Source: an optimization exercise on an open RTL-to-GDS flow (aim: small area, a short achievable clock period and few clock cycles). Production flows keep margins and buffers that such runs may drop.
Where RTL was checked, it was by simulation tests only, not by an equivalence proof against the original.
The series may have gaps, and a smaller design here may also do less where the tests do not look.
For runs 2, 3 and 5, only the layout was checked, not whether the RTL still works.
No activity file was given, so power comes from the tool's default toggle rates.

==> design/flow/design.v <==
`default_nettype wire
module latch #(
  parameter DATA_W = 1
)(
  input clk,
  input reset,
  input en,
  input clear,
  input  [DATA_W-1:0]data_i,
  output [DATA_W-1:0]data_o
);
  reg [DATA_W-1:0]data_ff;
  assign data_o = data_ff;
  always_ff @(posedge clk or posedge reset) begin
    if (reset) begin
      data_ff <= 0;
    end else begin
      data_ff <= clear ? 0 : en ? data_i : data_ff;
    end
  end
endmodule
`default_nettype wire
`default_nettype wire
module alu #(
  parameter DATA_W   = 32,
  parameter ALU_OP_W = 3
)(
  input   [DATA_W-1:0]src_a,
  input   [DATA_W-1:0]src_b,
  input [ALU_OP_W-1:0]op,
  input               alt,
  output logic [DATA_W-1:0]res
);
  localparam SHAMT_W = 5;
  wire signed [DATA_W-1:0]a_sign;
  wire signed [DATA_W-1:0]b_sign;
  assign a_sign = src_a;
  assign b_sign = src_b;
  wire [SHAMT_W-1:0]shamt = src_b[4:0];
  always_comb begin
    case (op)
      3'b000: res = src_a + (alt ? (~src_b + 1) : src_b);
      3'b001: res = src_a << shamt;
      3'b010: res = a_sign < b_sign;
      3'b011: res = src_a < src_b;
      3'b100: res = src_a ^ src_b;
      3'b101: if (alt) res = a_sign >>> shamt;
              else res = src_a >> shamt;
      3'b110: res = src_a | src_b;
      3'b111: res = src_a & src_b;
      default: res = 0;
    endcase
  end
endmodule
`default_nettype wire
`default_nettype wire
module reg_file #(
  parameter ADDR_W = 5,
  parameter DATA_W = 32
)(
  input clk,
  input  [ADDR_W-1:0]raddr0,
  input  [ADDR_W-1:0]raddr1,
  input  [ADDR_W-1:0]waddr,
  input  [DATA_W-1:0]wdata,
  input              we,
  output [DATA_W-1:0]rdata0,
  output [DATA_W-1:0]rdata1
);
  localparam REG_NUM = 2**ADDR_W;
  reg [DATA_W-1:0]x[REG_NUM-1:0];
  wire wr0 = we && (waddr == raddr0);
  wire wr1 = we && (waddr == raddr1);
  assign rdata0 = (raddr0 == 0) ? 0 : wr0 ? wdata : x[raddr0];
  assign rdata1 = (raddr1 == 0) ? 0 : wr1 ? wdata : x[raddr1];
  always @(posedge clk) begin
    if (we) begin
      x[waddr] <= wdata;
    end
  end
endmodule
`default_nettype wire
`default_nettype wire
module control_unit #(
  parameter OP_W     = 7,
  parameter F3_W     = 3,
  parameter F7_W     = 7,
  parameter ALU_OP_W = 3
)(
  input      [OP_W-1:0]opcode,
  input      [F3_W-1:0]funct3,
  input      [F7_W-1:0]funct7,
  output logic               has_imm,
  output logic [ALU_OP_W-1:0]alu_op,
  output logic               alu_alt,
  output logic               rf_we,
  output logic               mem_we,
  output logic               mem2rf,
  output logic               branch,
  output logic               check_eq,
  output logic               jump,
  output logic               is_imm20
);
  always_comb begin
    has_imm  = 1'b0;
    alu_op   = 3'b000;
    alu_alt  = 1'b0;
    rf_we    = 1'b0;
    mem_we   = 1'b0;
    mem2rf   = 1'b0;
    branch   = 1'b0;
    check_eq = 1'b0;
    jump     = 1'b0;
    is_imm20 = 1'b0;
    casez (opcode)
      7'b0010011: begin  
        rf_we   = 1'b1;
        alu_op  = funct3;
        has_imm = 1'b1;
        alu_alt = (funct3 == 3'b101) && funct7[5];
      end
      7'b0110011: begin  
        rf_we   = 1'b1;
        alu_op  = funct3;
        alu_alt = funct7[5];
      end
      7'b0100011: begin  
        has_imm = 1'b1;
        mem_we  = (funct3 == 3'b010);
      end
      7'b0000011: begin  
        has_imm = 1'b1;
        rf_we   = 1'b1;
        mem2rf  = 1'b1;
      end
      7'b1100011: begin  
        alu_alt  = ~funct3[2];
        alu_op   = {1'b0, funct3[2:1]};
        branch   = 1'b1;
        check_eq = funct3[0] ^ ~funct3[2];
      end
      7'b1101111: begin  
        jump     = 1'b1;
        is_imm20 = 1'b1;
        rf_we    = 1'b1;
      end
      7'b1100111: begin  
        has_imm = 1'b1;
        jump    = 1'b1;
        rf_we   = 1'b1;
      end
      default: ;
    endcase
  end
endmodule
`default_nettype wire
module sign_ext #(
  parameter BASE_W = 12,
  parameter RES_W  = 32
)(
  input  [BASE_W-1:0]base_i,
  output  [RES_W-1:0]result_o
);
  localparam SIGN_W = RES_W - BASE_W;
  assign result_o = {{SIGN_W{base_i[BASE_W-1]}}, base_i};
endmodule
`default_nettype wire
module hazard_unit #(
  parameter ADDR_W        = 5,
  parameter ALU_SRC_SEL_W = 2
)(
  input [ADDR_W-1:0]rf_src0_i,
  input [ADDR_W-1:0]rf_src1_i,
  input [ADDR_W-1:0]rf_dst_m_i,
  input             rf_we_m_i,
  input [ADDR_W-1:0]rf_dst_w_i,
  input             rf_we_w_i,
  output [ALU_SRC_SEL_W-1:0]alu_src0_sel_o,
  output [ALU_SRC_SEL_W-1:0]alu_src1_sel_o,
  input [ADDR_W-1:0]rf_src0_d_i,
  input [ADDR_W-1:0]rf_src1_d_i,
  input             has_imm_d_i,
  input [ADDR_W-1:0]rf_dst_e_i,
  input             mem2rf_e_i,
  output latch_en_f_o,
  output latch_clear_d_o,
  input pc_src_i,
  output latch_clear_f_o,
  output latch_clear_e_o
);
  wire src0_bypass_m = rf_src0_i && (rf_src0_i == rf_dst_m_i) && rf_we_m_i;
  wire src0_bypass_w = rf_src0_i && (rf_src0_i == rf_dst_w_i) && rf_we_w_i;
  assign alu_src0_sel_o = src0_bypass_m ? 2'b10 : src0_bypass_w ? 2'b01 : 2'b00;
  wire src1_bypass_m = rf_src1_i && (rf_src1_i == rf_dst_m_i) && rf_we_m_i;
  wire src1_bypass_w = rf_src1_i && (rf_src1_i == rf_dst_w_i) && rf_we_w_i;
  assign alu_src1_sel_o = src1_bypass_m ? 2'b10 : src1_bypass_w ? 2'b01 : 2'b00;
  wire src0_stall_e = rf_src0_d_i && (rf_src0_d_i == rf_dst_e_i);
  wire src1_stall_e = ~has_imm_d_i && rf_src1_d_i && (rf_src1_d_i == rf_dst_e_i);
  wire is_stall     = (src0_stall_e || src1_stall_e) && mem2rf_e_i;
  assign latch_en_f_o    = ~is_stall || pc_src_i;
  assign latch_clear_d_o =  is_stall || pc_src_i;
  assign latch_clear_f_o = pc_src_i;
  assign latch_clear_e_o = pc_src_i;
endmodule
`default_nettype wire
`default_nettype wire
module fetch_stage #(
  parameter PC_W    = 32,
  parameter INSTR_W = 32
)(
  input clk,
  input reset,
  input               pc_src_i,
  input     [PC_W-1:0]pc_branch_i,
  input               latch_en_i,
  input               latch_clear_i,
  output [INSTR_W-1:0]instr_o,
  output    [PC_W-1:0]pc_plus1_o,
  output    [PC_W-1:0]imem_addr_o,
  input  [INSTR_W-1:0]imem_rdata_i
);
  reg  [PC_W-1:0]pc;
  wire [PC_W-1:0]pc_plus1 = pc + 1;
  wire [PC_W-1:0]pc_next  = pc_src_i ? pc_branch_i : pc_plus1;
  wire [INSTR_W-1:0]instr;
  always_ff @(posedge clk or posedge reset) begin
    if (reset) begin
      pc <= {PC_W{1'b0}};
    end else begin
      pc <= latch_en_i ? pc_next : pc;
    end
  end
  assign imem_addr_o = pc;
  assign instr       = imem_rdata_i;
  latch #(.DATA_W(INSTR_W)) instr_l (.clk(clk), .reset(reset), .en(latch_en_i), .clear(latch_clear_i), .data_i(instr), .data_o(instr_o   ));
  latch #(.DATA_W(INSTR_W)) pc_l    (.clk(clk), .reset(reset), .en(latch_en_i), .clear(latch_clear_i), .data_i(pc   ), .data_o(pc_plus1_o));
endmodule
`default_nettype wire
`default_nettype wire
module decode_stage #(
  parameter PC_W       = 32,
  parameter INSTR_W    = 32,
  parameter ADDR_W     = 5,
  parameter DATA_W     = 32,
  parameter ALU_OP_W   = 3,
  parameter IMM_W      = 32
)(
  input clk,
  input reset,
  input   [INSTR_W-1:0]instr_i,
  input      [PC_W-1:0]pc_plus1_i,
  input    [ADDR_W-1:0]rf_waddr_i,
  input    [DATA_W-1:0]rf_wdata_i,
  input                rf_we_i,
  input                latch_en_i,
  input                latch_clear_i,
  output               has_imm_o,
  output [ALU_OP_W-1:0]alu_op_o,
  output               alu_alt_o,
  output               rf_we_o,
  output               mem_we_o,
  output               mem2rf_o,
  output               branch_o,
  output               check_eq_o,
  output               jump_o,
  output    [IMM_W-1:0]imm32_o,
  output   [DATA_W-1:0]rf_data0_o,
  output   [DATA_W-1:0]rf_data1_o,
  output   [ADDR_W-1:0]rf_waddr_o,
  output     [PC_W-1:0]pc_plus1_o,
  output   [ADDR_W-1:0]rf_src0_o,
  output   [ADDR_W-1:0]rf_src1_o,
  output   [ADDR_W-1:0]rf_src0_hu_o,
  output   [ADDR_W-1:0]rf_src1_hu_o,
  output               has_imm_hu_o
);
  localparam IMM12_W    = 12;
  localparam IMM20_W    = 20;
  localparam F3_W       = 3;
  localparam F7_W       = 7;
  localparam OP_W       = 7;
  wire   [OP_W-1:0]opcode = instr_i[6:0];
  wire   [F3_W-1:0]funct3 = instr_i[14:12];
  wire   [F7_W-1:0]funct7 = instr_i[31:25];
  wire [ADDR_W-1:0]r_src0 = instr_i[19:15];
  wire [ADDR_W-1:0]r_src1 = instr_i[24:20];
  logic [IMM12_W-1:0]imm12_sw;
  logic [IMM12_W-1:0]imm12_branch;
  logic [IMM12_W-1:0]imm12_default;
  logic [IMM12_W-1:0]imm12;
  logic [IMM20_W-1:0]imm20;
  wire [ADDR_W-1:0]rf_waddr = instr_i[11:7];
  wire               has_imm;
  wire [ALU_OP_W-1:0]alu_op;
  wire               alu_alt;
  wire               rf_we;
  wire               mem_we;
  wire               mem2rf;
  wire               branch;
  wire               check_eq;
  wire               jump;
  wire               is_imm20;
  always_comb begin
    imm12_sw      = {instr_i[31:25], instr_i[11:7]};
    imm12_branch  = {instr_i[31], instr_i[31], instr_i[7],
                     instr_i[30:25], instr_i[11:9]};
    imm12_default = instr_i[31:20];
    imm12 = mem_we ? imm12_sw : branch ? imm12_branch : imm12_default;
    imm20 = {instr_i[31], instr_i[31], instr_i[19:12], instr_i[20], instr_i[30:22]};
  end
  control_unit #(
    .OP_W    (OP_W    ),
    .F3_W    (F3_W    ),
    .F7_W    (F7_W    ),
    .ALU_OP_W(ALU_OP_W)
  ) control_unit(
    .opcode  (opcode  ),
    .funct3  (funct3  ),
    .funct7  (funct7  ),
    .has_imm (has_imm ),
    .alu_op  (alu_op  ),
    .alu_alt (alu_alt ),
    .rf_we   (rf_we   ),
    .mem_we  (mem_we  ),
    .mem2rf  (mem2rf  ),
    .branch  (branch  ),
    .check_eq(check_eq),
    .jump    (jump    ),
    .is_imm20(is_imm20)
  );
  wire [DATA_W-1:0]rf_data0;
  wire [DATA_W-1:0]rf_data1;
  reg_file #(
    .ADDR_W(ADDR_W),
    .DATA_W(DATA_W)
  ) register_file(
    .clk   (clk       ),
    .raddr0(r_src0    ),
    .raddr1(r_src1    ),
    .waddr (rf_waddr_i),
    .wdata (rf_wdata_i),
    .we    (rf_we_i   ),
    .rdata0(rf_data0  ),
    .rdata1(rf_data1  )
  );
  wire [IMM_W-1:0]imm32;
  wire [IMM_W-1:0]imm32_12;
  wire [IMM_W-1:0]imm32_20;
  sign_ext #(.BASE_W(IMM12_W), .RES_W(IMM_W)) imm12_sext(.base_i(imm12), .result_o(imm32_12));
  sign_ext #(.BASE_W(IMM20_W), .RES_W(IMM_W)) imm20_sext(.base_i(imm20), .result_o(imm32_20));
  assign imm32 = is_imm20 ? imm32_20 : imm32_12;
  latch                      has_imm_l (.clk(clk), .reset(reset), .en(latch_en_i), .clear(latch_clear_i), .data_i(has_imm   ), .data_o(has_imm_o ));
  latch #(.DATA_W(ALU_OP_W)) alu_op_l  (.clk(clk), .reset(reset), .en(latch_en_i), .clear(latch_clear_i), .data_i(alu_op    ), .data_o(alu_op_o  ));
  latch                      alu_alt_l (.clk(clk), .reset(reset), .en(latch_en_i), .clear(latch_clear_i), .data_i(alu_alt   ), .data_o(alu_alt_o ));
  latch                      rf_we_l   (.clk(clk), .reset(reset), .en(latch_en_i), .clear(latch_clear_i), .data_i(rf_we     ), .data_o(rf_we_o   ));
  latch                      mem_we_l  (.clk(clk), .reset(reset), .en(latch_en_i), .clear(latch_clear_i), .data_i(mem_we    ), .data_o(mem_we_o  ));
  latch                      mem2rf_l  (.clk(clk), .reset(reset), .en(latch_en_i), .clear(latch_clear_i), .data_i(mem2rf    ), .data_o(mem2rf_o  ));
  latch                      branch_l  (.clk(clk), .reset(reset), .en(latch_en_i), .clear(latch_clear_i), .data_i(branch    ), .data_o(branch_o  ));
  latch                      check_eq_l(.clk(clk), .reset(reset), .en(latch_en_i), .clear(latch_clear_i), .data_i(check_eq  ), .data_o(check_eq_o));
  latch                      jump_l    (.clk(clk), .reset(reset), .en(latch_en_i), .clear(latch_clear_i), .data_i(jump      ), .data_o(jump_o    ));
  latch #(.DATA_W(IMM_W))    imm32_l   (.clk(clk), .reset(reset), .en(latch_en_i), .clear(latch_clear_i), .data_i(imm32     ), .data_o(imm32_o   ));
  latch #(.DATA_W(DATA_W))   rf_data0_l(.clk(clk), .reset(reset), .en(latch_en_i), .clear(latch_clear_i), .data_i(rf_data0  ), .data_o(rf_data0_o));
  latch #(.DATA_W(DATA_W))   rf_data1_l(.clk(clk), .reset(reset), .en(latch_en_i), .clear(latch_clear_i), .data_i(rf_data1  ), .data_o(rf_data1_o));
  latch #(.DATA_W(ADDR_W))   rf_waddr_l(.clk(clk), .reset(reset), .en(latch_en_i), .clear(latch_clear_i), .data_i(rf_waddr  ), .data_o(rf_waddr_o));
  latch #(.DATA_W(PC_W))     pc_plus1_l(.clk(clk), .reset(reset), .en(latch_en_i), .clear(latch_clear_i), .data_i(pc_plus1_i), .data_o(pc_plus1_o));
  latch #(.DATA_W(ADDR_W))   rf_src0_l (.clk(clk), .reset(reset), .en(latch_en_i), .clear(latch_clear_i), .data_i(r_src0    ), .data_o(rf_src0_o ));
  latch #(.DATA_W(ADDR_W))   rf_src1_l (.clk(clk), .reset(reset), .en(latch_en_i), .clear(latch_clear_i), .data_i(r_src1    ), .data_o(rf_src1_o ));
  assign rf_src0_hu_o = r_src0;
  assign rf_src1_hu_o = r_src1;
  assign has_imm_hu_o = has_imm && !mem_we;
endmodule
`default_nettype wire
`default_nettype wire
module execute_stage #(
  parameter ALU_OP_W      = 3,
  parameter IMM_W         = 32,
  parameter DATA_W        = 32,
  parameter ADDR_W        = 5,
  parameter PC_W          = 32,
  parameter ALU_SRC_SEL_W = 2
)(
  input clk,
  input reset,
  input                 has_imm_i,
  input   [ALU_OP_W-1:0]alu_op_i,
  input                 alu_alt_i,
  input                 rf_we_i,
  input                 mem_we_i,
  input                 mem2rf_i,
  input                 branch_i,
  input                 check_eq_i,
  input                 jump_i,
  input      [IMM_W-1:0]imm32_i,
  input     [DATA_W-1:0]rf_data0_i,
  input     [DATA_W-1:0]rf_data1_i,
  input     [ADDR_W-1:0]rf_waddr_i,
  input       [PC_W-1:0]pc_plus1_i,
  input     [ADDR_W-1:0]rf_src0_i,
  input     [ADDR_W-1:0]rf_src1_i,
  input     [DATA_W-1:0]rf_data_m_i,
  input     [DATA_W-1:0]rf_data_w_i,
  input [ALU_SRC_SEL_W-1:0]alu_src0_sel_i,
  input [ALU_SRC_SEL_W-1:0]alu_src1_sel_i,
  input latch_en_i,
  input latch_clear_i,
  output             rf_we_o,
  output             mem_we_o,
  output             mem2rf_o,
  output             branch_o,
  output             check_eq_o,
  output             jump_o,
  output [DATA_W-1:0]mem_wdata_o,
  output [ADDR_W-1:0]rf_waddr_o,
  output [DATA_W-1:0]alu_result_o,
  output   [PC_W-1:0]pc_branch_o,
  output [ADDR_W-1:0]rf_src0_o,
  output [ADDR_W-1:0]rf_src1_o,
  output [ADDR_W-1:0]rf_dst_o,
  output             mem2rf_hu_o
);
  logic [DATA_W-1:0]alu_src0_rf;
  logic [DATA_W-1:0]alu_src1_rf;
  always_comb begin
    casez(alu_src0_sel_i)
      2'b00:   alu_src0_rf = rf_data0_i;
      2'b01:   alu_src0_rf = rf_data_w_i;
      2'b10:   alu_src0_rf = rf_data_m_i;
      default: alu_src0_rf = 0;
    endcase
  end
  always_comb begin
    casez(alu_src1_sel_i)
      2'b00:   alu_src1_rf = rf_data1_i;
      2'b01:   alu_src1_rf = rf_data_w_i;
      2'b10:   alu_src1_rf = rf_data_m_i;
      default: alu_src1_rf = 0;
    endcase
  end
  wire [PC_W-1:0]pc_branch_pc = pc_plus1_i + imm32_i;
  wire [DATA_W-1:0]alu_src0 = alu_src0_rf;
  wire [DATA_W-1:0]alu_src1 = has_imm_i ? imm32_i : alu_src1_rf;
  wire [DATA_W-1:0]alu_result;
  wire [DATA_W-1:0]pc_plus1;
  wire [DATA_W-1:0]result;
  alu #(
    .DATA_W  (DATA_W  ),
    .ALU_OP_W(ALU_OP_W)
  ) alu (
    .src_a(alu_src0  ),
    .src_b(alu_src1  ),
    .op   (alu_op_i  ),
    .alt  (alu_alt_i ),
    .res  (alu_result)
  );
  assign pc_plus1 = pc_plus1_i + 1;
  assign result   = jump_i ? pc_plus1 : alu_result;
  wire [PC_W-1:0]pc_jalr    = alu_result;
  wire           pc_src_sel = has_imm_i && jump_i;
  wire [PC_W-1:0]pc_branch  = pc_src_sel ? pc_jalr : pc_branch_pc;
  latch rf_we_l   (.clk(clk), .reset(reset), .en(latch_en_i), .clear(latch_clear_i), .data_i(rf_we_i   ), .data_o(rf_we_o   ));
  latch mem_we_l  (.clk(clk), .reset(reset), .en(latch_en_i), .clear(latch_clear_i), .data_i(mem_we_i  ), .data_o(mem_we_o  ));
  latch mem2rf_l  (.clk(clk), .reset(reset), .en(latch_en_i), .clear(latch_clear_i), .data_i(mem2rf_i  ), .data_o(mem2rf_o  ));
  latch branch_l  (.clk(clk), .reset(reset), .en(latch_en_i), .clear(latch_clear_i), .data_i(branch_i  ), .data_o(branch_o  ));
  latch check_eq_l(.clk(clk), .reset(reset), .en(latch_en_i), .clear(latch_clear_i), .data_i(check_eq_i), .data_o(check_eq_o));
  latch jump_l    (.clk(clk), .reset(reset), .en(latch_en_i), .clear(latch_clear_i), .data_i(jump_i    ), .data_o(jump_o    ));
  latch #(.DATA_W(DATA_W)) mem_wdata_l (.clk(clk), .reset(reset), .en(latch_en_i), .clear(latch_clear_i), .data_i(alu_src1_rf), .data_o(mem_wdata_o ));
  latch #(.DATA_W(ADDR_W)) rf_waddr_l  (.clk(clk), .reset(reset), .en(latch_en_i), .clear(latch_clear_i), .data_i(rf_waddr_i ), .data_o(rf_waddr_o  ));
  latch #(.DATA_W(DATA_W)) alu_result_l(.clk(clk), .reset(reset), .en(latch_en_i), .clear(latch_clear_i), .data_i(result     ), .data_o(alu_result_o));
  latch #(.DATA_W(PC_W))   pc_branch_l (.clk(clk), .reset(reset), .en(latch_en_i), .clear(latch_clear_i), .data_i(pc_branch  ), .data_o(pc_branch_o  ));
  assign rf_src0_o = rf_src0_i;
  assign rf_src1_o = rf_src1_i;
  assign rf_dst_o    = rf_waddr_i;
  assign mem2rf_hu_o = mem2rf_i;
endmodule
`default_nettype wire
`default_nettype wire
module memory_stage #(
  parameter DATA_W = 32,
  parameter ADDR_W = 5,
  parameter PC_W   = 32
)(
  input clk,
  input reset,
  input              rf_we_i,
  input              mem_we_i,
  input              mem2rf_i,
  input              branch_i,
  input              check_eq_i,
  input              jump_i,
  input  [DATA_W-1:0]mem_wdata_i,
  input  [ADDR_W-1:0]rf_waddr_i,
  input  [DATA_W-1:0]alu_result_i,
  input    [PC_W-1:0]pc_branch_i,
  input latch_en_i,
  input latch_clear_i,
  output             rf_we_o,
  output [ADDR_W-1:0]rf_waddr_o,
  output             mem2rf_o,
  output [DATA_W-1:0]mem_rdata_o,
  output [DATA_W-1:0]alu_result_o,
  output             pc_src_o,
  output   [PC_W-1:0]pc_branch_o,
  output [DATA_W-1:0]rf_data_o,
  output [ADDR_W-1:0]rf_dst_o,
  output             rf_we_hu_o,
  output             pc_src_hu_o,
  output [DATA_W-1:0]dmem_addr_o,
  output [DATA_W-1:0]dmem_wdata_o,
  output             dmem_we_o,
  input  [DATA_W-1:0]dmem_rdata_i
);
  localparam MEM_ELEM_W = 8;
  assign pc_src_o    = jump_i || branch_i && (check_eq_i ^ |alu_result_i);
  assign pc_branch_o = pc_branch_i;
  wire [DATA_W-1:0]mem_rdata;
  assign dmem_addr_o  = alu_result_i;
  assign dmem_wdata_o = mem_wdata_i;
  assign dmem_we_o    = mem_we_i;
  assign mem_rdata    = dmem_rdata_i;
  latch                    rf_we_l     (.clk(clk), .reset(reset), .en(latch_en_i), .clear(latch_clear_i), .data_i(rf_we_i      ), .data_o(rf_we_o     ));
  latch #(.DATA_W(ADDR_W)) rf_waddr_l  (.clk(clk), .reset(reset), .en(latch_en_i), .clear(latch_clear_i), .data_i(rf_waddr_i   ), .data_o(rf_waddr_o  ));
  latch                    mem2rf_l    (.clk(clk), .reset(reset), .en(latch_en_i), .clear(latch_clear_i), .data_i(mem2rf_i     ), .data_o(mem2rf_o    ));
  latch #(.DATA_W(DATA_W)) mem_rdata_l (.clk(clk), .reset(reset), .en(latch_en_i), .clear(latch_clear_i), .data_i(mem_rdata    ), .data_o(mem_rdata_o ));
  latch #(.DATA_W(DATA_W)) alu_result_l(.clk(clk), .reset(reset), .en(latch_en_i), .clear(latch_clear_i), .data_i(alu_result_i ), .data_o(alu_result_o));
  assign rf_data_o   = alu_result_i;
  assign rf_dst_o    = rf_waddr_i;
  assign rf_we_hu_o  = rf_we_i;
  assign pc_src_hu_o = pc_src_o;
endmodule
`default_nettype wire
`default_nettype wire
module writeback_stage #(
  parameter ADDR_W = 5,
  parameter DATA_W = 32
)(
  input clk,
  input              rf_we_i,
  input  [ADDR_W-1:0]rf_waddr_i,
  input              mem2rf_i,
  input  [DATA_W-1:0]mem_rdata_i,
  input  [DATA_W-1:0]alu_result_i,
  output logic             rf_we_o,
  output logic [ADDR_W-1:0]rf_waddr_o,
  output logic [DATA_W-1:0]alu_result_o,
  output [DATA_W-1:0]rf_data_o,
  output [ADDR_W-1:0]rf_dst_o,
  output             rf_we_hu_o
);
  always_comb begin
    rf_we_o      = rf_we_i;
    rf_waddr_o   = rf_waddr_i;
    alu_result_o = mem2rf_i ? mem_rdata_i : alu_result_i;
  end
  assign rf_data_o  = alu_result_o;
  assign rf_dst_o   = rf_waddr_i;
  assign rf_we_hu_o = rf_we_i;
endmodule
`default_nettype wire
`default_nettype wire
module cpu #(
  parameter PC_W          = 32,
  parameter INSTR_W       = 32,
  parameter ADDR_W        = 5,
  parameter DATA_W        = 32,
  parameter ALU_OP_W      = 3,
  parameter IMM_W         = 32,
  parameter ALU_SRC_SEL_W = 2
)(
  input clk,
  input reset,
  output    [PC_W-1:0]imem_addr,
  input  [INSTR_W-1:0]imem_rdata,
  output  [DATA_W-1:0]dmem_addr,
  output  [DATA_W-1:0]dmem_wdata,
  output              dmem_we,
  input   [DATA_W-1:0]dmem_rdata,
  output              wb_we,
  output  [ADDR_W-1:0]wb_rd,
  output  [DATA_W-1:0]wb_data
);
  wire        [ADDR_W-1:0]e_rf_src0_hu;
  wire        [ADDR_W-1:0]e_rf_src1_hu;
  wire        [ADDR_W-1:0]m_rf_dst_hu;
  wire        [ADDR_W-1:0]w_rf_dst_hu;
  wire                    m_rf_we_hu;
  wire                    w_rf_we_hu;
  wire [ALU_SRC_SEL_W-1:0]hu_alu_src0_sel_e;
  wire [ALU_SRC_SEL_W-1:0]hu_alu_src1_sel_e;
  wire [ADDR_W-1:0]d_rf_src0_hu;
  wire [ADDR_W-1:0]d_rf_src1_hu;
  wire             d_has_imm_hu;
  wire [ADDR_W-1:0]e_rf_dst_hu;
  wire             e_mem2rf_hu;
  wire             hu_latch_en_f;
  wire             hu_latch_clear_d;
  wire m_pc_src_hu;
  wire hu_latch_clear_f;
  wire hu_latch_clear_e;
  hazard_unit hu(
    .rf_src0_i      (e_rf_src0_hu     ),
    .rf_src1_i      (e_rf_src1_hu     ),
    .rf_dst_m_i     (m_rf_dst_hu      ),
    .rf_dst_w_i     (w_rf_dst_hu      ),
    .rf_we_m_i      (m_rf_we_hu       ),
    .rf_we_w_i      (w_rf_we_hu       ),
    .alu_src0_sel_o (hu_alu_src0_sel_e),
    .alu_src1_sel_o (hu_alu_src1_sel_e),
    .rf_src0_d_i    (d_rf_src0_hu     ),
    .rf_src1_d_i    (d_rf_src1_hu     ),
    .has_imm_d_i    (d_has_imm_hu     ),
    .rf_dst_e_i     (e_rf_dst_hu      ),
    .mem2rf_e_i     (e_mem2rf_hu      ),
    .latch_en_f_o   (hu_latch_en_f    ),
    .latch_clear_d_o(hu_latch_clear_d ),
    .pc_src_i       (m_pc_src_hu      ),
    .latch_clear_f_o(hu_latch_clear_f ),
    .latch_clear_e_o(hu_latch_clear_e )
  );
  wire              m_pc_src_f;
  wire    [PC_W-1:0]m_pc_branch_f;
  wire [INSTR_W-1:0]f_instr_d;
  wire    [PC_W-1:0]f_pc_plus1_d;
  fetch_stage fetch(
    .clk          (clk             ),
    .reset        (reset           ),
    .pc_src_i     (m_pc_src_f      ),
    .pc_branch_i  (m_pc_branch_f   ),
    .latch_en_i   (hu_latch_en_f   ),
    .latch_clear_i(hu_latch_clear_f),
    .instr_o      (f_instr_d       ),
    .pc_plus1_o   (f_pc_plus1_d    ),
    .imem_addr_o  (imem_addr       ),
    .imem_rdata_i (imem_rdata      )
  );
  wire [ADDR_W-1:0]w_rf_waddr_d;
  wire [DATA_W-1:0]w_rf_wdata_d;
  wire             w_rf_we_d;
  wire               d_has_imm_e;
  wire [ALU_OP_W-1:0]d_alu_op_e;
  wire               d_alu_alt_e;
  wire               d_rf_we_e;
  wire               d_mem_we_e;
  wire               d_mem2rf_e;
  wire               d_branch_e;
  wire               d_check_eq_e;
  wire               d_jump_e;
  wire    [IMM_W-1:0]d_imm32_e;
  wire   [DATA_W-1:0]d_rf_data0_e;
  wire   [DATA_W-1:0]d_rf_data1_e;
  wire   [ADDR_W-1:0]d_rf_waddr_e;
  wire     [PC_W-1:0]d_pc_plus1_e;
  wire   [ADDR_W-1:0]d_rf_src0_e;
  wire   [ADDR_W-1:0]d_rf_src1_e;
  wire latch_en_d    = 1'b1;
  decode_stage decode(
    .clk          (clk             ),
    .reset        (reset           ),
    .instr_i      (f_instr_d       ),
    .pc_plus1_i   (f_pc_plus1_d    ),
    .rf_waddr_i   (w_rf_waddr_d    ),
    .rf_wdata_i   (w_rf_wdata_d    ),
    .rf_we_i      (w_rf_we_d       ),
    .latch_en_i   (latch_en_d      ),
    .latch_clear_i(hu_latch_clear_d),
    .has_imm_o    (d_has_imm_e     ),
    .alu_op_o     (d_alu_op_e      ),
    .alu_alt_o    (d_alu_alt_e     ),
    .rf_we_o      (d_rf_we_e       ),
    .mem_we_o     (d_mem_we_e      ),
    .mem2rf_o     (d_mem2rf_e      ),
    .branch_o     (d_branch_e      ),
    .check_eq_o   (d_check_eq_e    ),
    .jump_o       (d_jump_e        ),
    .imm32_o      (d_imm32_e       ),
    .rf_data0_o   (d_rf_data0_e    ),
    .rf_data1_o   (d_rf_data1_e    ),
    .rf_waddr_o   (d_rf_waddr_e    ),
    .pc_plus1_o   (d_pc_plus1_e    ),
    .rf_src0_o    (d_rf_src0_e     ),
    .rf_src1_o    (d_rf_src1_e     ),
    .rf_src0_hu_o (d_rf_src0_hu    ),
    .rf_src1_hu_o (d_rf_src1_hu    ),
    .has_imm_hu_o (d_has_imm_hu    )
  );
  wire [DATA_W-1:0]m_rf_data_e;
  wire [DATA_W-1:0]w_rf_data_e;
  wire latch_en_e    = 1'b1;
  wire             e_rf_we_m;
  wire             e_mem_we_m;
  wire             e_mem2rf_m;
  wire             e_branch_m;
  wire             e_check_eq_m;
  wire             e_jump_m;
  wire [DATA_W-1:0]e_mem_wdata_m;
  wire [ADDR_W-1:0]e_rf_waddr_m;
  wire [DATA_W-1:0]e_alu_result_m;
  wire   [PC_W-1:0]e_pc_branch_m;
  execute_stage execute(
    .clk           (clk              ),
    .reset         (reset            ),
    .has_imm_i     (d_has_imm_e      ),
    .alu_op_i      (d_alu_op_e       ),
    .alu_alt_i     (d_alu_alt_e      ),
    .rf_we_i       (d_rf_we_e        ),
    .mem_we_i      (d_mem_we_e       ),
    .mem2rf_i      (d_mem2rf_e       ),
    .branch_i      (d_branch_e       ),
    .check_eq_i    (d_check_eq_e     ),
    .jump_i        (d_jump_e         ),
    .imm32_i       (d_imm32_e        ),
    .rf_data0_i    (d_rf_data0_e     ),
    .rf_data1_i    (d_rf_data1_e     ),
    .rf_waddr_i    (d_rf_waddr_e     ),
    .pc_plus1_i    (d_pc_plus1_e     ),
    .rf_src0_i     (d_rf_src0_e      ),
    .rf_src1_i     (d_rf_src1_e      ),
    .rf_data_m_i   (m_rf_data_e      ),
    .rf_data_w_i   (w_rf_data_e      ),
    .alu_src0_sel_i(hu_alu_src0_sel_e),
    .alu_src1_sel_i(hu_alu_src1_sel_e),
    .latch_en_i    (latch_en_e       ),
    .latch_clear_i (hu_latch_clear_e ),
    .rf_we_o       (e_rf_we_m        ),
    .mem_we_o      (e_mem_we_m       ),
    .mem2rf_o      (e_mem2rf_m       ),
    .branch_o      (e_branch_m       ),
    .check_eq_o    (e_check_eq_m     ),
    .jump_o        (e_jump_m         ),
    .mem_wdata_o   (e_mem_wdata_m    ),
    .rf_waddr_o    (e_rf_waddr_m     ),
    .alu_result_o  (e_alu_result_m   ),
    .pc_branch_o   (e_pc_branch_m    ),
    .rf_src0_o     (e_rf_src0_hu     ),
    .rf_src1_o     (e_rf_src1_hu     ),
    .rf_dst_o      (e_rf_dst_hu      ),
    .mem2rf_hu_o   (e_mem2rf_hu      )
  );
  wire latch_en_m    = 1'b1;
  wire latch_clear_m = 1'b0;
  wire             m_rf_we_w;
  wire [ADDR_W-1:0]m_rf_waddr_w;
  wire             m_mem2rf_w;
  wire [DATA_W-1:0]m_mem_rdata_w;
  wire [DATA_W-1:0]m_alu_result_w;
  memory_stage memory(
    .clk          (clk           ),
    .reset        (reset         ),
    .rf_we_i      (e_rf_we_m     ),
    .mem_we_i     (e_mem_we_m    ),
    .mem2rf_i     (e_mem2rf_m    ),
    .branch_i     (e_branch_m    ),
    .check_eq_i   (e_check_eq_m  ),
    .jump_i       (e_jump_m      ),
    .mem_wdata_i  (e_mem_wdata_m ),
    .rf_waddr_i   (e_rf_waddr_m  ),
    .alu_result_i (e_alu_result_m),
    .pc_branch_i  (e_pc_branch_m ),
    .latch_en_i   (latch_en_m    ),
    .latch_clear_i(latch_clear_m ),
    .rf_we_o      (m_rf_we_w     ),
    .rf_waddr_o   (m_rf_waddr_w  ),
    .mem2rf_o     (m_mem2rf_w    ),
    .pc_src_o     (m_pc_src_f    ),
    .mem_rdata_o  (m_mem_rdata_w ),
    .alu_result_o (m_alu_result_w),
    .pc_branch_o  (m_pc_branch_f ),
    .rf_data_o    (m_rf_data_e   ),
    .rf_dst_o     (m_rf_dst_hu   ),
    .rf_we_hu_o   (m_rf_we_hu    ),
    .pc_src_hu_o  (m_pc_src_hu   ),
    .dmem_addr_o  (dmem_addr     ),
    .dmem_wdata_o (dmem_wdata    ),
    .dmem_we_o    (dmem_we       ),
    .dmem_rdata_i (dmem_rdata    )
  );
  writeback_stage writeback(
    .clk         (clk           ),
    .rf_we_i     (m_rf_we_w     ),
    .rf_waddr_i  (m_rf_waddr_w  ),
    .mem2rf_i    (m_mem2rf_w    ),
    .mem_rdata_i (m_mem_rdata_w ),
    .alu_result_i(m_alu_result_w),
    .rf_we_o     (w_rf_we_d     ),
    .rf_waddr_o  (w_rf_waddr_d  ),
    .alu_result_o(w_rf_wdata_d  ),
    .rf_data_o   (w_rf_data_e   ),
    .rf_dst_o    (w_rf_dst_hu   ),
    .rf_we_hu_o  (w_rf_we_hu    )
  );
  assign wb_we   = w_rf_we_d;
  assign wb_rd   = w_rf_waddr_d;
  assign wb_data = w_rf_wdata_d;
endmodule
`default_nettype wire
==> design/flow/run.sh <==
#!/bin/bash
# synth_recipe.tcl (not shown) runs the flow's synth.tcl, then flattens the netlist and writes it again
# the make line also repeats each setting of config.mk as NAME=value (left out here)
make -C /OpenROAD-flow-scripts/flow DESIGN_CONFIG=/design/flow/config.mk WORK_HOME=/design/flow/orfs CLKGATE_MAP_FILE= SYNTH_SCRIPT=/design/flow/synth_recipe.tcl finish
==> design/flow/config.mk <==
export PLATFORM = sky130hd
export DESIGN_NAME = cpu
export DESIGN_NICKNAME = cpu
export VERILOG_FILES = /design/flow/design.v
export SDC_FILE = /design/flow/constraint.sdc
export NUM_CORES = 4
export LEC_CHECK = 0
export CAP_MARGIN = 20
export CORE_MARGIN = 2
export CORE_UTILIZATION = 40
export SLEW_MARGIN = 20
==> design/flow/constraint.sdc <==
create_clock -name core_clock -period 10.0 [get_ports {clk}]
set_input_delay 2.0000 -clock core_clock [delete_from_list [all_inputs] [get_ports {clk}]]
set_output_delay 2.0000 -clock core_clock [all_outputs]
set_load 0.01 [all_outputs]
Run 1, nets reached from selected ports:
Scale: 1 px per µm.
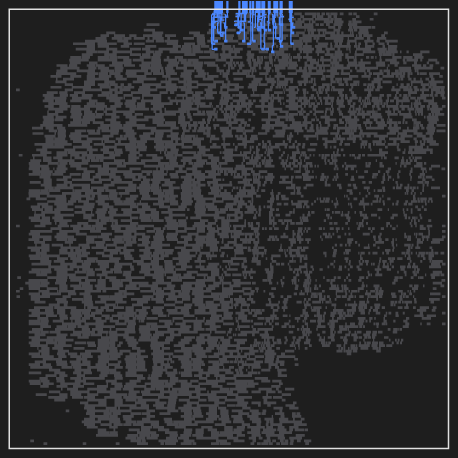
legend:
  blue:
    port: imem_rdata
    bits: 32
    direction: input
    end_cells: 32
    buffers: 32
    wire: 983 µm

Run 1, placement density heat map:
The die is cut into 22 by 22 equal tiles; white is low, dark blue is high, 0 to 100% covered.
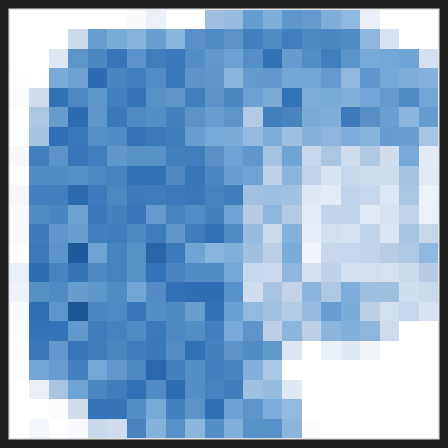
mean over tiles: 43%
nearly empty tiles: 14%
fullest tile: 85%

Run 1, signal wires on met1:
Scale: 1 px per µm. Supply wires on this layer in gray.
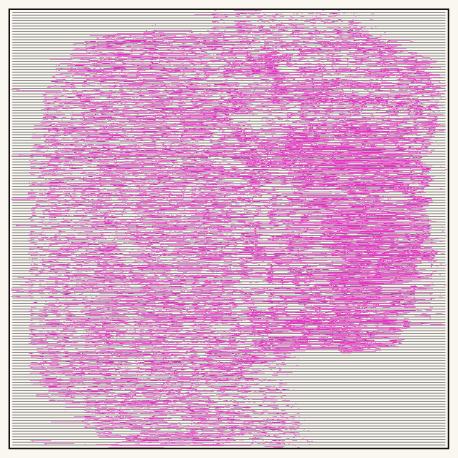
share of all routed wire: 38%
wire length on this layer: 106 mm
nets with wire on the layer: 5346
main direction: horizontal
longest straight run: 134 µm
Routed WL: 277 mm
Via Count: 51800
routing usage on met1: 0.369

## run 1: cells by family after synthesis
| family | after synthesis | synth area share |
|---|---|---|
| xor gates and xnor gates | 181 | 0.0211 |
| muxes | 752 | 0.207 |
| adders and majority gates | 163 | 0.0273 |
| and+or+nand+nor | 1174 | 0.0747 |
| DFF | 1439 | 0.547 |
| buffers and inverters | 509 | 0.0265 |
| AOI/OAI and AO/OA | 1100 | 0.0963 |
## run 1: power breakdown
| part | switching (W) | leakage, nW | internal, W |
|---|---|---|---|
| Sequential | 0.000565 | 14.2 | 0.00750 |
| Clock | 0.00251 | 2.48 | 0.00329 |
| Combinational | 0.00359 | 13.3 | 0.00190 |
## run 1: metrics by stage
step                      utilization  instances  cell area, µm²  power (W)  setup WS, ps
after detailed placement        0.430       7802           80700     0.0136          2230
after global routing            0.458       8097           85800     0.0200          1740
after CTS                       0.458       8091           85800     0.0194          2240
final                           0.458       8099           85800     0.0194          1990
after floorplan                     -       5318           75200     0.0108          2400
after global placement          0.430       7802           80600     0.0136          2340
==> results.cfg, run 1 <==
[sta]
min_period_ps = 8010
slew_viol_final = 0
skew_ps = 43.4
hold_viol = 0
fmax_mhz = 125
relSlewSlack = 0.173
tns_ps = 0
hold_slack_ps = 400
grt_setup_unrepaired = false
worst_slew_pin_slew_ps = 1230
period_share = 0.801
finalSetupViolations = 0

[worst_setup_path]
crit_type = reg -> reg
critPathLaunchType = flop
path_depth = 23
worst-path-buf-inv = 1
reg2reg_from = decode.rf_src1_l.data_ff[3]
crit_path_top_delay_cell = o31ai_1
crit_chain = or4_4, o211a_1, and2_2, o31ai_1, o21a_1, nor4_2, nand4_1, or2_1, nand2_1, xnor2_1, ha_1, and3_1, a221oi_1, nand4b_1, o21ai_0, buf_4, a21oi_1, o221a_2, a211oi_1, xor2_1, nand2_1, a221oi_1, a211oi_1
critPathLaunch = decode.rf_src1_l.data_ff[3]
endpoint_kind = flop
critical_path_required_ps = 10660
r2r_slack_ps = 1990
crit_path_end = execute.alu_result_l.data_ff[29]
r2r_cells = 23
arrival_ps = 8670
r2r-end = execute.alu_result_l.data_ff[29]

[layout]
syn_to_final_growth_pct = 14.1
dominant_cells = registers
diodes = 8
design.seq.count = 1439
final_cell_mix = 1024 x edfxtp_1, 641 x mux4_2, 403 x dfrtp_1
nonClockBufferCount = 381
clock_area_frac = 0.0597
largest_register_ffs = 1024
final_common_cell = edfxtp_1
final-seq-area_um2 = 41200
multi_input_area_um2 = 32500
buffer_area_frac = 0.0403
comb.multi_input.count = 3370
fill_cells = 16400
largest-register = decode.register_file.x
drive_above_1_share = 0.214
n_all_inverters = 117
nets = 5694
seqAreaFraction = 0.480
num-clock-buffers = 207
multi_input_area_share = 0.378

[floorplanning]
die_w_um = 438
die_height_um = 438
io_pins = 201
core-area_um2 = 187000
rows = 159
start_util = 0.401

[clock_network]
cts_resized = 0
cts_tree = yes
cts-buffers-inserted = 156
htreeDepth = 4
cts_hold_buf = 0
cts_setup_buffers = 0
clk_latency_ps = 840
cts_sinks = 1439
path_clk_slew_ps = 60

[global_routing]
busiest_layer = met2
use_met3 = 0.0514
grt_overflow = 0
grt_pass1_vias = 51300
grt.met2_usage = 0.460
antenna_found_initial = 7
grtUsageTotal = 0.287

[pwr]
p_leak_nw = 29.9
peakVddDrop_uv = 193
power.density_nw_per_um2 = 226

[hold_path]
holdPathEnd = memory.rf_we_l.data_ff
min_from = execute.rf_we_l.data_ff
min_path_cells = 0
hold_path.class = reg -> reg

[synth]
syn_avg_cell_area_um2 = 14.1
yosysMostFrequentCell = edfxtp_1
synthesis.area_um2 = 75200
synthCells = 5318
yosys-top-cells-count = 1024 x edfxtp_1, 641 x mux4_2, 415 x dfrtp_1, 327 x nor2_1, 316 x a21oi_1
async_flop_share = 0.288
yosys_register_bits = 1439
ys_types = 92
synth_edf_count = 1024
synth_top_area_frac = 0.409
synth_fp_nets = 5547
ys_dominant_reg_cell = edfxtp_1
ys_top_cells_by_area = edfxtp_1 41%, mux4_2 19%, dfrtp_1 14%
yosys.area.top_type = edfxtp_1
synth_warnings = 11

[detailed_routing]
routedLengthMet1_mm = 106
wl_met3_mm = 20.8
drt-vias-per-instance = 6.40
wl_per_cell_um = 34.2
top_layer = met5
wl_met2_mm = 132
drt_pass1_iterations = 6
drc_errors = 0
drt_iter0_drc = 6372

[flow_run]
maxCapViolations = 0

[placed_design]
finalWeightedCongestion = 1.07
hpwlAfterDp_mm = 183
port_buffers = 200

[outcome]
status = no timing/DRC/antenna violations
Testbench counts for the RTL of run 1, summed over its fixed seeds: cycles 25,032.
Run 1, the metal 3 layer:
Scale: 1 px per µm.
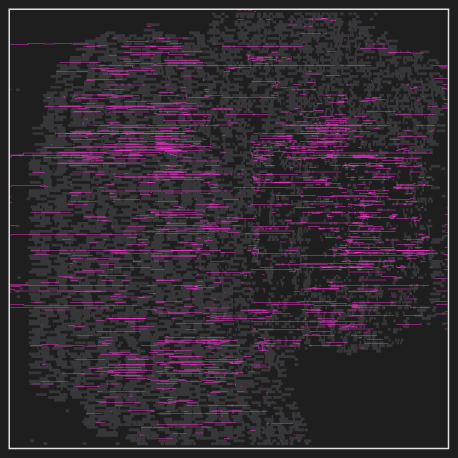

--- run 2 (changed files replaced; the others as in run 1) ---
==> design/flow/design.v <==
`default_nettype wire
module alu (
  input  [31:0] a,
  input  [31:0] b,
  input   [2:0] f3,
  input         sub,
  input         alt,
  output reg [31:0] res,
  output [31:0] sum,
  output        taken
);
  wire [31:0] bx = sub ? ~b : b;
  wire [32:0] s  = {1'b0, a} + {1'b0, bx} + {32'b0, sub};
  assign sum = s[31:0];
  wire eq  = (a == b);
  wire ltu = ~s[32];
  wire lt  = (a[31] ^ b[31]) ? a[31] : s[31];
  assign taken = f3[0] ^ (f3[2] ? (f3[1] ? ltu : lt) : eq);
  wire [4:0] sh = b[4:0];
  wire [31:0] sr = $signed({alt & a[31], a}) >>> sh;
  always @(*) begin
    case (f3)
      3'b000: res = s[31:0];
      3'b001: res = a << sh;
      3'b010: res = {31'b0, lt};
      3'b011: res = {31'b0, ltu};
      3'b100: res = a ^ b;
      3'b101: res = sr;
      3'b110: res = a | b;
      default: res = a & b;
    endcase
  end
endmodule
`default_nettype wire
`default_nettype wire
module reg_file (
  input         clk,
  input   [4:0] raddr0,
  input   [4:0] raddr1,
  input   [4:0] waddr,
  input  [31:0] wdata,
  input         we,
  output [31:0] rdata0,
  output [31:0] rdata1
);
  reg [31:0] x [1:31];
  integer i;
  always @(posedge clk) begin
    for (i = 1; i < 32; i = i + 1)
      if (we && waddr == i) x[i] <= wdata;
  end
  reg [31:0] r0, r1;
  always @(*) begin
    r0 = 32'b0;
    r1 = 32'b0;
    for (i = 1; i < 32; i = i + 1) begin
      r0 = r0 | ({32{raddr0 == i}} & x[i]);
      r1 = r1 | ({32{raddr1 == i}} & x[i]);
    end
  end
  wire byp0 = we && waddr == raddr0;
  wire byp1 = we && waddr == raddr1;
  assign rdata0 = byp0 ? wdata : r0;
  assign rdata1 = byp1 ? wdata : r1;
endmodule
`default_nettype wire
`default_nettype wire
module cpu (
  input clk,
  input reset,
  output [31:0] imem_addr,
  input  [31:0] imem_rdata,
  output [31:0] dmem_addr,
  output [31:0] dmem_wdata,
  output        dmem_we,
  input  [31:0] dmem_rdata,
  output        wb_we,
  output  [4:0] wb_rd,
  output [31:0] wb_data
);
  reg  [31:0] pc;
  reg  [31:0] d_ins;
  reg  [31:0] d_pc;
  reg         d_valid;
  reg  [31:0] e_a, e_b, e_c;
  reg   [4:0] e_rd;
  reg   [2:0] e_f3;
  reg         e_sub, e_alt;
  reg         e_we, e_load, e_store, e_br, e_jalr, e_link, e_pred;
  reg   [1:0] e_fa, e_fb, e_fc;
  reg  [31:0] m_res, m_sdata;
  reg   [4:0] m_rd;
  reg         m_we, m_load, m_store;
  reg  [31:0] w_data;
  reg   [4:0] w_rd;
  reg         w_we;
  wire [31:0] a = e_fa[1] ? m_res : e_fa[0] ? w_data : e_a;
  wire [31:0] b = e_fb[1] ? m_res : e_fb[0] ? w_data : e_b;
  wire [31:0] c = e_fc[1] ? m_res : e_fc[0] ? w_data : e_c;
  wire [31:0] alu_res, sum;
  wire        taken;
  alu alu (
    .a    (a      ),
    .b    (b      ),
    .f3   (e_f3   ),
    .sub  (e_sub  ),
    .alt  (e_alt  ),
    .res  (alu_res),
    .sum  (sum    ),
    .taken(taken  )
  );
  wire        e_redirect = e_jalr | (e_br & (taken ^ e_pred));
  wire [31:0] e_target   = e_jalr ? sum : e_c;
  wire  [6:0] op  = d_ins[6:0];
  wire  [2:0] f3  = d_ins[14:12];
  wire  [4:0] rs1 = d_ins[19:15];
  wire  [4:0] rs2 = d_ins[24:20];
  wire  [4:0] rd  = d_ins[11:7];
  wire is_r    = op[6:2] == 5'b01100;
  wire is_i    = op[6:2] == 5'b00100;
  wire is_load = op[6:2] == 5'b00000;
  wire is_st   = op[6:2] == 5'b01000;
  wire is_br   = op[6:2] == 5'b11000;
  wire is_jal  = op[6:2] == 5'b11011;
  wire is_jalr = op[6:2] == 5'b11001;
  wire use1 = ~is_jal;
  wire use2 = is_r | is_st | is_br;
  wire wr   = (is_r | is_i | is_load | is_jal | is_jalr) && rd != 5'd0;
  wire [31:0] rf0, rf1;
  reg_file rf (
    .clk   (clk   ),
    .raddr0(rs1   ),
    .raddr1(rs2   ),
    .waddr (w_rd  ),
    .wdata (w_data),
    .we    (w_we  ),
    .rdata0(rf0   ),
    .rdata1(rf1   )
  );
  wire [31:0] imm_i  = {{20{d_ins[31]}}, d_ins[31:20]};
  wire [31:0] imm_s  = {{20{d_ins[31]}}, d_ins[31:25], d_ins[11:7]};
  wire [31:0] off_b  = {{22{d_ins[31]}}, d_ins[7], d_ins[30:25], d_ins[11:9]};
  wire [31:0] off_j  = {{14{d_ins[31]}}, d_ins[19:12], d_ins[20], d_ins[30:22]};
  wire [31:0] d_target = d_pc + (is_jal ? off_j : off_b);
  wire [31:0] d_pc1    = d_pc + 32'd1;
  wire pred = is_jal | (is_br & d_ins[31]);
  wire stall = d_valid && e_load && ((use1 && rs1 == e_rd) || (use2 && rs2 == e_rd));
  wire d_redirect = d_valid & pred & ~stall;
  wire fa_m = e_we && rs1 == e_rd;
  wire fa_w = m_we && rs1 == m_rd;
  wire fb_m = e_we && rs2 == e_rd;
  wire fb_w = m_we && rs2 == m_rd;
  wire kill_d = e_redirect | stall | ~d_valid;
  assign imem_addr = pc;
  always @(posedge clk or posedge reset) begin
    if (reset) begin
      pc      <= 32'd0;
      d_valid <= 1'b0;
    end else begin
      if (e_redirect) begin
        pc      <= e_target;
        d_valid <= 1'b0;
      end else if (!stall) begin
        pc      <= d_redirect ? d_target : pc + 32'd1;
        d_valid <= ~d_redirect;
      end
    end
  end
  always @(posedge clk) begin
    if (!stall) begin
      d_ins <= imem_rdata;
      d_pc  <= pc;
    end
  end
  always @(posedge clk or posedge reset) begin
    if (reset) begin
      e_we    <= 1'b0;
      e_load  <= 1'b0;
      e_store <= 1'b0;
      e_br    <= 1'b0;
      e_jalr  <= 1'b0;
    end else begin
      e_we    <= ~kill_d & wr;
      e_load  <= ~kill_d & is_load & (rd != 5'd0);
      e_store <= ~kill_d & is_st;
      e_br    <= ~kill_d & is_br;
      e_jalr  <= ~kill_d & is_jalr;
    end
  end
  always @(posedge clk) begin
    e_a    <= rf0;
    e_b    <= (is_r | is_br) ? rf1 : is_st ? imm_s : imm_i;
    e_c    <= is_st ? rf1 : (is_br & ~d_ins[31]) ? d_target : d_pc1;
    e_rd   <= rd;
    e_f3   <= (is_r | is_i | is_br) ? f3 : 3'b000;
    e_sub  <= is_br | (is_r & d_ins[30] & f3 == 3'b000) | ((is_r | is_i) & f3[2:1] == 2'b01);
    e_alt  <= d_ins[30];
    e_link <= is_jal | is_jalr;
    e_pred <= d_ins[31];
    e_fa   <= {fa_m, ~fa_m & fa_w};
    e_fb   <= (is_r | is_br) ? {fb_m, ~fb_m & fb_w} : 2'b00;
    e_fc   <= is_st ? {fb_m, ~fb_m & fb_w} : 2'b00;
  end
  always @(posedge clk or posedge reset) begin
    if (reset) begin
      m_we    <= 1'b0;
      m_load  <= 1'b0;
      m_store <= 1'b0;
    end else begin
      m_we    <= e_we;
      m_load  <= e_load;
      m_store <= e_store;
    end
  end
  always @(posedge clk) begin
    m_res   <= e_link ? e_c : (e_load | e_store) ? sum : alu_res;
    m_sdata <= c;
    m_rd    <= e_rd;
  end
  assign dmem_addr  = m_res;
  assign dmem_wdata = m_sdata;
  assign dmem_we    = m_store;
  always @(posedge clk or posedge reset) begin
    if (reset) w_we <= 1'b0;
    else       w_we <= m_we;
  end
  always @(posedge clk) begin
    w_data <= m_load ? dmem_rdata : m_res;
    w_rd   <= m_rd;
  end
  assign wb_we   = w_we;
  assign wb_rd   = w_rd;
  assign wb_data = w_data;
endmodule
`default_nettype wire
Run 2, the metal 3 layer:
Scale: 1.5 px per µm.
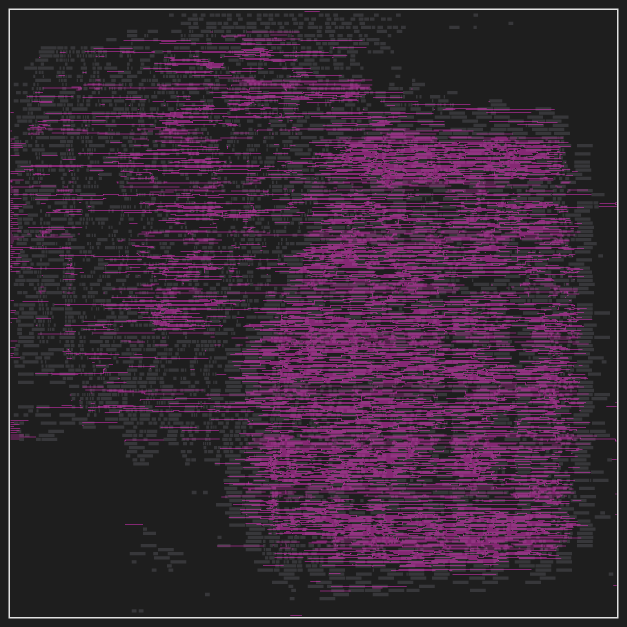
longest straight run: 216 µm
nets with wire on the layer: 1147
wire length on this layer: 53.7 mm
share of all routed wire: 17%

==> run 2 against run 1 <==
Effect of this change: die area decreased by 15%; clock power is 3.6% lower; critical path depth fell by 6; final cell count decreased by 3.3%; clock skew increased by 30 ps; global-route usage grew 9.8 points; combinational power shrank 16%; sequential share of layout area up 1.8 points; critical endpoint is now pc[18].
==> results.cfg, run 2 <==
[sta]
finalSetupViolations = 0
period_share = 0.626
fmax_mhz = 160
tns_ps = 0
grt_setup_unrepaired = false
skew_ps = 73.6
hold_slack_ps = 356

[detailed_routing]
drc_errors = 0
vias = 57700
drt_pass1_iterations = 12
wirelength_mm = 324

[hold_path]
hold_path.class = reg -> reg

[outcome]
status = no timing/DRC/antenna violations

[synth]
yosys.area.top_type = edfxtp_1
syn_avg_cell_area_um2 = 11.8
synth-compound-area-share = 0.212
yosys-top-cells-count = 1054 x edfxtp_1, 436 x a22oi_1, 373 x nor2_1, 323 x clkbuf_1, 313 x nand2_1
synth_top_area_frac = 0.493
ys_top_cells_by_area = edfxtp_1 49%, dfxtp_1 6.9%, a22oi_1 5.1%
synthAdderAreaFrac = 0.0258
ys_dominant_reg_cell = edfxtp_1
synthCells = 5450
async_flop_share = 0.0319
yosys_register_bits = 1316

[pwr]
power_w = 0.0180
pg_seq_w = 0.00781
p_comb_frac = 0.256
peakVddDrop_uv = 204
power.internal_w = 0.0117
p_sw_w = 0.00627
powerComb_w = 0.00461
seqPwrFrac = 0.434
pg_clk_w = 0.00558

[clock_network]
cts_sinks = 1316
cts-buffers-inserted = 144
cts_setup_buffers = 0
htreeDepth = 4
path_clk_slew_ps = 60
cts_resized = 0
cts_tree = yes

[layout]
final_common_cell = edfxtp_1
final_cell_area_um2 = 74600
syn_to_final_growth_pct = 16.2
nets = 5808

[global_routing]
grt_pass1_vias = 53900
grt_overflow = 0
antenna_found_initial = 23

[worst_setup_path]
critical_path_required_ps = 10640
crit_chain = buf_4, mux2i_1, o21a_2, buf_4, xnor2_1, ha_1, and3_1, a221o_1, a211oi_2, nor2_1, a311oi_1, o31a_1, o31a_1, nor4_2, buf_4, a22oi_1, o21ai_0
arrival_ps = 6900

[placed_design]
dpl_worst_slack_ps = 3940
dpl_cell_area_um2 = 69600
port_buffers = 198

[floorplanning]
io_pins = 201
die_height_um = 405
Run 2, placement density heat map:
Scale: 1 px per µm. The die is cut into 20 by 20 equal tiles; white is low, dark blue is high, 0 to 100% covered.
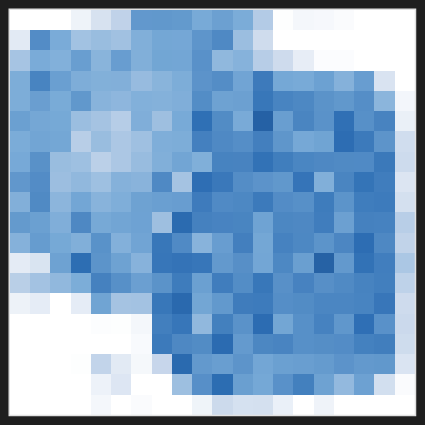
mean over tiles: 44%
nearly empty tiles: 14%
fullest tile: 80%
post-layout util: 0.466
Core Region: 160000 µm²
Initial Util: 0.401

## run 2: cell types whose count changed after synthesis, moves of 115 or more
cell,change
a22oi_1,+430
mux2i_1,+155
dfxtp_1,+220
nand4_1,+115
dfrtp_1,-373
mux4_2,-639
a221oi_1,+243
a22o_1,+184
## run 2: worst paths after layout
kind / end / slack, ps / start / cells after the start
setup / recovery: pc[18] / 3740 / e_fb[0] / 17
hold / removal: m_rd[3] / 360 / e_rd[3] / 0
setup reg to reg: pc[18] / 3740 / e_fb[0] / 17
hold reg to reg: m_rd[3] / 360 / e_rd[3] / 0
max in group asynchronous: e_we / 7760 / reset / 3
min in group asynchronous: m_store / 1340 / reset / 2
## run 2: routing by layer
| layer | global-route usage | vias up | wire, µm |
|---|---|---|---|
| met4 | 0.250 | 16 | 28100 |
| met1 | 0.478 | 27700 | 110000 |
| li1 | - | 22100 | - |
| met2 | 0.549 | 6206 | 132000 |
| met5 | 0.000892 | - | 102 |
| met3 | 0.160 | 1729 | 53700 |
## run 2: area by class of cell
type,count,area [µm²]
well taps,2086,2610
fillers,14400,85400
inverters,104,392
repair buffers,413,3600
flip-flops and latches,1316,37100
clock inverters,85,1050
clock buffers,181,3890
diodes,16,40.0
multi-input cells,3632,25900
Run 2, supply voltage drop heat map:
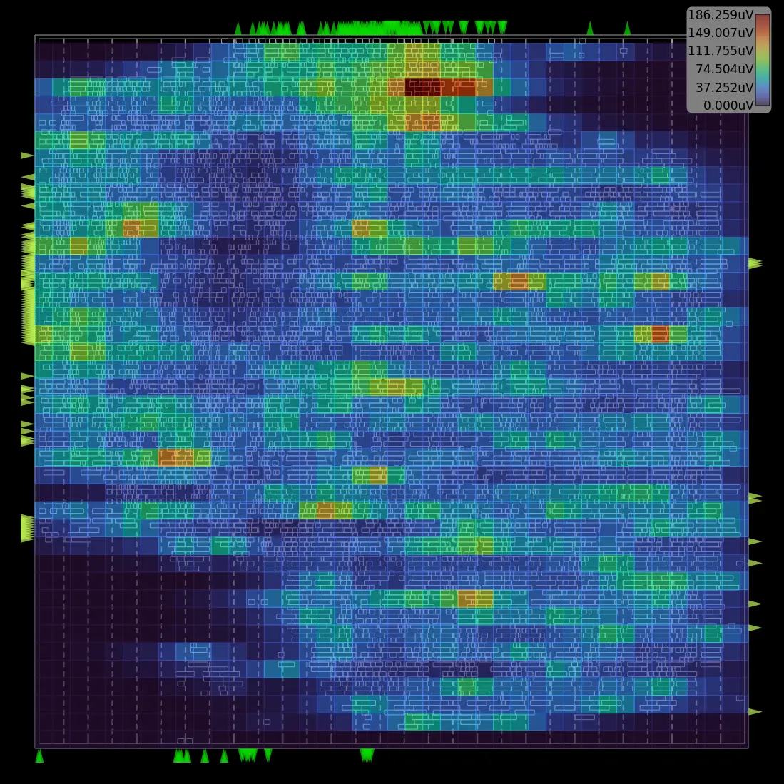

## Run 3: what changed since run 2
--- a/design/flow/design.v
+++ b/design/flow/design.v
@@ -80,7 +80,7 @@
 );
   reg  [31:0] pc;
   reg  [31:0] d_ins;
-  reg  [31:0] d_pc;
+  reg  [31:0] d_alt;
   reg         d_valid;
   reg  [31:0] e_a, e_b, e_c;
   reg   [4:0] e_rd;
@@ -139,19 +139,21 @@
   );
   wire [31:0] imm_i  = {{20{d_ins[31]}}, d_ins[31:20]};
   wire [31:0] imm_s  = {{20{d_ins[31]}}, d_ins[31:25], d_ins[11:7]};
-  wire [31:0] off_b  = {{22{d_ins[31]}}, d_ins[7], d_ins[30:25], d_ins[11:9]};
-  wire [31:0] off_j  = {{14{d_ins[31]}}, d_ins[19:12], d_ins[20], d_ins[30:22]};
-  wire [31:0] d_target = d_pc + (is_jal ? off_j : off_b);
-  wire [31:0] d_pc1    = d_pc + 32'd1;
-  wire pred = is_jal | (is_br & d_ins[31]);
   wire stall = d_valid && e_load && ((use1 && rs1 == e_rd) || (use2 && rs2 == e_rd));
-  wire d_redirect = d_valid & pred & ~stall;
   wire fa_m = e_we && rs1 == e_rd;
   wire fa_w = m_we && rs1 == m_rd;
   wire fb_m = e_we && rs2 == e_rd;
   wire fb_w = m_we && rs2 == m_rd;
   wire kill_d = e_redirect | stall | ~d_valid;
   assign imem_addr = pc;
+  wire [31:0] ins = imem_rdata;
+  wire f_jal = ins[6:2] == 5'b11011;
+  wire f_br  = ins[6:2] == 5'b11000;
+  wire [31:0] off_b = {{22{ins[31]}}, ins[7], ins[30:25], ins[11:9]};
+  wire [31:0] off_j = {{14{ins[31]}}, ins[19:12], ins[20], ins[30:22]};
+  wire [31:0] f_target = pc + (f_jal ? off_j : off_b);
+  wire [31:0] f_pc1    = pc + 32'd1;
+  wire        f_pred   = f_jal | (f_br & ins[31]);
   always @(posedge clk or posedge reset) begin
     if (reset) begin
       pc      <= 32'd0;
@@ -161,15 +163,15 @@
         pc      <= e_target;
         d_valid <= 1'b0;
       end else if (!stall) begin
-        pc      <= d_redirect ? d_target : pc + 32'd1;
-        d_valid <= ~d_redirect;
+        pc      <= f_pred ? f_target : f_pc1;
+        d_valid <= 1'b1;
       end
     end
   end
   always @(posedge clk) begin
     if (!stall) begin
-      d_ins <= imem_rdata;
-      d_pc  <= pc;
+      d_ins <= ins;
+      d_alt <= (f_br & ~ins[31]) ? f_target : f_pc1;
     end
   end
   always @(posedge clk or posedge reset) begin
@@ -190,7 +192,7 @@
   always @(posedge clk) begin
     e_a    <= rf0;
     e_b    <= (is_r | is_br) ? rf1 : is_st ? imm_s : imm_i;
-    e_c    <= is_st ? rf1 : (is_br & ~d_ins[31]) ? d_target : d_pc1;
+    e_c    <= is_st ? rf1 : d_alt;
     e_rd   <= rd;
     e_f3   <= (is_r | is_i | is_br) ? f3 : 3'b000;
     e_sub  <= is_br | (is_r & d_ins[30] & f3 == 3'b000) | ((is_r | is_i) & f3[2:1] == 2'b01);
Run 3, supply voltage drop heat map:
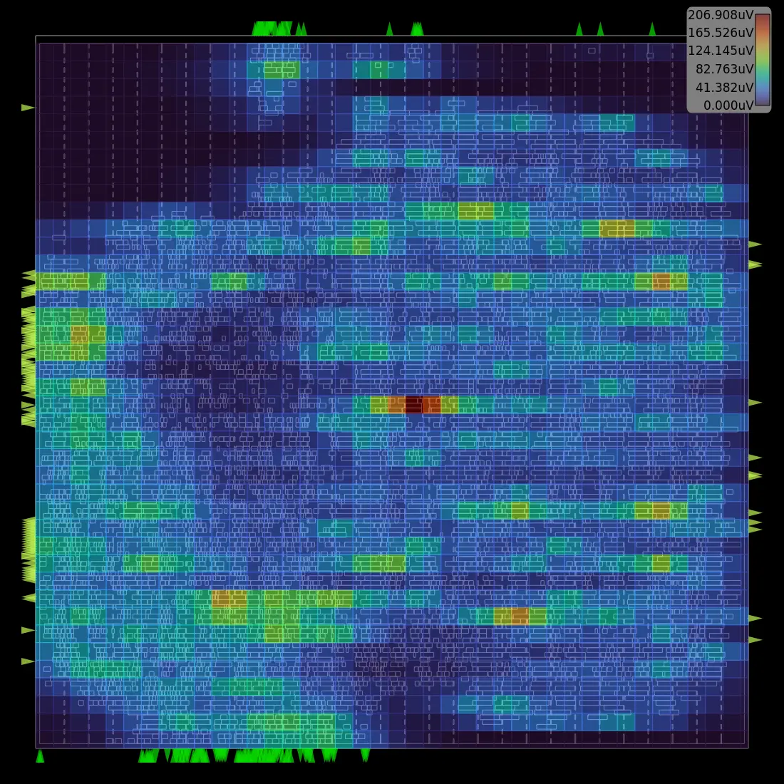
cell-internal power: 0.0117 W
switching power summed over all nets: 0.00599 W
Power Total: 0.0177 W
Cell Pwr Density: 238 nW/µm²

==> run 3 against run 2 <==
Effect of this change: critical path depth down 1; first-iteration DRC count is 14% lower; fmax is 5.5% lower; critical path type is now in -> reg; largest cell class unchanged; sequential power is 2% lower; hold slack improved by 17 ps; non-clock buffer count fell by 11.
==> results.cfg, run 3 <==
[detailed_routing]
wirelength_mm = 312
drt-vias-per-instance = 7.26
drc_errors = 0
wl_per_cell_um = 40.3
top_layer = met5
drt_pass1_iterations = 13
routedLengthMet1_mm = 108
wl_met3_mm = 47.9

[placed_design]
dp.cells = 7480
dpl_cell_area_um2 = 69400
hpwlAfterDp_mm = 186
dpl_worst_slack_ps = 2720
port_buffers = 198

[global_routing]
busiest_layer = met2
use_met3 = 0.137
antenna_found_initial = 10
met1_usage = 0.457
grt.met2_usage = 0.548
grtUsageTotal = 0.369
grt_overflow = 0

[worst_setup_path]
critical_path_required_ps = 10670
r2r-end = pc[11]
r2r_slack_ps = 3610
crit_path_end = pc[30]
critPathLaunch = imem_rdata[4]
critPathLaunchType = input pin
worst-path-buf-inv = 1
reg2reg_from = e_fb[0]
endpoint_kind = flop
path_depth = 16
crit_type = in -> reg
r2r_cells = 15
arrival_ps = 7290

[synth]
synth_fp_nets = 5603
synth_top_area_frac = 0.494
ys_types = 84
yosys_register_bits = 1316
synthCells = 5407
yosysMostFrequentCell = edfxtp_1
ys_top_cells_by_area = edfxtp_1 49%, dfxtp_1 6.9%, a22oi_1 5.1%
yosys.area.top_type = edfxtp_1
yosys-top-cells-count = 1054 x edfxtp_1, 432 x a22oi_1, 398 x nor2_1, 328 x clkbuf_1, 319 x nand2_1
synth_warnings = 4
ys_dominant_reg_cell = edfxtp_1
syn_avg_cell_area_um2 = 11.9

[layout]
comb.multi_input.count = 3599
final_common_cell = edfxtp_1
multi_input_area_share = 0.348
largest-register = rf.x
final_cell_mix = 1054 x edfxtp_1, 432 x a22oi_1, 318 x nand2_1
buffer_area_frac = 0.0477
diodes = 3
layout.cells.non_filler = 7748
nonClockBufferCount = 402
design.seq.count = 1316
clock_area_frac = 0.0652
drive_above_1_share = 0.117

[clock_network]
cts_tree = yes
cts_resized = 0
cts_hold_buf = 0
cts_setup_buffers = 0
cts-buffers-inserted = 145
htreeDepth = 4

[sta]
hold_slack_ps = 373
relSlewSlack = 0.0990
grt_setup_unrepaired = false
hold_viol = 0
fin_ws_ps = 3380
worst_slew_pin_slew_ps = 1340
finalSetupViolations = 0
period_share = 0.662
slew_viol_final = 0
fmax_mhz = 151
min_period_ps = 6620

[floorplanning]
start_util = 0.404
die_w_um = 404
n_tap_cell = 2072

[flow_run]
maxCapViolations = 0

[hold_path]
min_from = d_ins[31]
min_path_cells = 0
holdPathEnd = e_pred
hold_path.class = reg -> reg

[outcome]
status = no timing/DRC/antenna violations

[pwr]
power_frac_clock = 0.310
p_comb_frac = 0.256
p_leak_nw = 25.4
seqPwrFrac = 0.433
Run 3, nets reached from selected ports:
Scale: 1.5 px per µm.
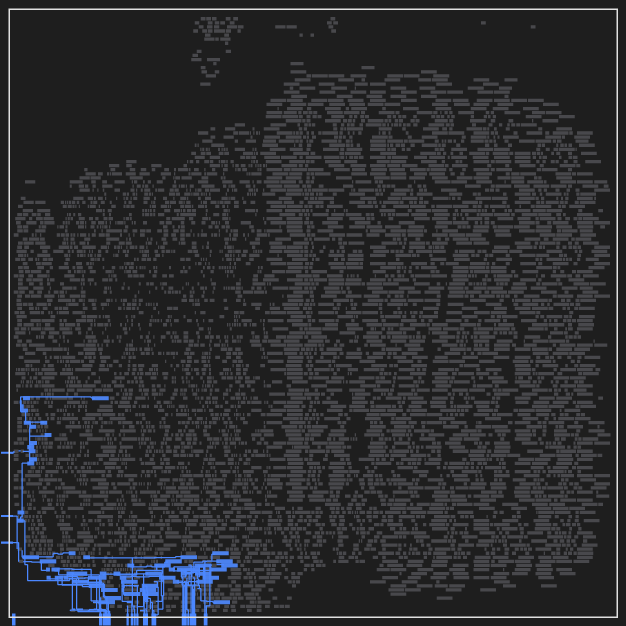
legend:
  blue:
    port: imem_rdata
    bits: 32
    direction: input
    end_cells: 68
    buffers: 31
    wire: 1850 µm

run 3: worst reg2reg max path: cells and delay by family (launching register included):
| family | cells | cell delay, ps |
|---|---|---|
| buffers and inverters | 2 | 1050 |
| XOR/XNOR | 1 | 260 |
| AO/OA/AOI/OAI | 8 | 2510 |
| multiplexers | 2 | 860 |
| flip-flops | 1 | 720 |
| adder cells (fa/ha/maj) | 1 | 510 |
| AND/OR/NAND/NOR | 1 | 360 |
run 3: power by group through the flow:
stage | Clock [W] | Sequential, W | Combinational, W
3_3_place_gp | 0 | 0.00777 | 0.00432
4_1_cts | 0.00547 | 0.00765 | 0.00437
3_5_place_dp | 0 | 0.00776 | 0.00435
2_1_floorplan | 0 | 0.00784 | 0.00192
6_report | 0.00549 | 0.00767 | 0.00453
5_1_grt | 0.00569 | 0.00769 | 0.00474
run 3: cells by family after synthesis:
| group | count (synthesis) | synth area share |
|---|---|---|
| AO/OA/AOI/OAI | 1773 | 0.205 |
| XOR/XNOR | 150 | 0.0205 |
| adder cells (fa/ha/maj) | 130 | 0.0256 |
| buffers and inverters | 492 | 0.0298 |
| flip-flops | 1316 | 0.579 |
| multiplexers | 325 | 0.0525 |
| AND/OR/NAND/NOR | 1221 | 0.0877 |
Run 3, signal wires on met1:
Scale: 1.5 px per µm. Supply wires on this layer in gray.
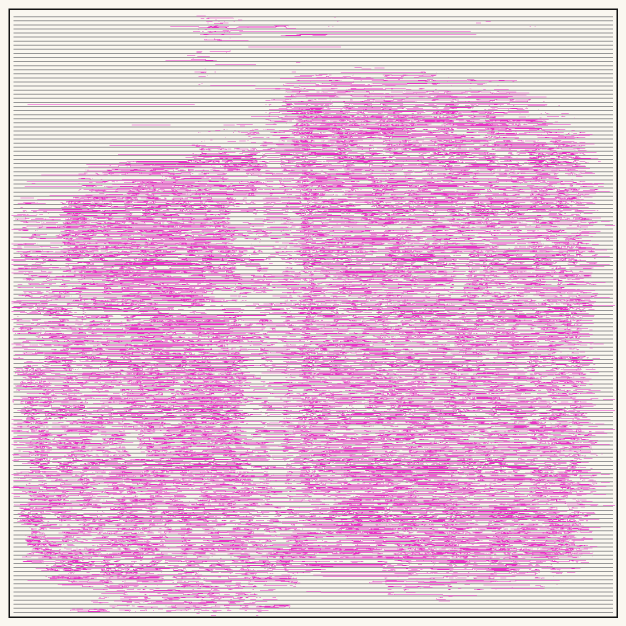

## Run 4: what changed since run 3
--- a/design/flow/design.v
+++ b/design/flow/design.v
@@ -17,7 +17,9 @@
   wire lt  = (a[31] ^ b[31]) ? a[31] : s[31];
   assign taken = f3[0] ^ (f3[2] ? (f3[1] ? ltu : lt) : eq);
   wire [4:0] sh = b[4:0];
-  wire [31:0] sr = $signed({alt & a[31], a}) >>> sh;
+  wire signed [32:0] a_ext = {alt & a[31], a};
+  wire signed [32:0] sr_ext = a_ext >>> sh;
+  wire [31:0] sr = sr_ext[31:0];
   always @(*) begin
     case (f3)
       3'b000: res = s[31:0];
Run 4, signal wires on met1:
Scale: 1.5 px per µm. Supply wires on this layer in gray.
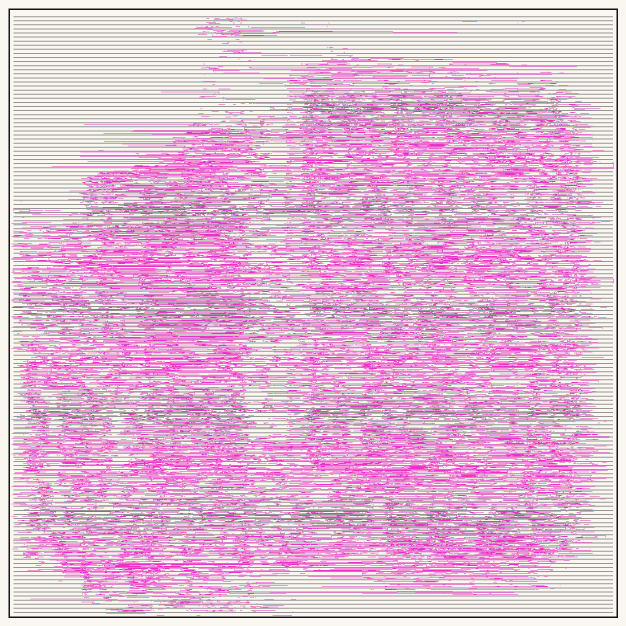
main direction: horizontal
wire length on this layer: 110 mm
longest straight run: 131 µm
share of all routed wire: 35%

Run 4, nets reached from selected ports:
Scale: 1.5 px per µm.
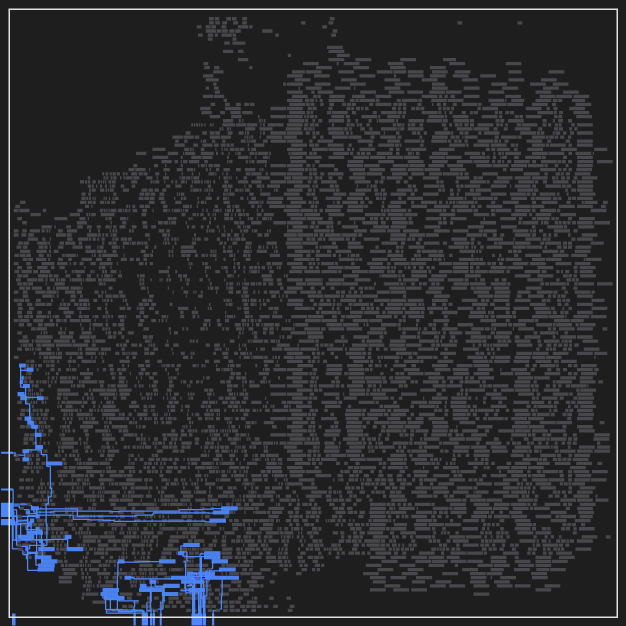
legend:
  blue:
    port: imem_rdata
    bits: 32
    direction: input
    end_cells: 68
    buffers: 30
    wire: 1850 µm
# IOs: 201
PortBufs: 198

==> run 4 against run 3 <==
Effect of this change: critical path type unchanged; clock skew shrank 13 ps; clock power decreased by 1%; final cell count did not move; cell area hardly changed; synthesized area about the same; core utilization is essentially flat; still clean; fmax up 5.0%; highest routed layer unchanged; synthesized cell count is the same.
==> results.cfg, run 4 <==
[outcome]
status = no timing/DRC/antenna violations

[layout]
nets = 5756
syn_to_final_growth_pct = 15.9
final_cell_mix = 1054 x edfxtp_1, 432 x a22oi_1, 318 x nand2_1
multi_input_area_um2 = 25900

[pwr]
peakVddDrop_uv = 225
power_w = 0.0176
power.internal_w = 0.0117
p_sw_frac = 0.338

[detailed_routing]
wl_met2_mm = 133
routedLengthMet1_mm = 110
wirelength_mm = 314
drt-vias-per-instance = 7.23
drt_iter0_drc = 12100
drc_errors = 0

[synth]
async_flop_share = 0.0319
syn_avg_cell_area_um2 = 11.9
yosys_register_bits = 1316
ys_types = 84
yosys.area.top_type = edfxtp_1
synth_fp_nets = 5603

[sta]
hold_slack_ps = 393
grt_setup_unrepaired = false
tns_ps = 0
relSlewSlack = 0.0550
worst_slew_pin_slew_ps = 1410

[clock_network]
cts_hold_buf = 0
htreeDepth = 4
cts_setup_buffers = 0
cts-buffers-inserted = 146

[worst_setup_path]
critPathLaunch = imem_rdata[4]
endpoint_kind = flop
crit_path_top_delay_cell = a2111oi_1
r2r_cells = 13
critPathLaunchType = input pin
path_depth = 15
crit_type = in -> reg

[global_routing]
antenna_found_initial = 9
met1_usage = 0.466

[hold_path]
min_from = m_rd[3]
hold_path.class = reg -> reg

[placed_design]
dpl_cell_area_um2 = 69400
Testbench counts for the RTL of run 4, summed over its fixed seeds: cycles 19,214.
## run 4: cell count changes after synthesis, sizes merged
cell	change
buf	+1
clkbuf	-1
## run 4: logic make-up (layout without fill, tap and decap cells)
logic type | Yosys count | in the layout | synth area share
adders and majority gates | 130 | 130 | 0.0256
buffers and inverters | 492 | 756 | 0.0298
AOI/OAI and AO/OA | 1773 | 1773 | 0.205
other | 0 | 5 | 0
DFF | 1316 | 1316 | 0.579
and+or+nand+nor | 1221 | 1221 | 0.0877
muxes | 325 | 325 | 0.0525
xor gates and xnor gates | 150 | 150 | 0.0205
## run 4: area by class of cell
| cell class | instances | area share |
|---|---|---|
| tap | 2072 | 0.0349 |
| timing repair buffer | 405 | 0.0478 |
| multi-input combinational | 3599 | 0.349 |
| sequential | 1316 | 0.500 |
| clock inverter | 77 | 0.0111 |
| inverter | 92 | 0.00467 |
| antenna | 5 | 0.000168 |
| clock buffer | 182 | 0.0530 |
## run 4: power groups by stage
stage	registers, W	clock network, W	logic [W]
after CTS	0.00767	0.00542	0.00434
after floorplan	0.00784	0	0.00192
final	0.00769	0.00542	0.00448
after global placement	0.00779	0	0.00430
after detailed placement	0.00778	0	0.00432
after global routing	0.00772	0.00564	0.00472
Run 4, supply voltage drop heat map:
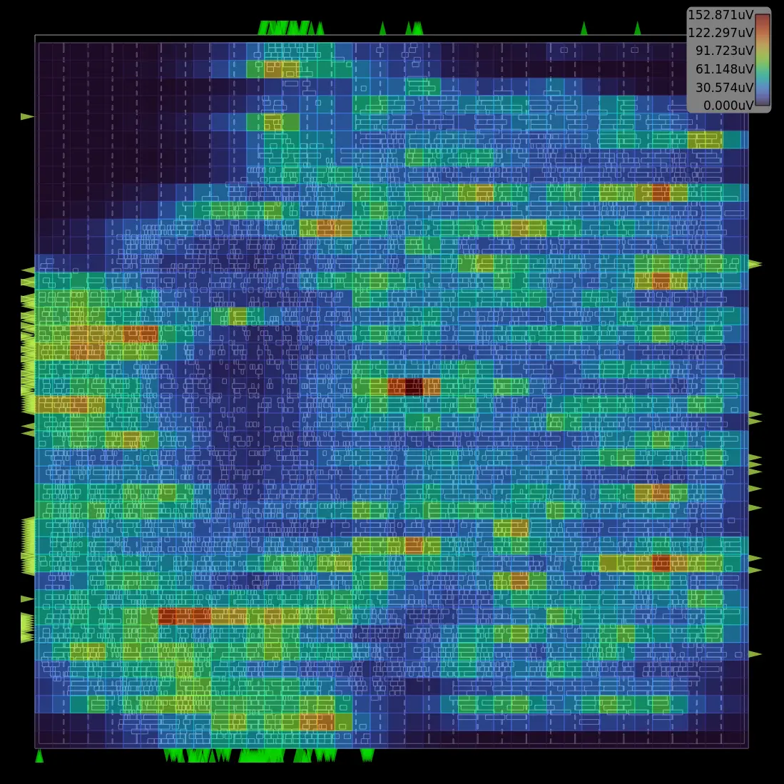

## Run 5: what changed since run 4
--- a/design/flow/design.v
+++ b/design/flow/design.v
@@ -81,6 +81,8 @@
   output [31:0] wb_data
 );
   reg  [31:0] pc;
+  reg         r_valid;       
+  reg  [31:0] r_target;
   reg  [31:0] d_ins;
   reg  [31:0] d_alt;
   reg         d_valid;
@@ -111,7 +113,7 @@
     .sum  (sum    ),
     .taken(taken  )
   );
-  wire        e_redirect = e_jalr | (e_br & (taken ^ e_pred));
+  wire        e_redirect = ~r_valid & (e_jalr | (e_br & (taken ^ e_pred)));
   wire [31:0] e_target   = e_jalr ? sum : e_c;
   wire  [6:0] op  = d_ins[6:0];
   wire  [2:0] f3  = d_ins[14:12];
@@ -141,39 +143,44 @@
   );
   wire [31:0] imm_i  = {{20{d_ins[31]}}, d_ins[31:20]};
   wire [31:0] imm_s  = {{20{d_ins[31]}}, d_ins[31:25], d_ins[11:7]};
-  wire stall = d_valid && e_load && ((use1 && rs1 == e_rd) || (use2 && rs2 == e_rd));
+  wire d_ok = d_valid & ~r_valid;
+  wire stall = d_ok && e_load && ((use1 && rs1 == e_rd) || (use2 && rs2 == e_rd));
   wire fa_m = e_we && rs1 == e_rd;
   wire fa_w = m_we && rs1 == m_rd;
   wire fb_m = e_we && rs2 == e_rd;
   wire fb_w = m_we && rs2 == m_rd;
-  wire kill_d = e_redirect | stall | ~d_valid;
-  assign imem_addr = pc;
-  wire [31:0] ins = imem_rdata;
-  wire f_jal = ins[6:2] == 5'b11011;
-  wire f_br  = ins[6:2] == 5'b11000;
+  wire kill_d = ~d_ok | stall;
+  wire [31:0] fa = r_valid ? r_target : pc;
+  assign imem_addr = fa;
+  wire [31:0] ins   = imem_rdata;
+  wire        f_jal = ins[3];
+  wire        f_br  = ins[6] & ~ins[2];
   wire [31:0] off_b = {{22{ins[31]}}, ins[7], ins[30:25], ins[11:9]};
   wire [31:0] off_j = {{14{ins[31]}}, ins[19:12], ins[20], ins[30:22]};
-  wire [31:0] f_target = pc + (f_jal ? off_j : off_b);
-  wire [31:0] f_pc1    = pc + 32'd1;
-  wire        f_pred   = f_jal | (f_br & ins[31]);
+  wire [31:0] f_tb  = fa + off_b;
+  wire [31:0] f_tj  = fa + off_j;
+  wire [31:0] f_pc1 = fa + 32'd1;
+  wire [31:0] f_next = f_jal ? f_tj : (f_br & ins[31]) ? f_tb : f_pc1;
   always @(posedge clk or posedge reset) begin
     if (reset) begin
       pc      <= 32'd0;
+      r_valid <= 1'b0;
       d_valid <= 1'b0;
     end else begin
-      if (e_redirect) begin
-        pc      <= e_target;
-        d_valid <= 1'b0;
-      end else if (!stall) begin
-        pc      <= f_pred ? f_target : f_pc1;
+      r_valid <= e_redirect;
+      if (!stall) begin
+        pc      <= f_next;
         d_valid <= 1'b1;
       end
     end
   end
   always @(posedge clk) begin
+    r_target <= e_target;
+  end
+  always @(posedge clk) begin
     if (!stall) begin
       d_ins <= ins;
-      d_alt <= (f_br & ~ins[31]) ? f_target : f_pc1;
+      d_alt <= (f_br & ~ins[31]) ? f_tb : f_pc1;
     end
   end
   always @(posedge clk or posedge reset) begin
@@ -211,9 +218,9 @@
       m_load  <= 1'b0;
       m_store <= 1'b0;
     end else begin
-      m_we    <= e_we;
-      m_load  <= e_load;
-      m_store <= e_store;
+      m_we    <= e_we & ~r_valid;
+      m_load  <= e_load & ~r_valid;
+      m_store <= e_store & ~r_valid;
     end
   end
   always @(posedge clk) begin
--- a/design/flow/config.mk
+++ b/design/flow/config.mk
@@ -8,4 +8,5 @@
 export CAP_MARGIN = 20
 export CORE_MARGIN = 2
 export CORE_UTILIZATION = 40
+export SETUP_SLACK_MARGIN = 5
 export SLEW_MARGIN = 20
Run 5, supply voltage drop heat map:
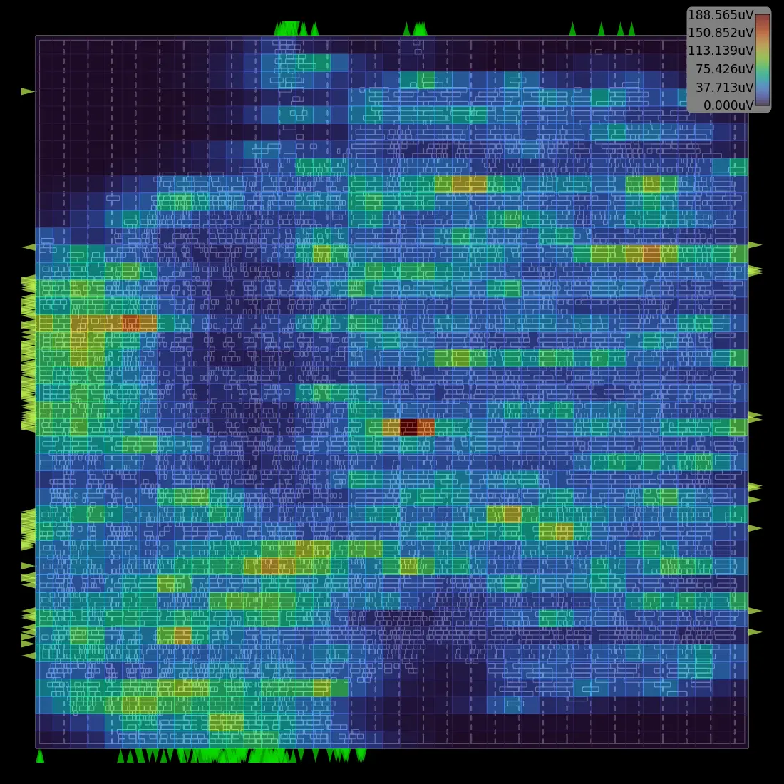
cell-internal power: 0.0122 W
Cell Pwr Density: 242 nW/µm²

Run 5, the metal 3 layer:
Scale: 1.5 px per µm.
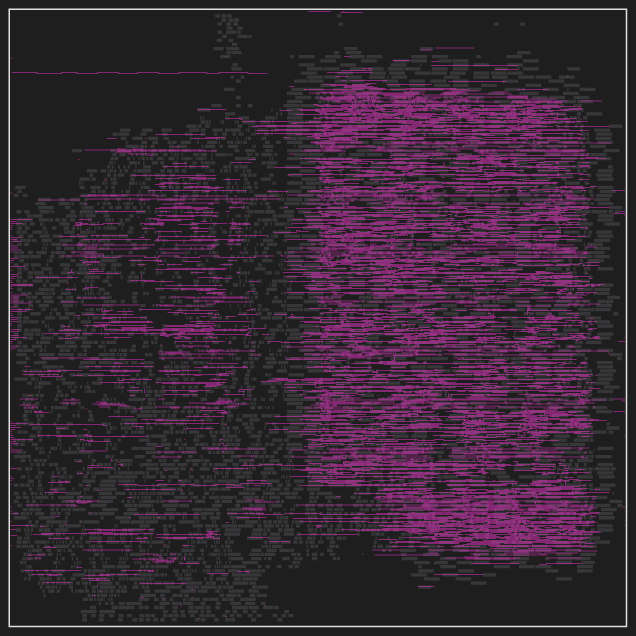
main direction: horizontal
wire length on this layer: 47.6 mm
met3 Usage GRT: 0.129
Via Count: 57400
Routed WL: 322 mm

==> run 5 against run 4 <==
Effect of this change: still clean on timing, DRC and antenna; via count rose by 2.6%; power is 5.2% higher; clock power rose by 3%; non-clock buffer count up 2; first-iteration DRC count fell by 1.4%; global-route usage down 0.40 points; wire length is 2.5% higher; synthesized cell count up 3.6%; sequential power increased by 2%; fmax grew 29%; cell area grew 3.1%.
==> results.cfg, run 5 <==
[detailed_routing]
drc_errors = 0
drt-vias-per-instance = 7.13
routedLengthMet1_mm = 114
drt_pass1_iterations = 15
wl_met3_mm = 47.6
wl_met2_mm = 135
top_layer = met5
drt_iter0_drc = 12000
wl_per_cell_um = 39.9
detail-route-antenna-nets = 0

[worst_setup_path]
arrival_ps = 2910
endpoint_kind = output pin
crit_path_top_delay_cell = dfrtp_4
reg2reg_from = d_ins[20]
crit_type = reg -> out
r2r_slack_ps = 5100
critPathLaunch = r_valid
path_depth = 4
crit_chain = buf_6, mux2i_2, inv_1, clkdlybuf4s50_1
critPathLaunchType = flop
critical_path_required_ps = 8000
worst-path-buf-inv = 3
crit_path_end = imem_addr[28]
cpLargestDelayFamily = buffers and inverters
r2r_cells = 10
r2r-end = e_c[22]

[global_routing]
busiest_layer = met2
met1_usage = 0.463
grt.met2_usage = 0.547
grt_overflow = 0
grtUsageTotal = 0.368
antenna_found_initial = 7
grt_pass1_vias = 54600

[pwr]
peakVddDrop_uv = 223
p_comb_frac = 0.277
p_leak_nw = 26.2
pg_clk_w = 0.00556
p_sw_frac = 0.343
pg_seq_w = 0.00781
power_w = 0.0185
seqPwrFrac = 0.422
powerComb_w = 0.00513
largestPowerGroup = sequential cells
p_sw_w = 0.00635
power_frac_clock = 0.300

[synth]
synth_edf_count = 1054
ys_dominant_reg_cell = edfxtp_1
async_flop_share = 0.0319
synthCells = 5602
yosysMostFrequentCell = edfxtp_1
synth_top_area_frac = 0.479
yosys-top-cells-count = 1054 x edfxtp_1, 409 x a22oi_1, 351 x nand2_1, 344 x nor2_1, 317 x clkbuf_1
ys_types = 94
synth_warnings = 4
syn_avg_cell_area_um2 = 11.8
ys_top_cells_by_area = edfxtp_1 48%, dfxtp_1 7.6%, a22oi_1 4.6%
yosys.area.top_type = edfxtp_1
yosys_register_bits = 1349
synth_fp_nets = 5811
synthesis.area_um2 = 66100

[hold_path]
min_path_cells = 0
hold_path.class = reg -> reg
min_from = e_rd[3]
holdPathEnd = m_rd[3]

[layout]
fill_cells = 15100
final_cell_area_um2 = 76600
nets = 5962
final_cell_mix = 1054 x edfxtp_1, 409 x a22oi_1, 350 x nand2_1
final_common_cell = edfxtp_1
syn_to_final_growth_pct = 15.9
drive_above_1_share = 0.126
largest-register = rf.x
largest_register_ffs = 992

[sta]
hold_viol = 0
fmax_mhz = 204
finalSetupViolations = 0
grt_setup_unrepaired = true
hold_slack_ps = 392
skew_ps = 42.5
tns_ps = 0
relSlewSlack = 0.135
min_period_ps = 4910
worst_slew_pin_slew_ps = 1290
period_share = 0.491
slew_viol_final = 0

[placed_design]
dpl_cell_area_um2 = 71500
hpwlAfterDp_mm = 193
port_buffers = 198
finalWeightedCongestion = 0.998

[floorplanning]
die_w_um = 411
io_pins = 201
start_util = 0.402
dieArea_um2 = 169000
die_height_um = 411
rows = 149
core-area_um2 = 165000

[clock_network]
path_clk_slew_ps = 60
cts-buffers-inserted = 145
cts_sinks = 1349
htreeDepth = 4
clk_latency_ps = 820
cts_tree = yes
cts-root-buf = clkbuf_16

[outcome]
status = no timing/DRC/antenna violations

[flow_run]
maxCapViolations = 0
## run 5: stage by stage
stage | instances | utilization | setup WS, ps
after global routing | 8055 | 0.465 | 4960
final | 8057 | 0.465 | 5090
after floorplan | 5602 | - | 5130
after detailed placement | 7787 | 0.434 | 3900
after CTS | 8051 | 0.464 | 4960
after global placement | 7787 | 0.434 | 3890
## run 5: logic make-up (layout without fill, tap and decap cells)
family	count (synthesis)	in the layout	synth area share
muxes	356	356	0.0564
buffers and inverters	525	788	0.0317
adders and majority gates	143	143	0.0274
other	1	4	0.0000567
AOI/OAI and AO/OA	1862	1862	0.207
DFF	1349	1349	0.571
and+or+nand+nor	1204	1204	0.0845
xor gates and xnor gates	162	162	0.0215
## run 5: final cells by class
class	count	area, µm²	share of cell area
Sequential cell	1349	37800	0.493
Multi-Input combinational cell	3728	27200	0.355
Clock buffer	183	3910	0.0510
Timing Repair Buffer	407	3600	0.0470
Tap cell	2189	2740	0.0357
Clock inverter	76	927	0.0121
Inverter	122	459	0.00599
Antenna cell	3	7.51	0.0000980
## run 5: timing repair
action                     4_1_cts  5_1_grt
setup endpoints to repair       45       30
gates resized for setup         20       25
hold buffers                     0        0
buffers inserted                 5        0
pin swaps                        2        0
Run 5, signal wires on met1:
Scale: 1.5 px per µm. Supply wires on this layer in gray.
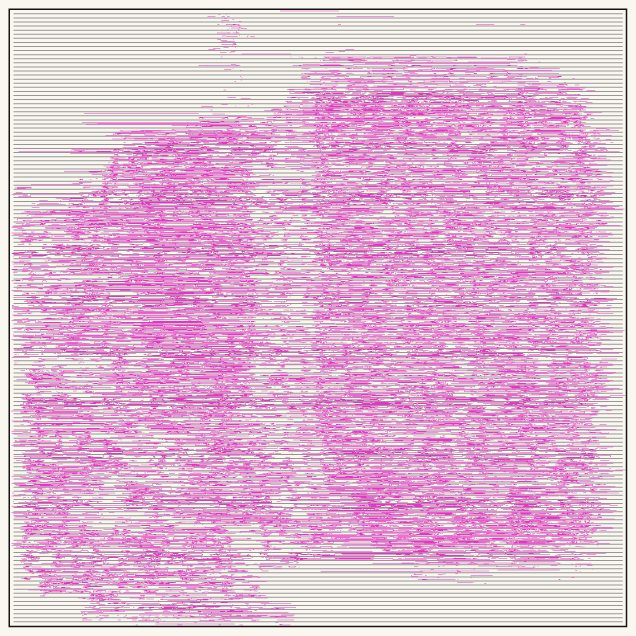

--- run 6 (changed files replaced; the others as in run 5) ---
removed: design/flow/run.sh
==> design/flow/design.v <==
`default_nettype wire
module alu (
  input  [31:0] a,
  input  [31:0] b,
  input         sub,       
  input         sgn,       
  input         sra,       
  input   [6:0] sel,       
  output [31:0] res,
  output [31:0] sum,
  output        eq,
  output        lt
);
  wire [31:0] bx = sub ? ~b : b;
  wire        sum_c;
  add32 adder (.a(a), .b(bx), .cin(sub), .sum(sum), .cout(sum_c));
  assign eq = (a == b);
  wire [31:0] cmp_sum;
  wire        cmp_c;
  add32 cmp (.a({a[31] ^ sgn, a[30:0]}), .b(~{b[31] ^ sgn, b[30:0]}), .cin(1'b1),
             .sum(cmp_sum), .cout(cmp_c));
  assign lt = ~cmp_c;
  wire  [4:0] sh = b[4:0];
  wire [31:0] sl = a << sh;
  wire signed [32:0] a_ext = {sra & a[31], a};
  wire signed [32:0] sr_ext = a_ext >>> sh;
  wire [31:0] sr = sr_ext[31:0];
  assign res = ({32{sel[0]}} & sum)
             | ({32{sel[1]}} & sl)
             | {31'b0, sel[2] & lt}
             | ({32{sel[3]}} & (a ^ b))
             | ({32{sel[4]}} & sr)
             | ({32{sel[5]}} & (a | b))
             | ({32{sel[6]}} & (a & b));
endmodule
`default_nettype wire
`default_nettype wire
module reg_file (
  input         clk,
  input   [4:0] raddr0,
  input   [4:0] raddr1,
  input   [4:0] waddr,
  input  [31:0] wdata,
  input         we,
  output [31:0] rdata0,
  output [31:0] rdata1
);
  reg [31:0] x [1:31];
  integer i;
  always @(posedge clk) begin
    for (i = 1; i < 32; i = i + 1)
      if (we && waddr == i) x[i] <= wdata;
  end
  reg [31:0] r0, r1;
  always @(*) begin
    r0 = 32'b0;
    r1 = 32'b0;
    for (i = 1; i < 32; i = i + 1) begin
      r0 = r0 | ({32{raddr0 == i}} & x[i]);
      r1 = r1 | ({32{raddr1 == i}} & x[i]);
    end
  end
  wire byp0 = we && waddr == raddr0;
  wire byp1 = we && waddr == raddr1;
  assign rdata0 = byp0 ? wdata : r0;
  assign rdata1 = byp1 ? wdata : r1;
endmodule
`default_nettype wire
`default_nettype wire
module add32 (
  input  [31:0] a,
  input  [31:0] b,
  input         cin,
  output [31:0] sum,
  output        cout
);
  wire [31:0] p = a ^ b;
  wire [31:0] g0 = a & b;
  wire [31:0] gl [0:5];
  wire [31:0] pl [0:5];
  assign gl[0] = {g0[31:1], g0[0] | (p[0] & cin)};
  assign pl[0] = p;
  genvar l, i;
  generate
    for (l = 0; l < 5; l = l + 1) begin : lev
      for (i = 0; i < 32; i = i + 1) begin : bitl
        if (i >= (1 << l)) begin : comb
          assign gl[l+1][i] = gl[l][i] | (pl[l][i] & gl[l][i - (1 << l)]);
          assign pl[l+1][i] = pl[l][i] & pl[l][i - (1 << l)];
        end else begin : pass
          assign gl[l+1][i] = gl[l][i];
          assign pl[l+1][i] = pl[l][i];
        end
      end
    end
  endgenerate
  assign sum  = p ^ {gl[5][30:0], cin};
  assign cout = gl[5][31];
endmodule
`default_nettype wire
`default_nettype wire
module cpu (
  input clk,
  input reset,
  output [31:0] imem_addr,
  input  [31:0] imem_rdata,
  output [31:0] dmem_addr,
  output [31:0] dmem_wdata,
  output        dmem_we,
  input  [31:0] dmem_rdata,
  output        wb_we,
  output  [4:0] wb_rd,
  output [31:0] wb_data
);
  reg  [31:0] pc;
  reg         r_valid;       
  reg  [31:0] r_target;
  reg  [31:0] d_ins;
  reg  [31:0] d_alt;
  reg         d_valid;
  reg  [31:0] e_a, e_b, e_c;
  reg   [4:0] e_rd;
  reg         e_sub, e_sgn, e_sra;
  reg   [6:0] e_sel;         
  reg         e_use_eq;      
  reg         e_inv;         
  reg         e_we, e_load, e_store, e_br, e_jalr, e_link;
  reg   [1:0] e_fa, e_fb, e_fc;
  reg         e_fld;         
  reg  [31:0] m_res, m_sdata;
  reg   [4:0] m_rd;
  reg         m_we, m_load, m_store;
  reg  [31:0] w_data;
  reg   [4:0] w_rd;
  reg         w_we;
  wire [31:0] a = e_fa[1] ? m_res : e_fa[0] ? w_data : e_a;
  wire [31:0] b = e_fb[1] ? m_res : e_fb[0] ? w_data : e_b;
  wire [31:0] c = e_fc[1] ? m_res : e_fc[0] ? w_data : e_c;
  wire [31:0] alu_res, sum;
  wire        eq, lt;
  alu alu (
    .a  (a      ),
    .b  (b      ),
    .sub(e_sub  ),
    .sgn(e_sgn  ),
    .sra(e_sra  ),
    .sel(e_sel  ),
    .res(alu_res),
    .sum(sum    ),
    .eq (eq     ),
    .lt (lt     )
  );
  wire        e_cond     = e_use_eq ? eq : lt;
  wire        e_redirect = ~r_valid & (e_jalr | (e_br & (e_cond ^ e_inv)));
  wire [31:0] e_target   = e_jalr ? sum : e_c;
  wire  [6:0] op  = d_ins[6:0];
  wire  [2:0] f3  = d_ins[14:12];
  wire  [4:0] rs1 = d_ins[19:15];
  wire  [4:0] rs2 = d_ins[24:20];
  wire  [4:0] rd  = d_ins[11:7];
  wire is_r    = op[6:2] == 5'b01100;
  wire is_i    = op[6:2] == 5'b00100;
  wire is_load = op[6:2] == 5'b00000;
  wire is_st   = op[6:2] == 5'b01000;
  wire is_br   = op[6:2] == 5'b11000;
  wire is_jal  = op[6:2] == 5'b11011;
  wire is_jalr = op[6:2] == 5'b11001;
  wire use1 = ~is_jal;
  wire use2 = is_r | is_br;
  wire wr   = (is_r | is_i | is_load | is_jal | is_jalr) && rd != 5'd0;
  wire [31:0] rf0, rf1;
  reg_file rf (
    .clk   (clk   ),
    .raddr0(rs1   ),
    .raddr1(rs2   ),
    .waddr (w_rd  ),
    .wdata (w_data),
    .we    (w_we  ),
    .rdata0(rf0   ),
    .rdata1(rf1   )
  );
  wire [31:0] imm_i  = {{20{d_ins[31]}}, d_ins[31:20]};
  wire [31:0] imm_s  = {{20{d_ins[31]}}, d_ins[31:25], d_ins[11:7]};
  wire d_ok = d_valid & ~r_valid;
  wire stall = d_ok && e_load && ((use1 && rs1 == e_rd) || (use2 && rs2 == e_rd));
  wire fa_m = e_we && rs1 == e_rd;
  wire fa_w = m_we && rs1 == m_rd;
  wire fb_m = e_we && rs2 == e_rd;
  wire fb_w = m_we && rs2 == m_rd;
  wire kill_d = ~d_ok | stall;
  wire [31:0] fa = r_valid ? r_target : pc;
  assign imem_addr = fa;
  wire [31:0] ins   = imem_rdata;
  wire        f_jal = ins[3];
  wire        f_br  = ins[6] & ~ins[2];
  wire [31:0] off_b = {{22{ins[31]}}, ins[7], ins[30:25], ins[11:9]};
  wire [31:0] off_j = {{14{ins[31]}}, ins[19:12], ins[20], ins[30:22]};
  wire [31:0] f_tb, f_tj;
  wire        f_tb_c, f_tj_c;
  add32 add_tb (.a(fa), .b(off_b), .cin(1'b0), .sum(f_tb), .cout(f_tb_c));
  add32 add_tj (.a(fa), .b(off_j), .cin(1'b0), .sum(f_tj), .cout(f_tj_c));
  wire [31:0] f_pc1 = fa + 32'd1;
  wire [31:0] f_next = f_jal ? f_tj : (f_br & ins[31]) ? f_tb : f_pc1;
  always @(posedge clk or posedge reset) begin
    if (reset) begin
      pc      <= 32'd0;
      r_valid <= 1'b0;
      d_valid <= 1'b0;
    end else begin
      r_valid <= e_redirect;
      if (!stall) begin
        pc      <= f_next;
        d_valid <= 1'b1;
      end
    end
  end
  always @(posedge clk) begin
    r_target <= e_target;
  end
  always @(posedge clk) begin
    if (!stall) begin
      d_ins <= ins;
      d_alt <= (f_br & ~ins[31]) ? f_tb : f_pc1;
    end
  end
  always @(posedge clk or posedge reset) begin
    if (reset) begin
      e_we    <= 1'b0;
      e_load  <= 1'b0;
      e_store <= 1'b0;
      e_br    <= 1'b0;
      e_jalr  <= 1'b0;
    end else begin
      e_we    <= ~kill_d & wr;
      e_load  <= ~kill_d & is_load & (rd != 5'd0);
      e_store <= ~kill_d & is_st;
      e_br    <= ~kill_d & is_br;
      e_jalr  <= ~kill_d & is_jalr;
    end
  end
  always @(posedge clk) begin
    e_a    <= rf0;
    e_b    <= (is_r | is_br) ? rf1 : is_st ? imm_s : imm_i;
    e_c    <= is_st ? rf1 : d_alt;
    e_rd   <= rd;
    e_sub    <= is_r & d_ins[30] & f3 == 3'b000;
    e_sgn    <= is_br ? ~f3[1] : ~f3[0];
    e_sra    <= d_ins[30];
    e_sel    <= (is_r | is_i) ? {f3 == 3'b111, f3 == 3'b110, f3 == 3'b101, f3 == 3'b100,
                                 f3[2:1] == 2'b01, f3 == 3'b001, f3 == 3'b000}
                              : {6'b0, ~(is_jal | is_jalr)};
    e_use_eq <= ~f3[2];
    e_inv    <= f3[0] ^ d_ins[31];
    e_link   <= is_jal | is_jalr;
    e_fa   <= {fa_m, ~fa_m & fa_w};
    e_fb   <= (is_r | is_br) ? {fb_m, ~fb_m & fb_w} : 2'b00;
    e_fc   <= is_st ? {fb_m & ~e_load, ~fb_m & fb_w} : 2'b00;
    e_fld  <= is_st & e_load & rs2 == e_rd;
  end
  always @(posedge clk or posedge reset) begin
    if (reset) begin
      m_we    <= 1'b0;
      m_load  <= 1'b0;
      m_store <= 1'b0;
    end else begin
      m_we    <= e_we & ~r_valid;
      m_load  <= e_load & ~r_valid;
      m_store <= e_store & ~r_valid;
    end
  end
  always @(posedge clk) begin
    m_res   <= e_link ? e_c : alu_res;
    m_sdata <= e_fld ? dmem_rdata : c;
    m_rd    <= e_rd;
  end
  assign dmem_addr  = m_res;
  assign dmem_wdata = m_sdata;
  assign dmem_we    = m_store;
  always @(posedge clk or posedge reset) begin
    if (reset) w_we <= 1'b0;
    else       w_we <= m_we;
  end
  always @(posedge clk) begin
    w_data <= m_load ? dmem_rdata : m_res;
    w_rd   <= m_rd;
  end
  assign wb_we   = w_we;
  assign wb_rd   = w_rd;
  assign wb_data = w_data;
endmodule
`default_nettype wire
==> design/flow/flow/run.sh <==
#!/bin/bash
set -euo pipefail
bash standard.sh SETUP_SLACK_MARGIN=6 CORE_UTILIZATION=55 \
  "BUFFER_PORTS_ARGS=-buffer_cell sky130_fd_sc_hd__buf_4" finish > flow_make.log 2>&1
==> design/flow/standard.sh <==
#!/bin/bash
# synth_recipe.tcl (not shown) runs the flow's synth.tcl, then flattens the netlist and writes it again
# the make line also repeats each setting of config.mk as NAME=value (left out here)
make -C /OpenROAD-flow-scripts/flow DESIGN_CONFIG=/design/flow/config.mk WORK_HOME=/design/flow/orfs CLKGATE_MAP_FILE= SYNTH_SCRIPT=/design/flow/synth_recipe.tcl "${@:-finish}"
==> design/flow/config.mk <==
export PLATFORM = sky130hd
export DESIGN_NAME = cpu
export DESIGN_NICKNAME = cpu
export VERILOG_FILES = /design/flow/design.v
export SDC_FILE = /design/flow/constraint.sdc
export NUM_CORES = 4
export LEC_CHECK = 0
export CAP_MARGIN = 20
export CORE_MARGIN = 2
export CORE_UTILIZATION = 40
export SLEW_MARGIN = 20
Run 6, signal wires on met1:
Scale: 1.5 px per µm. Supply wires on this layer in gray.
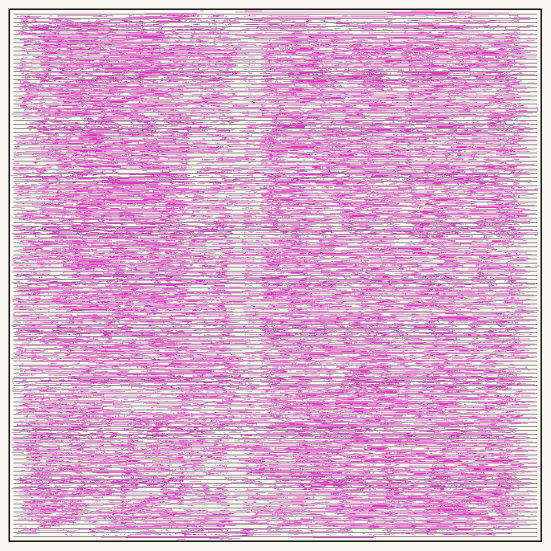
longest straight run: 156 µm
wire length on this layer: 107 mm

==> run 6 against run 5 <==
Effect of this change: still clean; final cell count shrank 4.5%; sequential power shrank 0.5%; count of clock-buffer cells in the layout shrank 2; register-to-register slack gained 740 ps; synthesized cell count grew 2.4%; global-route usage grew 13 points; critical path depth grew 14; setup slack gained 750 ps.
==> results.cfg, run 6 <==
[outcome]
status = no timing/DRC/antenna violations

[detailed_routing]
top_layer = met5
drt_iter0_drc = 13100
drc_errors = 0
drt_pass1_iterations = 12
vias = 59800
wl_met2_mm = 133
wl_met3_mm = 52.2
wl_per_cell_um = 42.2
drt-vias-per-instance = 7.77
detail-route-antenna-nets = 0
routedLengthMet1_mm = 107
wirelength_mm = 325

[pwr]
power_w = 0.0189
p_sw_frac = 0.349
power.internal_w = 0.0123
p_leak_nw = 27.6
pg_clk_w = 0.00563
p_comb_frac = 0.290
pg_seq_w = 0.00777
seqPwrFrac = 0.412
peakVddDrop_uv = 209
powerComb_w = 0.00546
p_sw_w = 0.00658
power_frac_clock = 0.299

[layout]
final_common_cell = edfxtp_1
layout.cells.non_filler = 7697
final_cell_area_um2 = 78400
largest-register = rf.x
final_cell_mix = 1054 x edfxtp_1, 435 x buf_4, 406 x a22oi_1
nets = 6184

[hold_path]
hold_path.class = reg -> reg

[synth]
synth_top_area_frac = 0.470
synth-compound-area-share = 0.211
syn_avg_cell_area_um2 = 11.7
synth_warnings = 4
synthesis.area_um2 = 67300
yosys.area.top_type = edfxtp_1
synthCells = 5737
ys_dominant_reg_cell = edfxtp_1
synth_fp_nets = 5977
yosys-top-cells-count = 1054 x edfxtp_1, 406 x a22oi_1, 383 x nor2_1, 334 x nand2_1, 322 x clkbuf_1
synth_top_family_by_area = compound AO/OA/AOI/OAI gates
synth-simple-area-share = 0.0858
ys_top_cells_by_area = edfxtp_1 47%, dfxtp_1 7.7%, a22oi_1 4.5%
ys_types = 102
yosys_register_bits = 1356
synthMuxAreaShare = 0.0528
synthAdderAreaFrac = 0.0327
async_flop_share = 0.0317
yosysMostFrequentCell = edfxtp_1

[worst_setup_path]
endpoint_kind = flop
critPathLaunchType = flop
crit_type = reg -> reg
arrival_ps = 4840
crit_path_top_delay_cell = dfxtp_4
critical_path_required_ps = 10680
crit_chain = buf_12, buf_4, mux2i_1, nor2_1, a21oi_2, xnor2_1, ha_2, a21oi_2, o22ai_1, o21a_1, a2111oi_4, buf_6, a21oi_4, o31a_1, buf_6, a41oi_4, xnor2_2, mux2_4

[placed_design]
dpl_worst_slack_ps = 3970
port_buffers = 198
finalWeightedCongestion = 1.01
hpwlAfterDp_mm = 190
dp.cells = 7323
dpl_cell_area_um2 = 71400

[flow_run]
maxCapViolations = 0

[sta]
slew_viol_final = 0
grt_setup_unrepaired = true
min_period_ps = 4160
hold_viol = 0
fmax_mhz = 240
tns_ps = 0
skew_ps = 56.3
hold_slack_ps = 389
finalSetupViolations = 0
period_share = 0.416
fin_ws_ps = 5840
relSlewSlack = 0.126

[clock_network]
clk_latency_ps = 820
cts-buffers-inserted = 143
cts_setup_buffers = 46
cts_tree = yes
cts-root-buf = clkbuf_16
cts_hold_buf = 0
path_clk_slew_ps = 60
cts_resized = 123
cts_sinks = 1356

[global_routing]
grtUsageTotal = 0.501
grt_pass1_vias = 55700
use_met3 = 0.206
grt_overflow = 0
busiest_layer = met2
met1_usage = 0.607

[floorplanning]
rows = 128
start_util = 0.553
io_pins = 201
die_height_um = 354
core-area_um2 = 122000
dieArea_um2 = 125000
Testbench counts for the RTL of run 6, summed over its fixed seeds: cycles 18,986.
Run 6, nets reached from selected ports:
Scale: 1.5 px per µm.
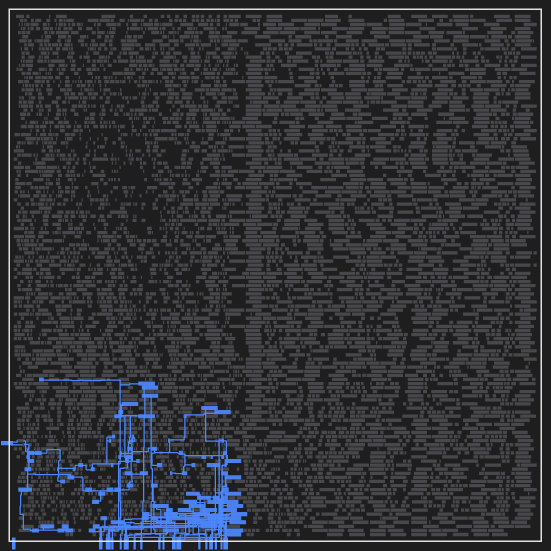
legend:
  blue:
    port: imem_rdata
    bits: 32
    direction: input
    end_cells: 112
    buffers: 30
    wire: 2680 µm

[run 6: cell count changes after synthesis, moves of 26 or more]
| cell | change |
|---|---|
| nor2_1 | +39 |
| o21ai_0 | -39 |
| a21oi_1 | +33 |
| ha_1 | +31 |
| mux2_2 | -26 |
[run 6: critical path: cells and delay by family (launching register included)]
family | cells | cell delay (ps)
and+or+nand+nor | 1 | 70
buffers and inverters | 4 | 650
xor gates and xnor gates | 2 | 280
DFF | 1 | 430
adders and majority gates | 1 | 340
AOI/OAI and AO/OA | 8 | 1800
muxes | 2 | 450
[run 6: final timing paths]
check / from / end / slack (ps) / cells after the start
max reg2reg: e_fb[0] / r_target[28] / 5840 / 18
max: e_fb[0] / r_target[28] / 5840 / 18
min: e_rd[2] / m_rd[2] / 390 / 0
min reg2reg: e_rd[2] / m_rd[2] / 390 / 0
max in group asynchronous: reset / r_valid / 8100 / 3
min in group asynchronous: reset / pc[26] / 1390 / 3
[run 6: final cells by class]
type	count	area, µm²
antenna	8	20.0
clock buffer	181	3890
clock inverter	84	1030
fill	9351	43100
inverter	139	532
multi-input combinational	3829	29000
sequential	1356	38000
tap	1625	2030
timing repair buffer	475	3940
Run 6, the metal 3 layer:
Scale: 1.5 px per µm.
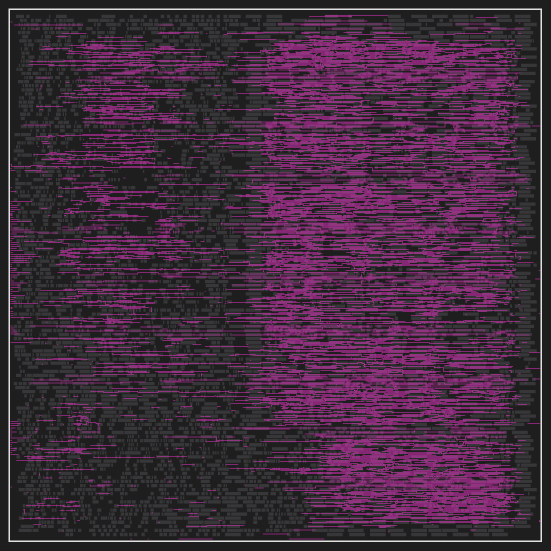

## Run 7: what changed since run 6
==> design/flow/run.sh (new file) <==
#!/bin/bash
# synth_recipe.tcl (not shown) runs the flow's synth.tcl, then flattens the netlist and writes it again
# the make line also repeats each setting of config.mk as NAME=value (left out here)
make -C /OpenROAD-flow-scripts/flow DESIGN_CONFIG=/design/flow/config.mk WORK_HOME=/design/flow/orfs CLKGATE_MAP_FILE= SYNTH_SCRIPT=/design/flow/synth_recipe.tcl finish
--- a/design/flow/config.mk
+++ b/design/flow/config.mk
@@ -7,5 +7,6 @@
 export LEC_CHECK = 0
 export CAP_MARGIN = 20
 export CORE_MARGIN = 2
-export CORE_UTILIZATION = 40
+export CORE_UTILIZATION = 55
+export SETUP_SLACK_MARGIN = 5
 export SLEW_MARGIN = 20
removed: design/flow/flow/run.sh
removed: design/flow/standard.sh
Run 7, the metal 3 layer:
Scale: 1.5 px per µm.
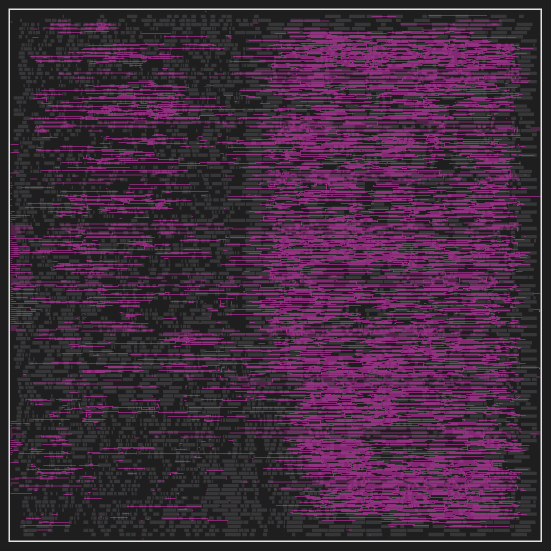
share of all routed wire: 17%
longest straight run: 206 µm
main direction: horizontal
wire length on this layer: 53.0 mm

==> run 7 against run 6 <==
Effect of this change: clock skew down 21 ps; sequential share of layout area up 1.0 points; synthesized cell count did not move; register-to-register slack got worse by 900 ps; non-clock buffer count is 100 lower; critical endpoint is now r_valid.
==> results.cfg, run 7 <==
[placed_design]
finalWeightedCongestion = 1.00
dpl_worst_slack_ps = 4320
dp.cells = 7322
port_buffers = 198
hpwlAfterDp_mm = 187

[synth]
ys_types = 102
ys_top_cells_by_area = edfxtp_1 47%, dfxtp_1 7.7%, a22oi_1 4.5%
yosysMostFrequentCell = edfxtp_1
yosys_register_bits = 1356
ys_dominant_reg_cell = edfxtp_1
synth_fp_nets = 5977
synth_edf_count = 1054
yosys-top-cells-count = 1054 x edfxtp_1, 406 x a22oi_1, 383 x nor2_1, 334 x nand2_1, 322 x clkbuf_1
synth_warnings = 4
syn_avg_cell_area_um2 = 11.7
yosys.area.top_type = edfxtp_1
synthCells = 5737
synth_top_area_frac = 0.470
async_flop_share = 0.0317

[detailed_routing]
routedLengthMet1_mm = 104
drt_pass1_iterations = 17
wl_per_cell_um = 41.8
detail-route-antenna-nets = 0
drt_iter0_drc = 13600
wl_met2_mm = 129
drt-vias-per-instance = 7.76

[global_routing]
grt.met2_usage = 0.708
grt_pass1_vias = 55600
use_met3 = 0.202
antenna_found_initial = 24
busiest_layer = met2

[worst_setup_path]
r2r_cells = 11
crit_chain = mux2_2, mux2i_1, ha_1, nor4_1, nand2_1, or3_1, a31oi_1, nor4_1, nor2_1, xor2_1, o22ai_1
r2r_slack_ps = 4940
r2r-end = r_valid
crit_path_end = r_valid
crit_path_top_delay_cell = dfxtp_4
critPathLaunch = e_fa[0]
endpoint_kind = flop
reg2reg_from = e_fa[0]
path_depth = 11
worst-path-buf-inv = 0
critical_path_required_ps = 10660
crit_type = reg -> reg
cpLargestDelayFamily = simple AND/OR/NAND/NOR gates
critPathLaunchType = flop

[pwr]
seqPwrFrac = 0.413
power.density_nw_per_um2 = 241
p_sw_w = 0.00635
p_comb_frac = 0.285
p_leak_nw = 26.6
power_w = 0.0185

[outcome]
status = no timing/DRC/antenna violations

[layout]
largest-register = rf.x
final_common_cell = edfxtp_1
syn_to_final_growth_pct = 14.1
final_cell_area_um2 = 76700
fin_util = 0.631
final_cell_mix = 1054 x edfxtp_1, 406 x a22oi_1, 334 x nand2_1
fill_cells = 9560

[hold_path]
hold_path.class = reg -> reg

[floorplanning]
dieArea_um2 = 125000
io_pins = 201
core-area_um2 = 122000
die_w_um = 354

[sta]
min_period_ps = 5060
finalSetupViolations = 0
grt_setup_unrepaired = true
fin_ws_ps = 4940
hold_slack_ps = 389
fmax_mhz = 198
worst_slew_pin_slew_ps = 1300
tns_ps = 0
period_share = 0.506
skew_ps = 35.4
slew_viol_final = 0

[clock_network]
cts_sinks = 1356
htreeDepth = 4
cts_setup_buffers = 0
cts_hold_buf = 0
cts-root-buf = clkbuf_16

[flow_run]
maxCapViolations = 0
Run 7, signal wires on met1:
Scale: 1.5 px per µm. Supply wires on this layer in gray.
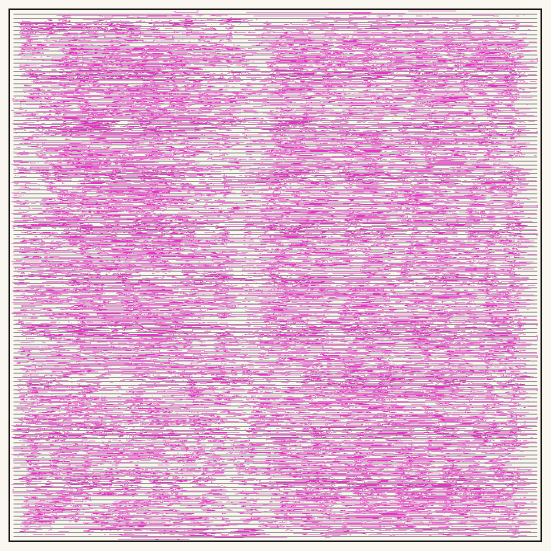
share of all routed wire: 33%
nets with wire on the layer: 5725
wire length on this layer: 104 mm
longest straight run: 115 µm
main direction: horizontal
Via Count: 58900
Routed WL: 317 mm
routing usage on met1: 0.596

-- run 7: cell counts after synthesis --
Identical to the previous run, type by type.
-- run 7: layout make-up --
cell class	count	area, µm²	share of cell area
antenna	8	20.0	0.000261
clock inverter	83	936	0.0122
inverter	139	526	0.00685
multi-input combinational	3828	28000	0.365
timing repair buffer	375	3360	0.0438
tap	1625	2030	0.0265
clock buffer	183	3910	0.0509
sequential	1356	37900	0.494
-- run 7: logic make-up (layout without fill, tap and decap cells) --
logic type,after synthesis,after routing,share of synthesized area
and+or+nand+nor,1227,1227,0.0858
buffers and inverters,553,780,0.0322
xor gates and xnor gates,170,170,0.0221
DFF,1356,1356,0.564
adders and majority gates,174,174,0.0327
other,1,9,0.0000557
muxes,339,339,0.0528
AOI/OAI and AO/OA,1917,1917,0.211
-- run 7: power by group through the flow --
stage | clock network [W] | registers (W) | logic [W]
after global routing | 0.00577 | 0.00765 | 0.00550
after global placement | 0 | 0.00771 | 0.00500
final | 0.00557 | 0.00763 | 0.00526
after floorplan | 0 | 0.00784 | 0.00249
after detailed placement | 0 | 0.00771 | 0.00503
after CTS | 0.00553 | 0.00761 | 0.00506
Run 7, nets reached from selected ports:
Scale: 1.5 px per µm.
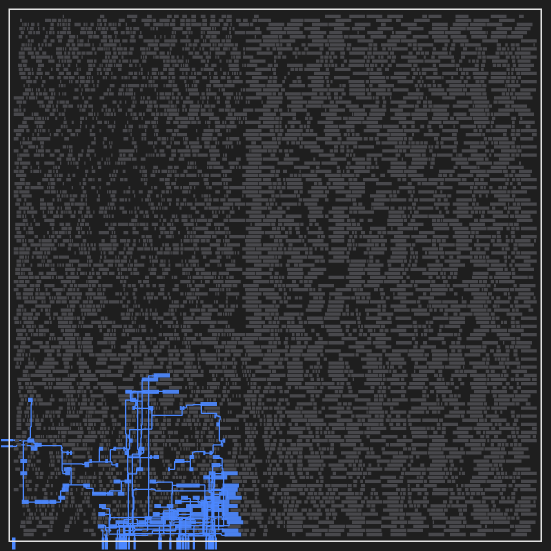

--- run 8: outline of the changes from run 7 ---
design/flow/design.v: 291 -> 294 lines; modules unchanged: 3
  add_sext: new, 15 lines
  cpu: edited, 189 -> 177 lines
==> module add_sext as of run 8 <==
module add_sext #(
  parameter LOW = 11
)(
  input      [31:0] a,
  input  [LOW-1:0] b,
  output     [31:0] sum
);
  wire    [LOW:0] lo   = {1'b0, a[LOW-1:0]} + {1'b0, b};
  wire            c    = lo[LOW];
  wire            s    = b[LOW-1];
  wire [31-LOW:0] hi   = a[31:LOW];
  wire [31-LOW:0] hi_p = hi + 1'b1;
  wire [31-LOW:0] hi_m = hi - 1'b1;
  assign sum = {(c & ~s) ? hi_p : (~c & s) ? hi_m : hi, lo[LOW-1:0]};
endmodule
==> design/flow/flow/run.sh (new file) <==
#!/bin/bash
# The standard layout (standard.sh: ORFS from synthesis to finish,
# with the design's constraints and clock period), with these changes in how
# the layout is made:
#  - the input and output ports get sky130_fd_sc_hd__buf_2 buffers instead of
#    the delay buffers buffer_ports picks on its own;
#  - clock tree sinks are clustered 20 to a buffer (at most 150 um across),
#    which needs fewer clock buffers than the default;
#  - 65% core utilization.
# Make's full output is kept in flow_make.log; ORFS keeps each step's log
# under orfs/logs/.
set -euo pipefail
bash standard.sh SETUP_SLACK_MARGIN=6 CORE_UTILIZATION=65 MATCH_CELL_FOOTPRINT=0 \
  CTS_CLUSTER_SIZE=20 CTS_CLUSTER_DIAMETER=150 \
  "BUFFER_PORTS_ARGS=-buffer_cell sky130_fd_sc_hd__buf_2" finish > flow_make.log 2>&1
==> design/flow/standard.sh (new file) <==
#!/bin/bash
# synth_recipe.tcl (not shown) runs the flow's synth.tcl, then flattens the netlist and writes it again
# the make line also repeats each setting of config.mk as NAME=value (left out here)
make -C /OpenROAD-flow-scripts/flow DESIGN_CONFIG=/design/flow/config.mk WORK_HOME=/design/flow/orfs CLKGATE_MAP_FILE= SYNTH_SCRIPT=/design/flow/synth_recipe.tcl "${@:-finish}"
--- a/design/flow/config.mk
+++ b/design/flow/config.mk
@@ -8,5 +8,7 @@
 export CAP_MARGIN = 20
 export CORE_MARGIN = 2
-export CORE_UTILIZATION = 55
+export CORE_UTILIZATION = 65
+export CTS_CLUSTER_DIAMETER = 150
+export CTS_CLUSTER_SIZE = 20
 export SETUP_SLACK_MARGIN = 5
 export SLEW_MARGIN = 20
removed: design/flow/run.sh
Run 8, nets reached from selected ports:
Scale: 2 px per µm.
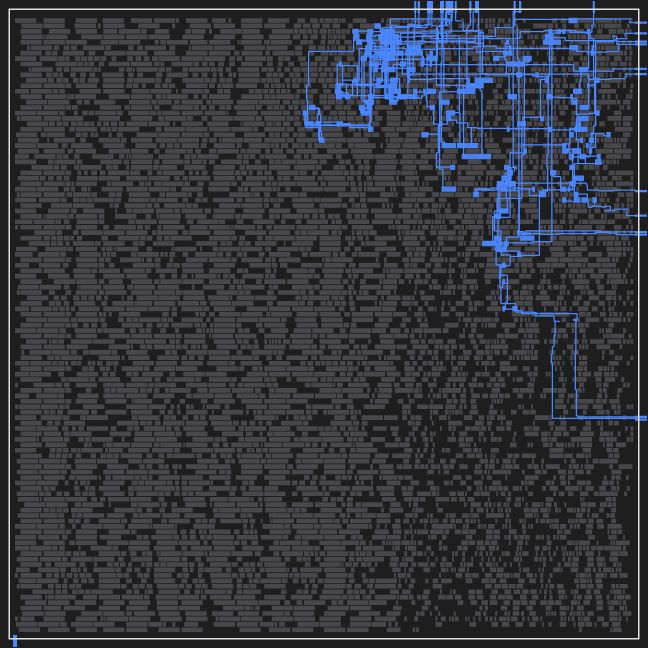
legend:
  blue:
    port: imem_rdata
    bits: 32
    direction: input
    end_cells: 184
    buffers: 31
    wire: 5190 µm

==> run 8 against run 7 <==
Effect of this change: hold slack is essentially flat; sequential power fell by 5.5%; largest power group unchanged; wire length is 7.5% lower; largest cell class unchanged; critical path type is now in -> reg; still clean on timing, DRC and antenna; core utilization rose by 10 points; fmax increased by 17%; first-iteration DRC count increased by 13%; cell area shrank 9.2%; clock power decreased by 42%.
==> results.cfg, run 8 <==
[outcome]
status = no timing/DRC/antenna violations

[pwr]
power_w = 0.0147
seqPwrFrac = 0.490
p_comb_frac = 0.290
power.density_nw_per_um2 = 211
p_sw_frac = 0.357
p_leak_nw = 24.5
peakVddDrop_uv = 222

[worst_setup_path]
endpoint_kind = flop
crit_type = in -> reg
arrival_ps = 4810
r2r_slack_ps = 5940
crit_path_end = e_rs2[5]

[floorplanning]
io_pins = 201
core-area_um2 = 95200

[layout]
multi_input_area_um2 = 26300
diodes = 22
final-seq-area_um2 = 35700
multi_input_area_share = 0.378
final_common_cell = edfxtp_1
nonClockBufferCount = 425
drive_above_1_share = 0.159
dominant_cells = registers
largest-register = rf.x
buffer_area_frac = 0.0456
fin_util = 0.732
nets = 5509
fill_cells = 6534

[sta]
fmax_mhz = 231
fin_ws_ps = 5670
skew_ps = 62.7
relSlewSlack = 0.0938
grt_setup_unrepaired = true
hold_slack_ps = 389
period_share = 0.433
min_period_ps = 4330

[synth]
ys_top_cells_by_area = edfxtp_1 48%, dfxtp_1 7.7%, a221oi_1 6.9%
synth_top_family_by_area = compound AO/OA/AOI/OAI gates
yosysMostFrequentCell = edfxtp_1
yosys-top-cells-count = 992 x edfxtp_1, 492 x a221oi_1, 484 x a22o_1, 322 x clkbuf_1, 291 x nand2_1
synthCells = 5162
yosys.area.top_type = edfxtp_1
synth_top_area_frac = 0.477
ys_types = 86
async_flop_share = 0.0337

[clock_network]
clk_latency_ps = 720
cts_sinks = 1275
cts_hold_buf = 0
path_clk_slew_ps = 90
cts-buffers-inserted = 73
cts_tree = yes

[global_routing]
grtUsageTotal = 0.577
grt.met2_usage = 0.778
busiest_layer = met2
grt_overflow = 0

[detailed_routing]
drt_pass1_iterations = 30
drc_errors = 0
routedLengthMet1_mm = 86.4
wl_per_cell_um = 44.3
detail-route-antenna-nets = 0
wl_met3_mm = 57.2

[hold_path]
min_from = e_rd[2]

[flow_run]
maxCapViolations = 0
Testbench counts for the RTL of run 8, summed over its fixed seeds: cycles 17,712.
Run 8, signal wires on met1:
Scale: 2 px per µm. Supply wires on this layer in gray.
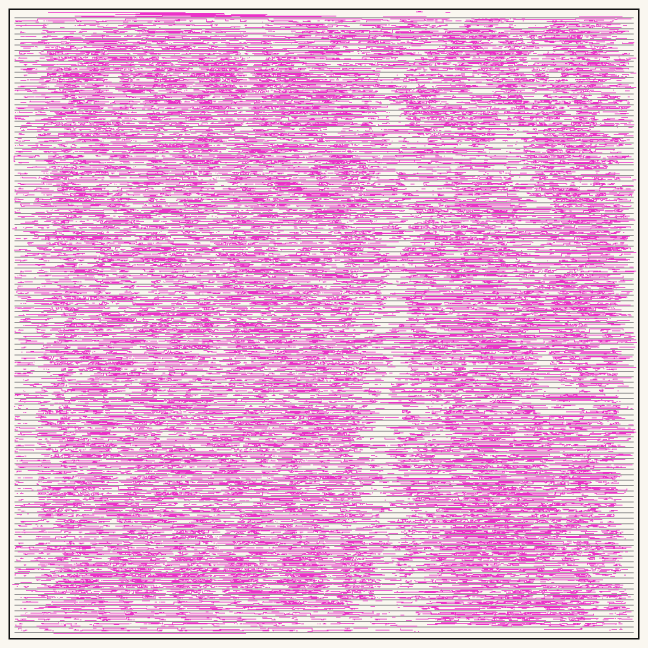
nets with wire on the layer: 5158
main direction: horizontal
share of all routed wire: 29%
routing usage on met1: 0.660
Routed WL: 294 mm

## run 8: changes by cell type after synthesis, sizes merged, moves of 62 or more
cell / delta
a221oi: +223
a22o: +226
edfxtp: -62
a21oi: -91
nor2: -122
a22oi: -386
## run 8: power groups by stage
stage          clock [W]  sequential [W]  combinational, W
3_5_place_dp           0         0.00725           0.00379
6_report         0.00324         0.00721           0.00426
4_1_cts          0.00317         0.00714           0.00392
3_3_place_gp           0         0.00725           0.00374
5_1_grt          0.00336         0.00719           0.00446
2_1_floorplan          0         0.00702           0.00235
## run 8: worst min path at each step
| stage | slack [ps] | to |
|---|---|---|
| floorplan | 330 | w_rd[2] |
| global placement | 380 | m_rd[1] |
| detailed placement | 380 | m_rd[2] |
| CTS | 390 | m_rd[2] |
| global route | 400 | m_rd[4] |
| finish | 390 | m_rd[2] |
## run 8: what timing repair did
item / in CTS / in global routing
cloned: 2 / 3
gates resized for setup: 153 / 125
pin swaps: 36 / 35
endpoints found under the setup margin: 160 / 109
hold endpoints to repair: 0 / 0
setup buffers: 46 / 32
## run 8: critical path, cell delays in order
cell      delay, ps
buf_2           280
nand3_1         380
nor2_4          160
buf_4           800
a221oi_1        230
nand4_1         150
nor3_1           80
a21oi_1         690
Run 8, the metal 3 layer:
Scale: 2 px per µm.
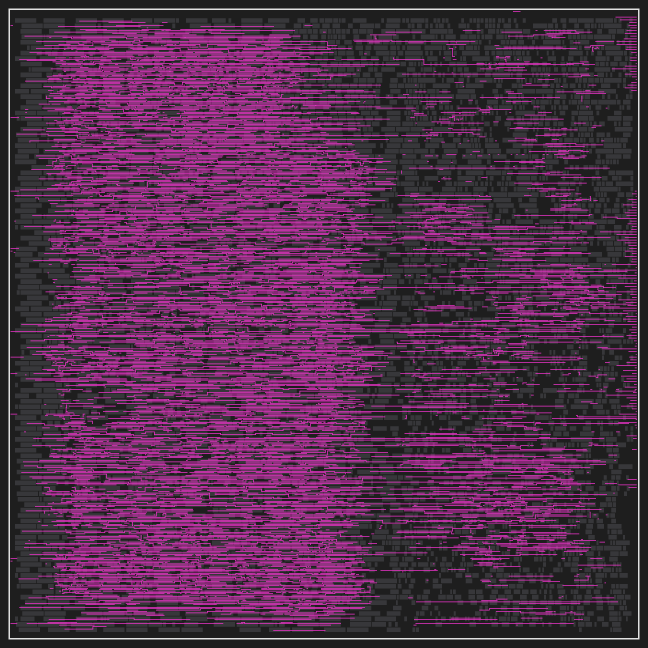

## Run 9: what changed since run 8
--- a/design/flow/flow/run.sh
+++ b/design/flow/flow/run.sh
@@ -6,10 +6,10 @@
 #    the delay buffers buffer_ports picks on its own;
 #  - clock tree sinks are clustered 20 to a buffer (at most 150 um across),
 #    which needs fewer clock buffers than the default;
-#  - 65% core utilization.
+#  - 55% core utilization.
 # Make's full output is kept in flow_make.log; ORFS keeps each step's log
 # under orfs/logs/.
 set -euo pipefail
-bash standard.sh SETUP_SLACK_MARGIN=6 CORE_UTILIZATION=65 MATCH_CELL_FOOTPRINT=0 \
+bash standard.sh SETUP_SLACK_MARGIN=6 CORE_UTILIZATION=55 MATCH_CELL_FOOTPRINT=0 \
   CTS_CLUSTER_SIZE=20 CTS_CLUSTER_DIAMETER=150 \
   "BUFFER_PORTS_ARGS=-buffer_cell sky130_fd_sc_hd__buf_2" finish > flow_make.log 2>&1
--- a/design/flow/config.mk
+++ b/design/flow/config.mk
@@ -7,7 +7,7 @@
 export LEC_CHECK = 0
 export CAP_MARGIN = 20
 export CORE_MARGIN = 2
-export CORE_UTILIZATION = 65
+export CORE_UTILIZATION = 55
 export CTS_CLUSTER_DIAMETER = 150
 export CTS_CLUSTER_SIZE = 20
 export SETUP_SLACK_MARGIN = 5
Run 9, the metal 3 layer:
Scale: 1.5 px per µm.
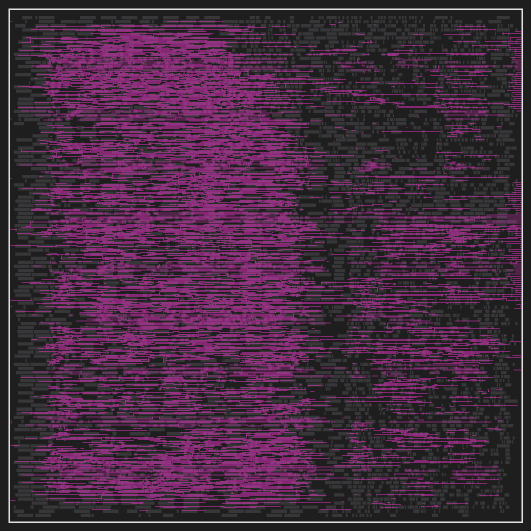
share of all routed wire: 17%
main direction: horizontal
wire length on this layer: 54.9 mm
nets with wire on the layer: 1266
Routed WL: 315 mm
met3 Usage GRT: 0.245
Via Count: 56900

==> run 9 against run 8 <==
Effect of this change: wire length up 7.3%; clock power is essentially flat; first-iteration DRC count down 17%; sequential power hardly changed; die area is 18% higher; via count is 1.6% lower; power up 0.32%; combinational power rose by 1%; final cell count up 4.2%; critical path type unchanged; critical endpoint is now e_a[27].
==> results.cfg, run 9 <==
[clock_network]
cts-buffers-inserted = 74
cts_hold_buf = 0
htreeDepth = 3
path_clk_slew_ps = 100
clk_latency_ps = 740

[synth]
synth_edf_count = 992
synth_fp_nets = 5387
async_flop_share = 0.0337
yosys_register_bits = 1275
synthesis.area_um2 = 62500
yosys.area.top_type = edfxtp_1
ys_dominant_reg_cell = edfxtp_1

[sta]
hold_slack_ps = 402
relSlewSlack = 0.136
finalSetupViolations = 0
period_share = 0.419
min_period_ps = 4190
skew_ps = 43.2
slew_viol_final = 0

[worst_setup_path]
crit_path_top_delay_cell = buf_4
r2r-end = m_sdata[30]
worst-path-buf-inv = 2
crit_path_end = e_a[27]
r2r_cells = 17
critPathLaunch = imem_rdata[18]
critPathLaunchType = input pin

[global_routing]
grtUsageTotal = 0.522
busiest_layer = met2
grt_pass1_vias = 51900

[pwr]
seqPwrFrac = 0.489
power_frac_clock = 0.219
pg_clk_w = 0.00324
power.density_nw_per_um2 = 209

[layout]
drive_above_1_share = 0.174
syn_to_final_growth_pct = 13.1
largest_register_ffs = 992
final_common_cell = edfxtp_1

[hold_path]
holdPathEnd = m_rd[2]

[outcome]
status = no timing/DRC/antenna violations

[floorplanning]
die_height_um = 341

[placed_design]
finalWeightedCongestion = 1.03

[detailed_routing]
drc_errors = 0
Run 9, placement density heat map:
Scale: 1 px per µm. The die is cut into 34 by 34 equal tiles; white is low, dark blue is high, 0 to 100% covered.
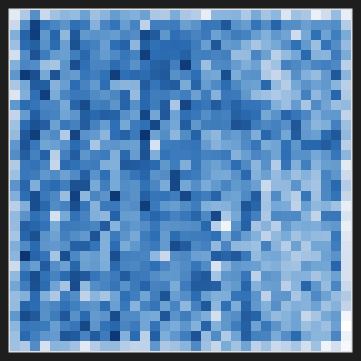
fullest tile: 98%
mean over tiles: 59%
tiles over 75% full: 19%
nearly empty tiles: 0.10%
Core Region: 112000 µm²
Initial Util: 0.555
post-layout util: 0.628

-- run 9: kinds of logic after synthesis --
logic type / Yosys count / synth area share
AOI/OAI and AO/OA: 1762 / 0.222
xor gates and xnor gates: 149 / 0.0209
adders and majority gates: 159 / 0.0322
buffers and inverters: 545 / 0.0337
DFF: 1275 / 0.571
muxes: 245 / 0.0407
and+or+nand+nor: 1027 / 0.0790
-- run 9: final cells by class --
type	count	area, µm²	share of cell area
repair buffers	490	3770	0.0533
inverters	166	639	0.00905
clock buffers	119	2020	0.0286
well taps	1500	1880	0.0266
diodes	8	20.0	0.000283
multi-input cells	3343	26500	0.375
flip-flops and latches	1275	35700	0.505
clock inverters	8	106	0.00151
-- run 9: per-stage QoR --
| step | instances | power [W] | utilization | cell area [µm²] |
|---|---|---|---|---|
| 6_report | 6909 | 0.0148 | 0.628 | 70600 |
| 5_1_grt | 6903 | 0.0151 | 0.628 | 70600 |
| 4_1_cts | 6853 | 0.0144 | 0.620 | 69700 |
| 3_5_place_dp | 6636 | 0.0111 | 0.586 | 65900 |
| 3_3_place_gp | 6635 | 0.0111 | 0.586 | 65900 |
| 2_1_floorplan | 5162 | 0.00937 | - | 62700 |

==> separate check: timing with driven ports <==
The results above use ideal ports. As a check the final layouts listed here were re-extracted and re-timed, cells and wires unchanged. Step 1 (the two cells are an assumption about what drives the block):
set clk [get_ports {clk}]
set_driving_cell -lib_cell sky130_fd_sc_hd__clkbuf_16 $clk
set_driving_cell -lib_cell sky130_fd_sc_hd__buf_2 [delete_from_list [all_inputs] $clk]
Step 2 times the ports against the registers' clock, not the clock port: input delays grow and output delays shrink by t, the midpoint of the rising clock arrivals with the driver on. Three values: no drivers, after step 1, after step 2; two values: the first two.
| run | shift t [ns] | slack for setup (ns) | worst setup path at the end | slew at the worst register clock pin (ns) |
|---|---|---|---|---|
| run 1 | 0.911 | 1.990 / 1.990 / 1.990 | register to register | 0.08 / 0.08 |
| run 2 | 0.886 | 3.745 / 3.745 / 3.745 | register to register | 0.07 / 0.07 |
| run 3 | 0.863 | 3.381 / 3.440 / 2.577 | input to register | 0.07 / 0.07 |
| run 4 | 0.874 | 3.695 / 3.744 / 2.870 | input to register | 0.07 / 0.07 |
| run 5 | 0.887 | 5.095 / 5.009 / 4.275 | input to register | 0.07 / 0.07 |
| run 6 | 0.875 | 5.840 / 5.755 / 5.232 | input to register | 0.07 / 0.07 |
| run 7 | 0.886 | 4.937 / 4.937 / 4.329 | input to register | 0.07 / 0.07 |
| run 8 | 0.758 | 5.670 / 5.718 / 4.960 | input to register | 0.10 / 0.10 |
| run 9 | 0.788 | 5.811 / 5.863 / 5.075 | input to register | 0.10 / 0.10 |
After both steps every run listed still meets setup and hold. For run 4, which loses most, drivers alone change the setup slack by +0.049 ns; drivers and shift together by -0.825 ns.
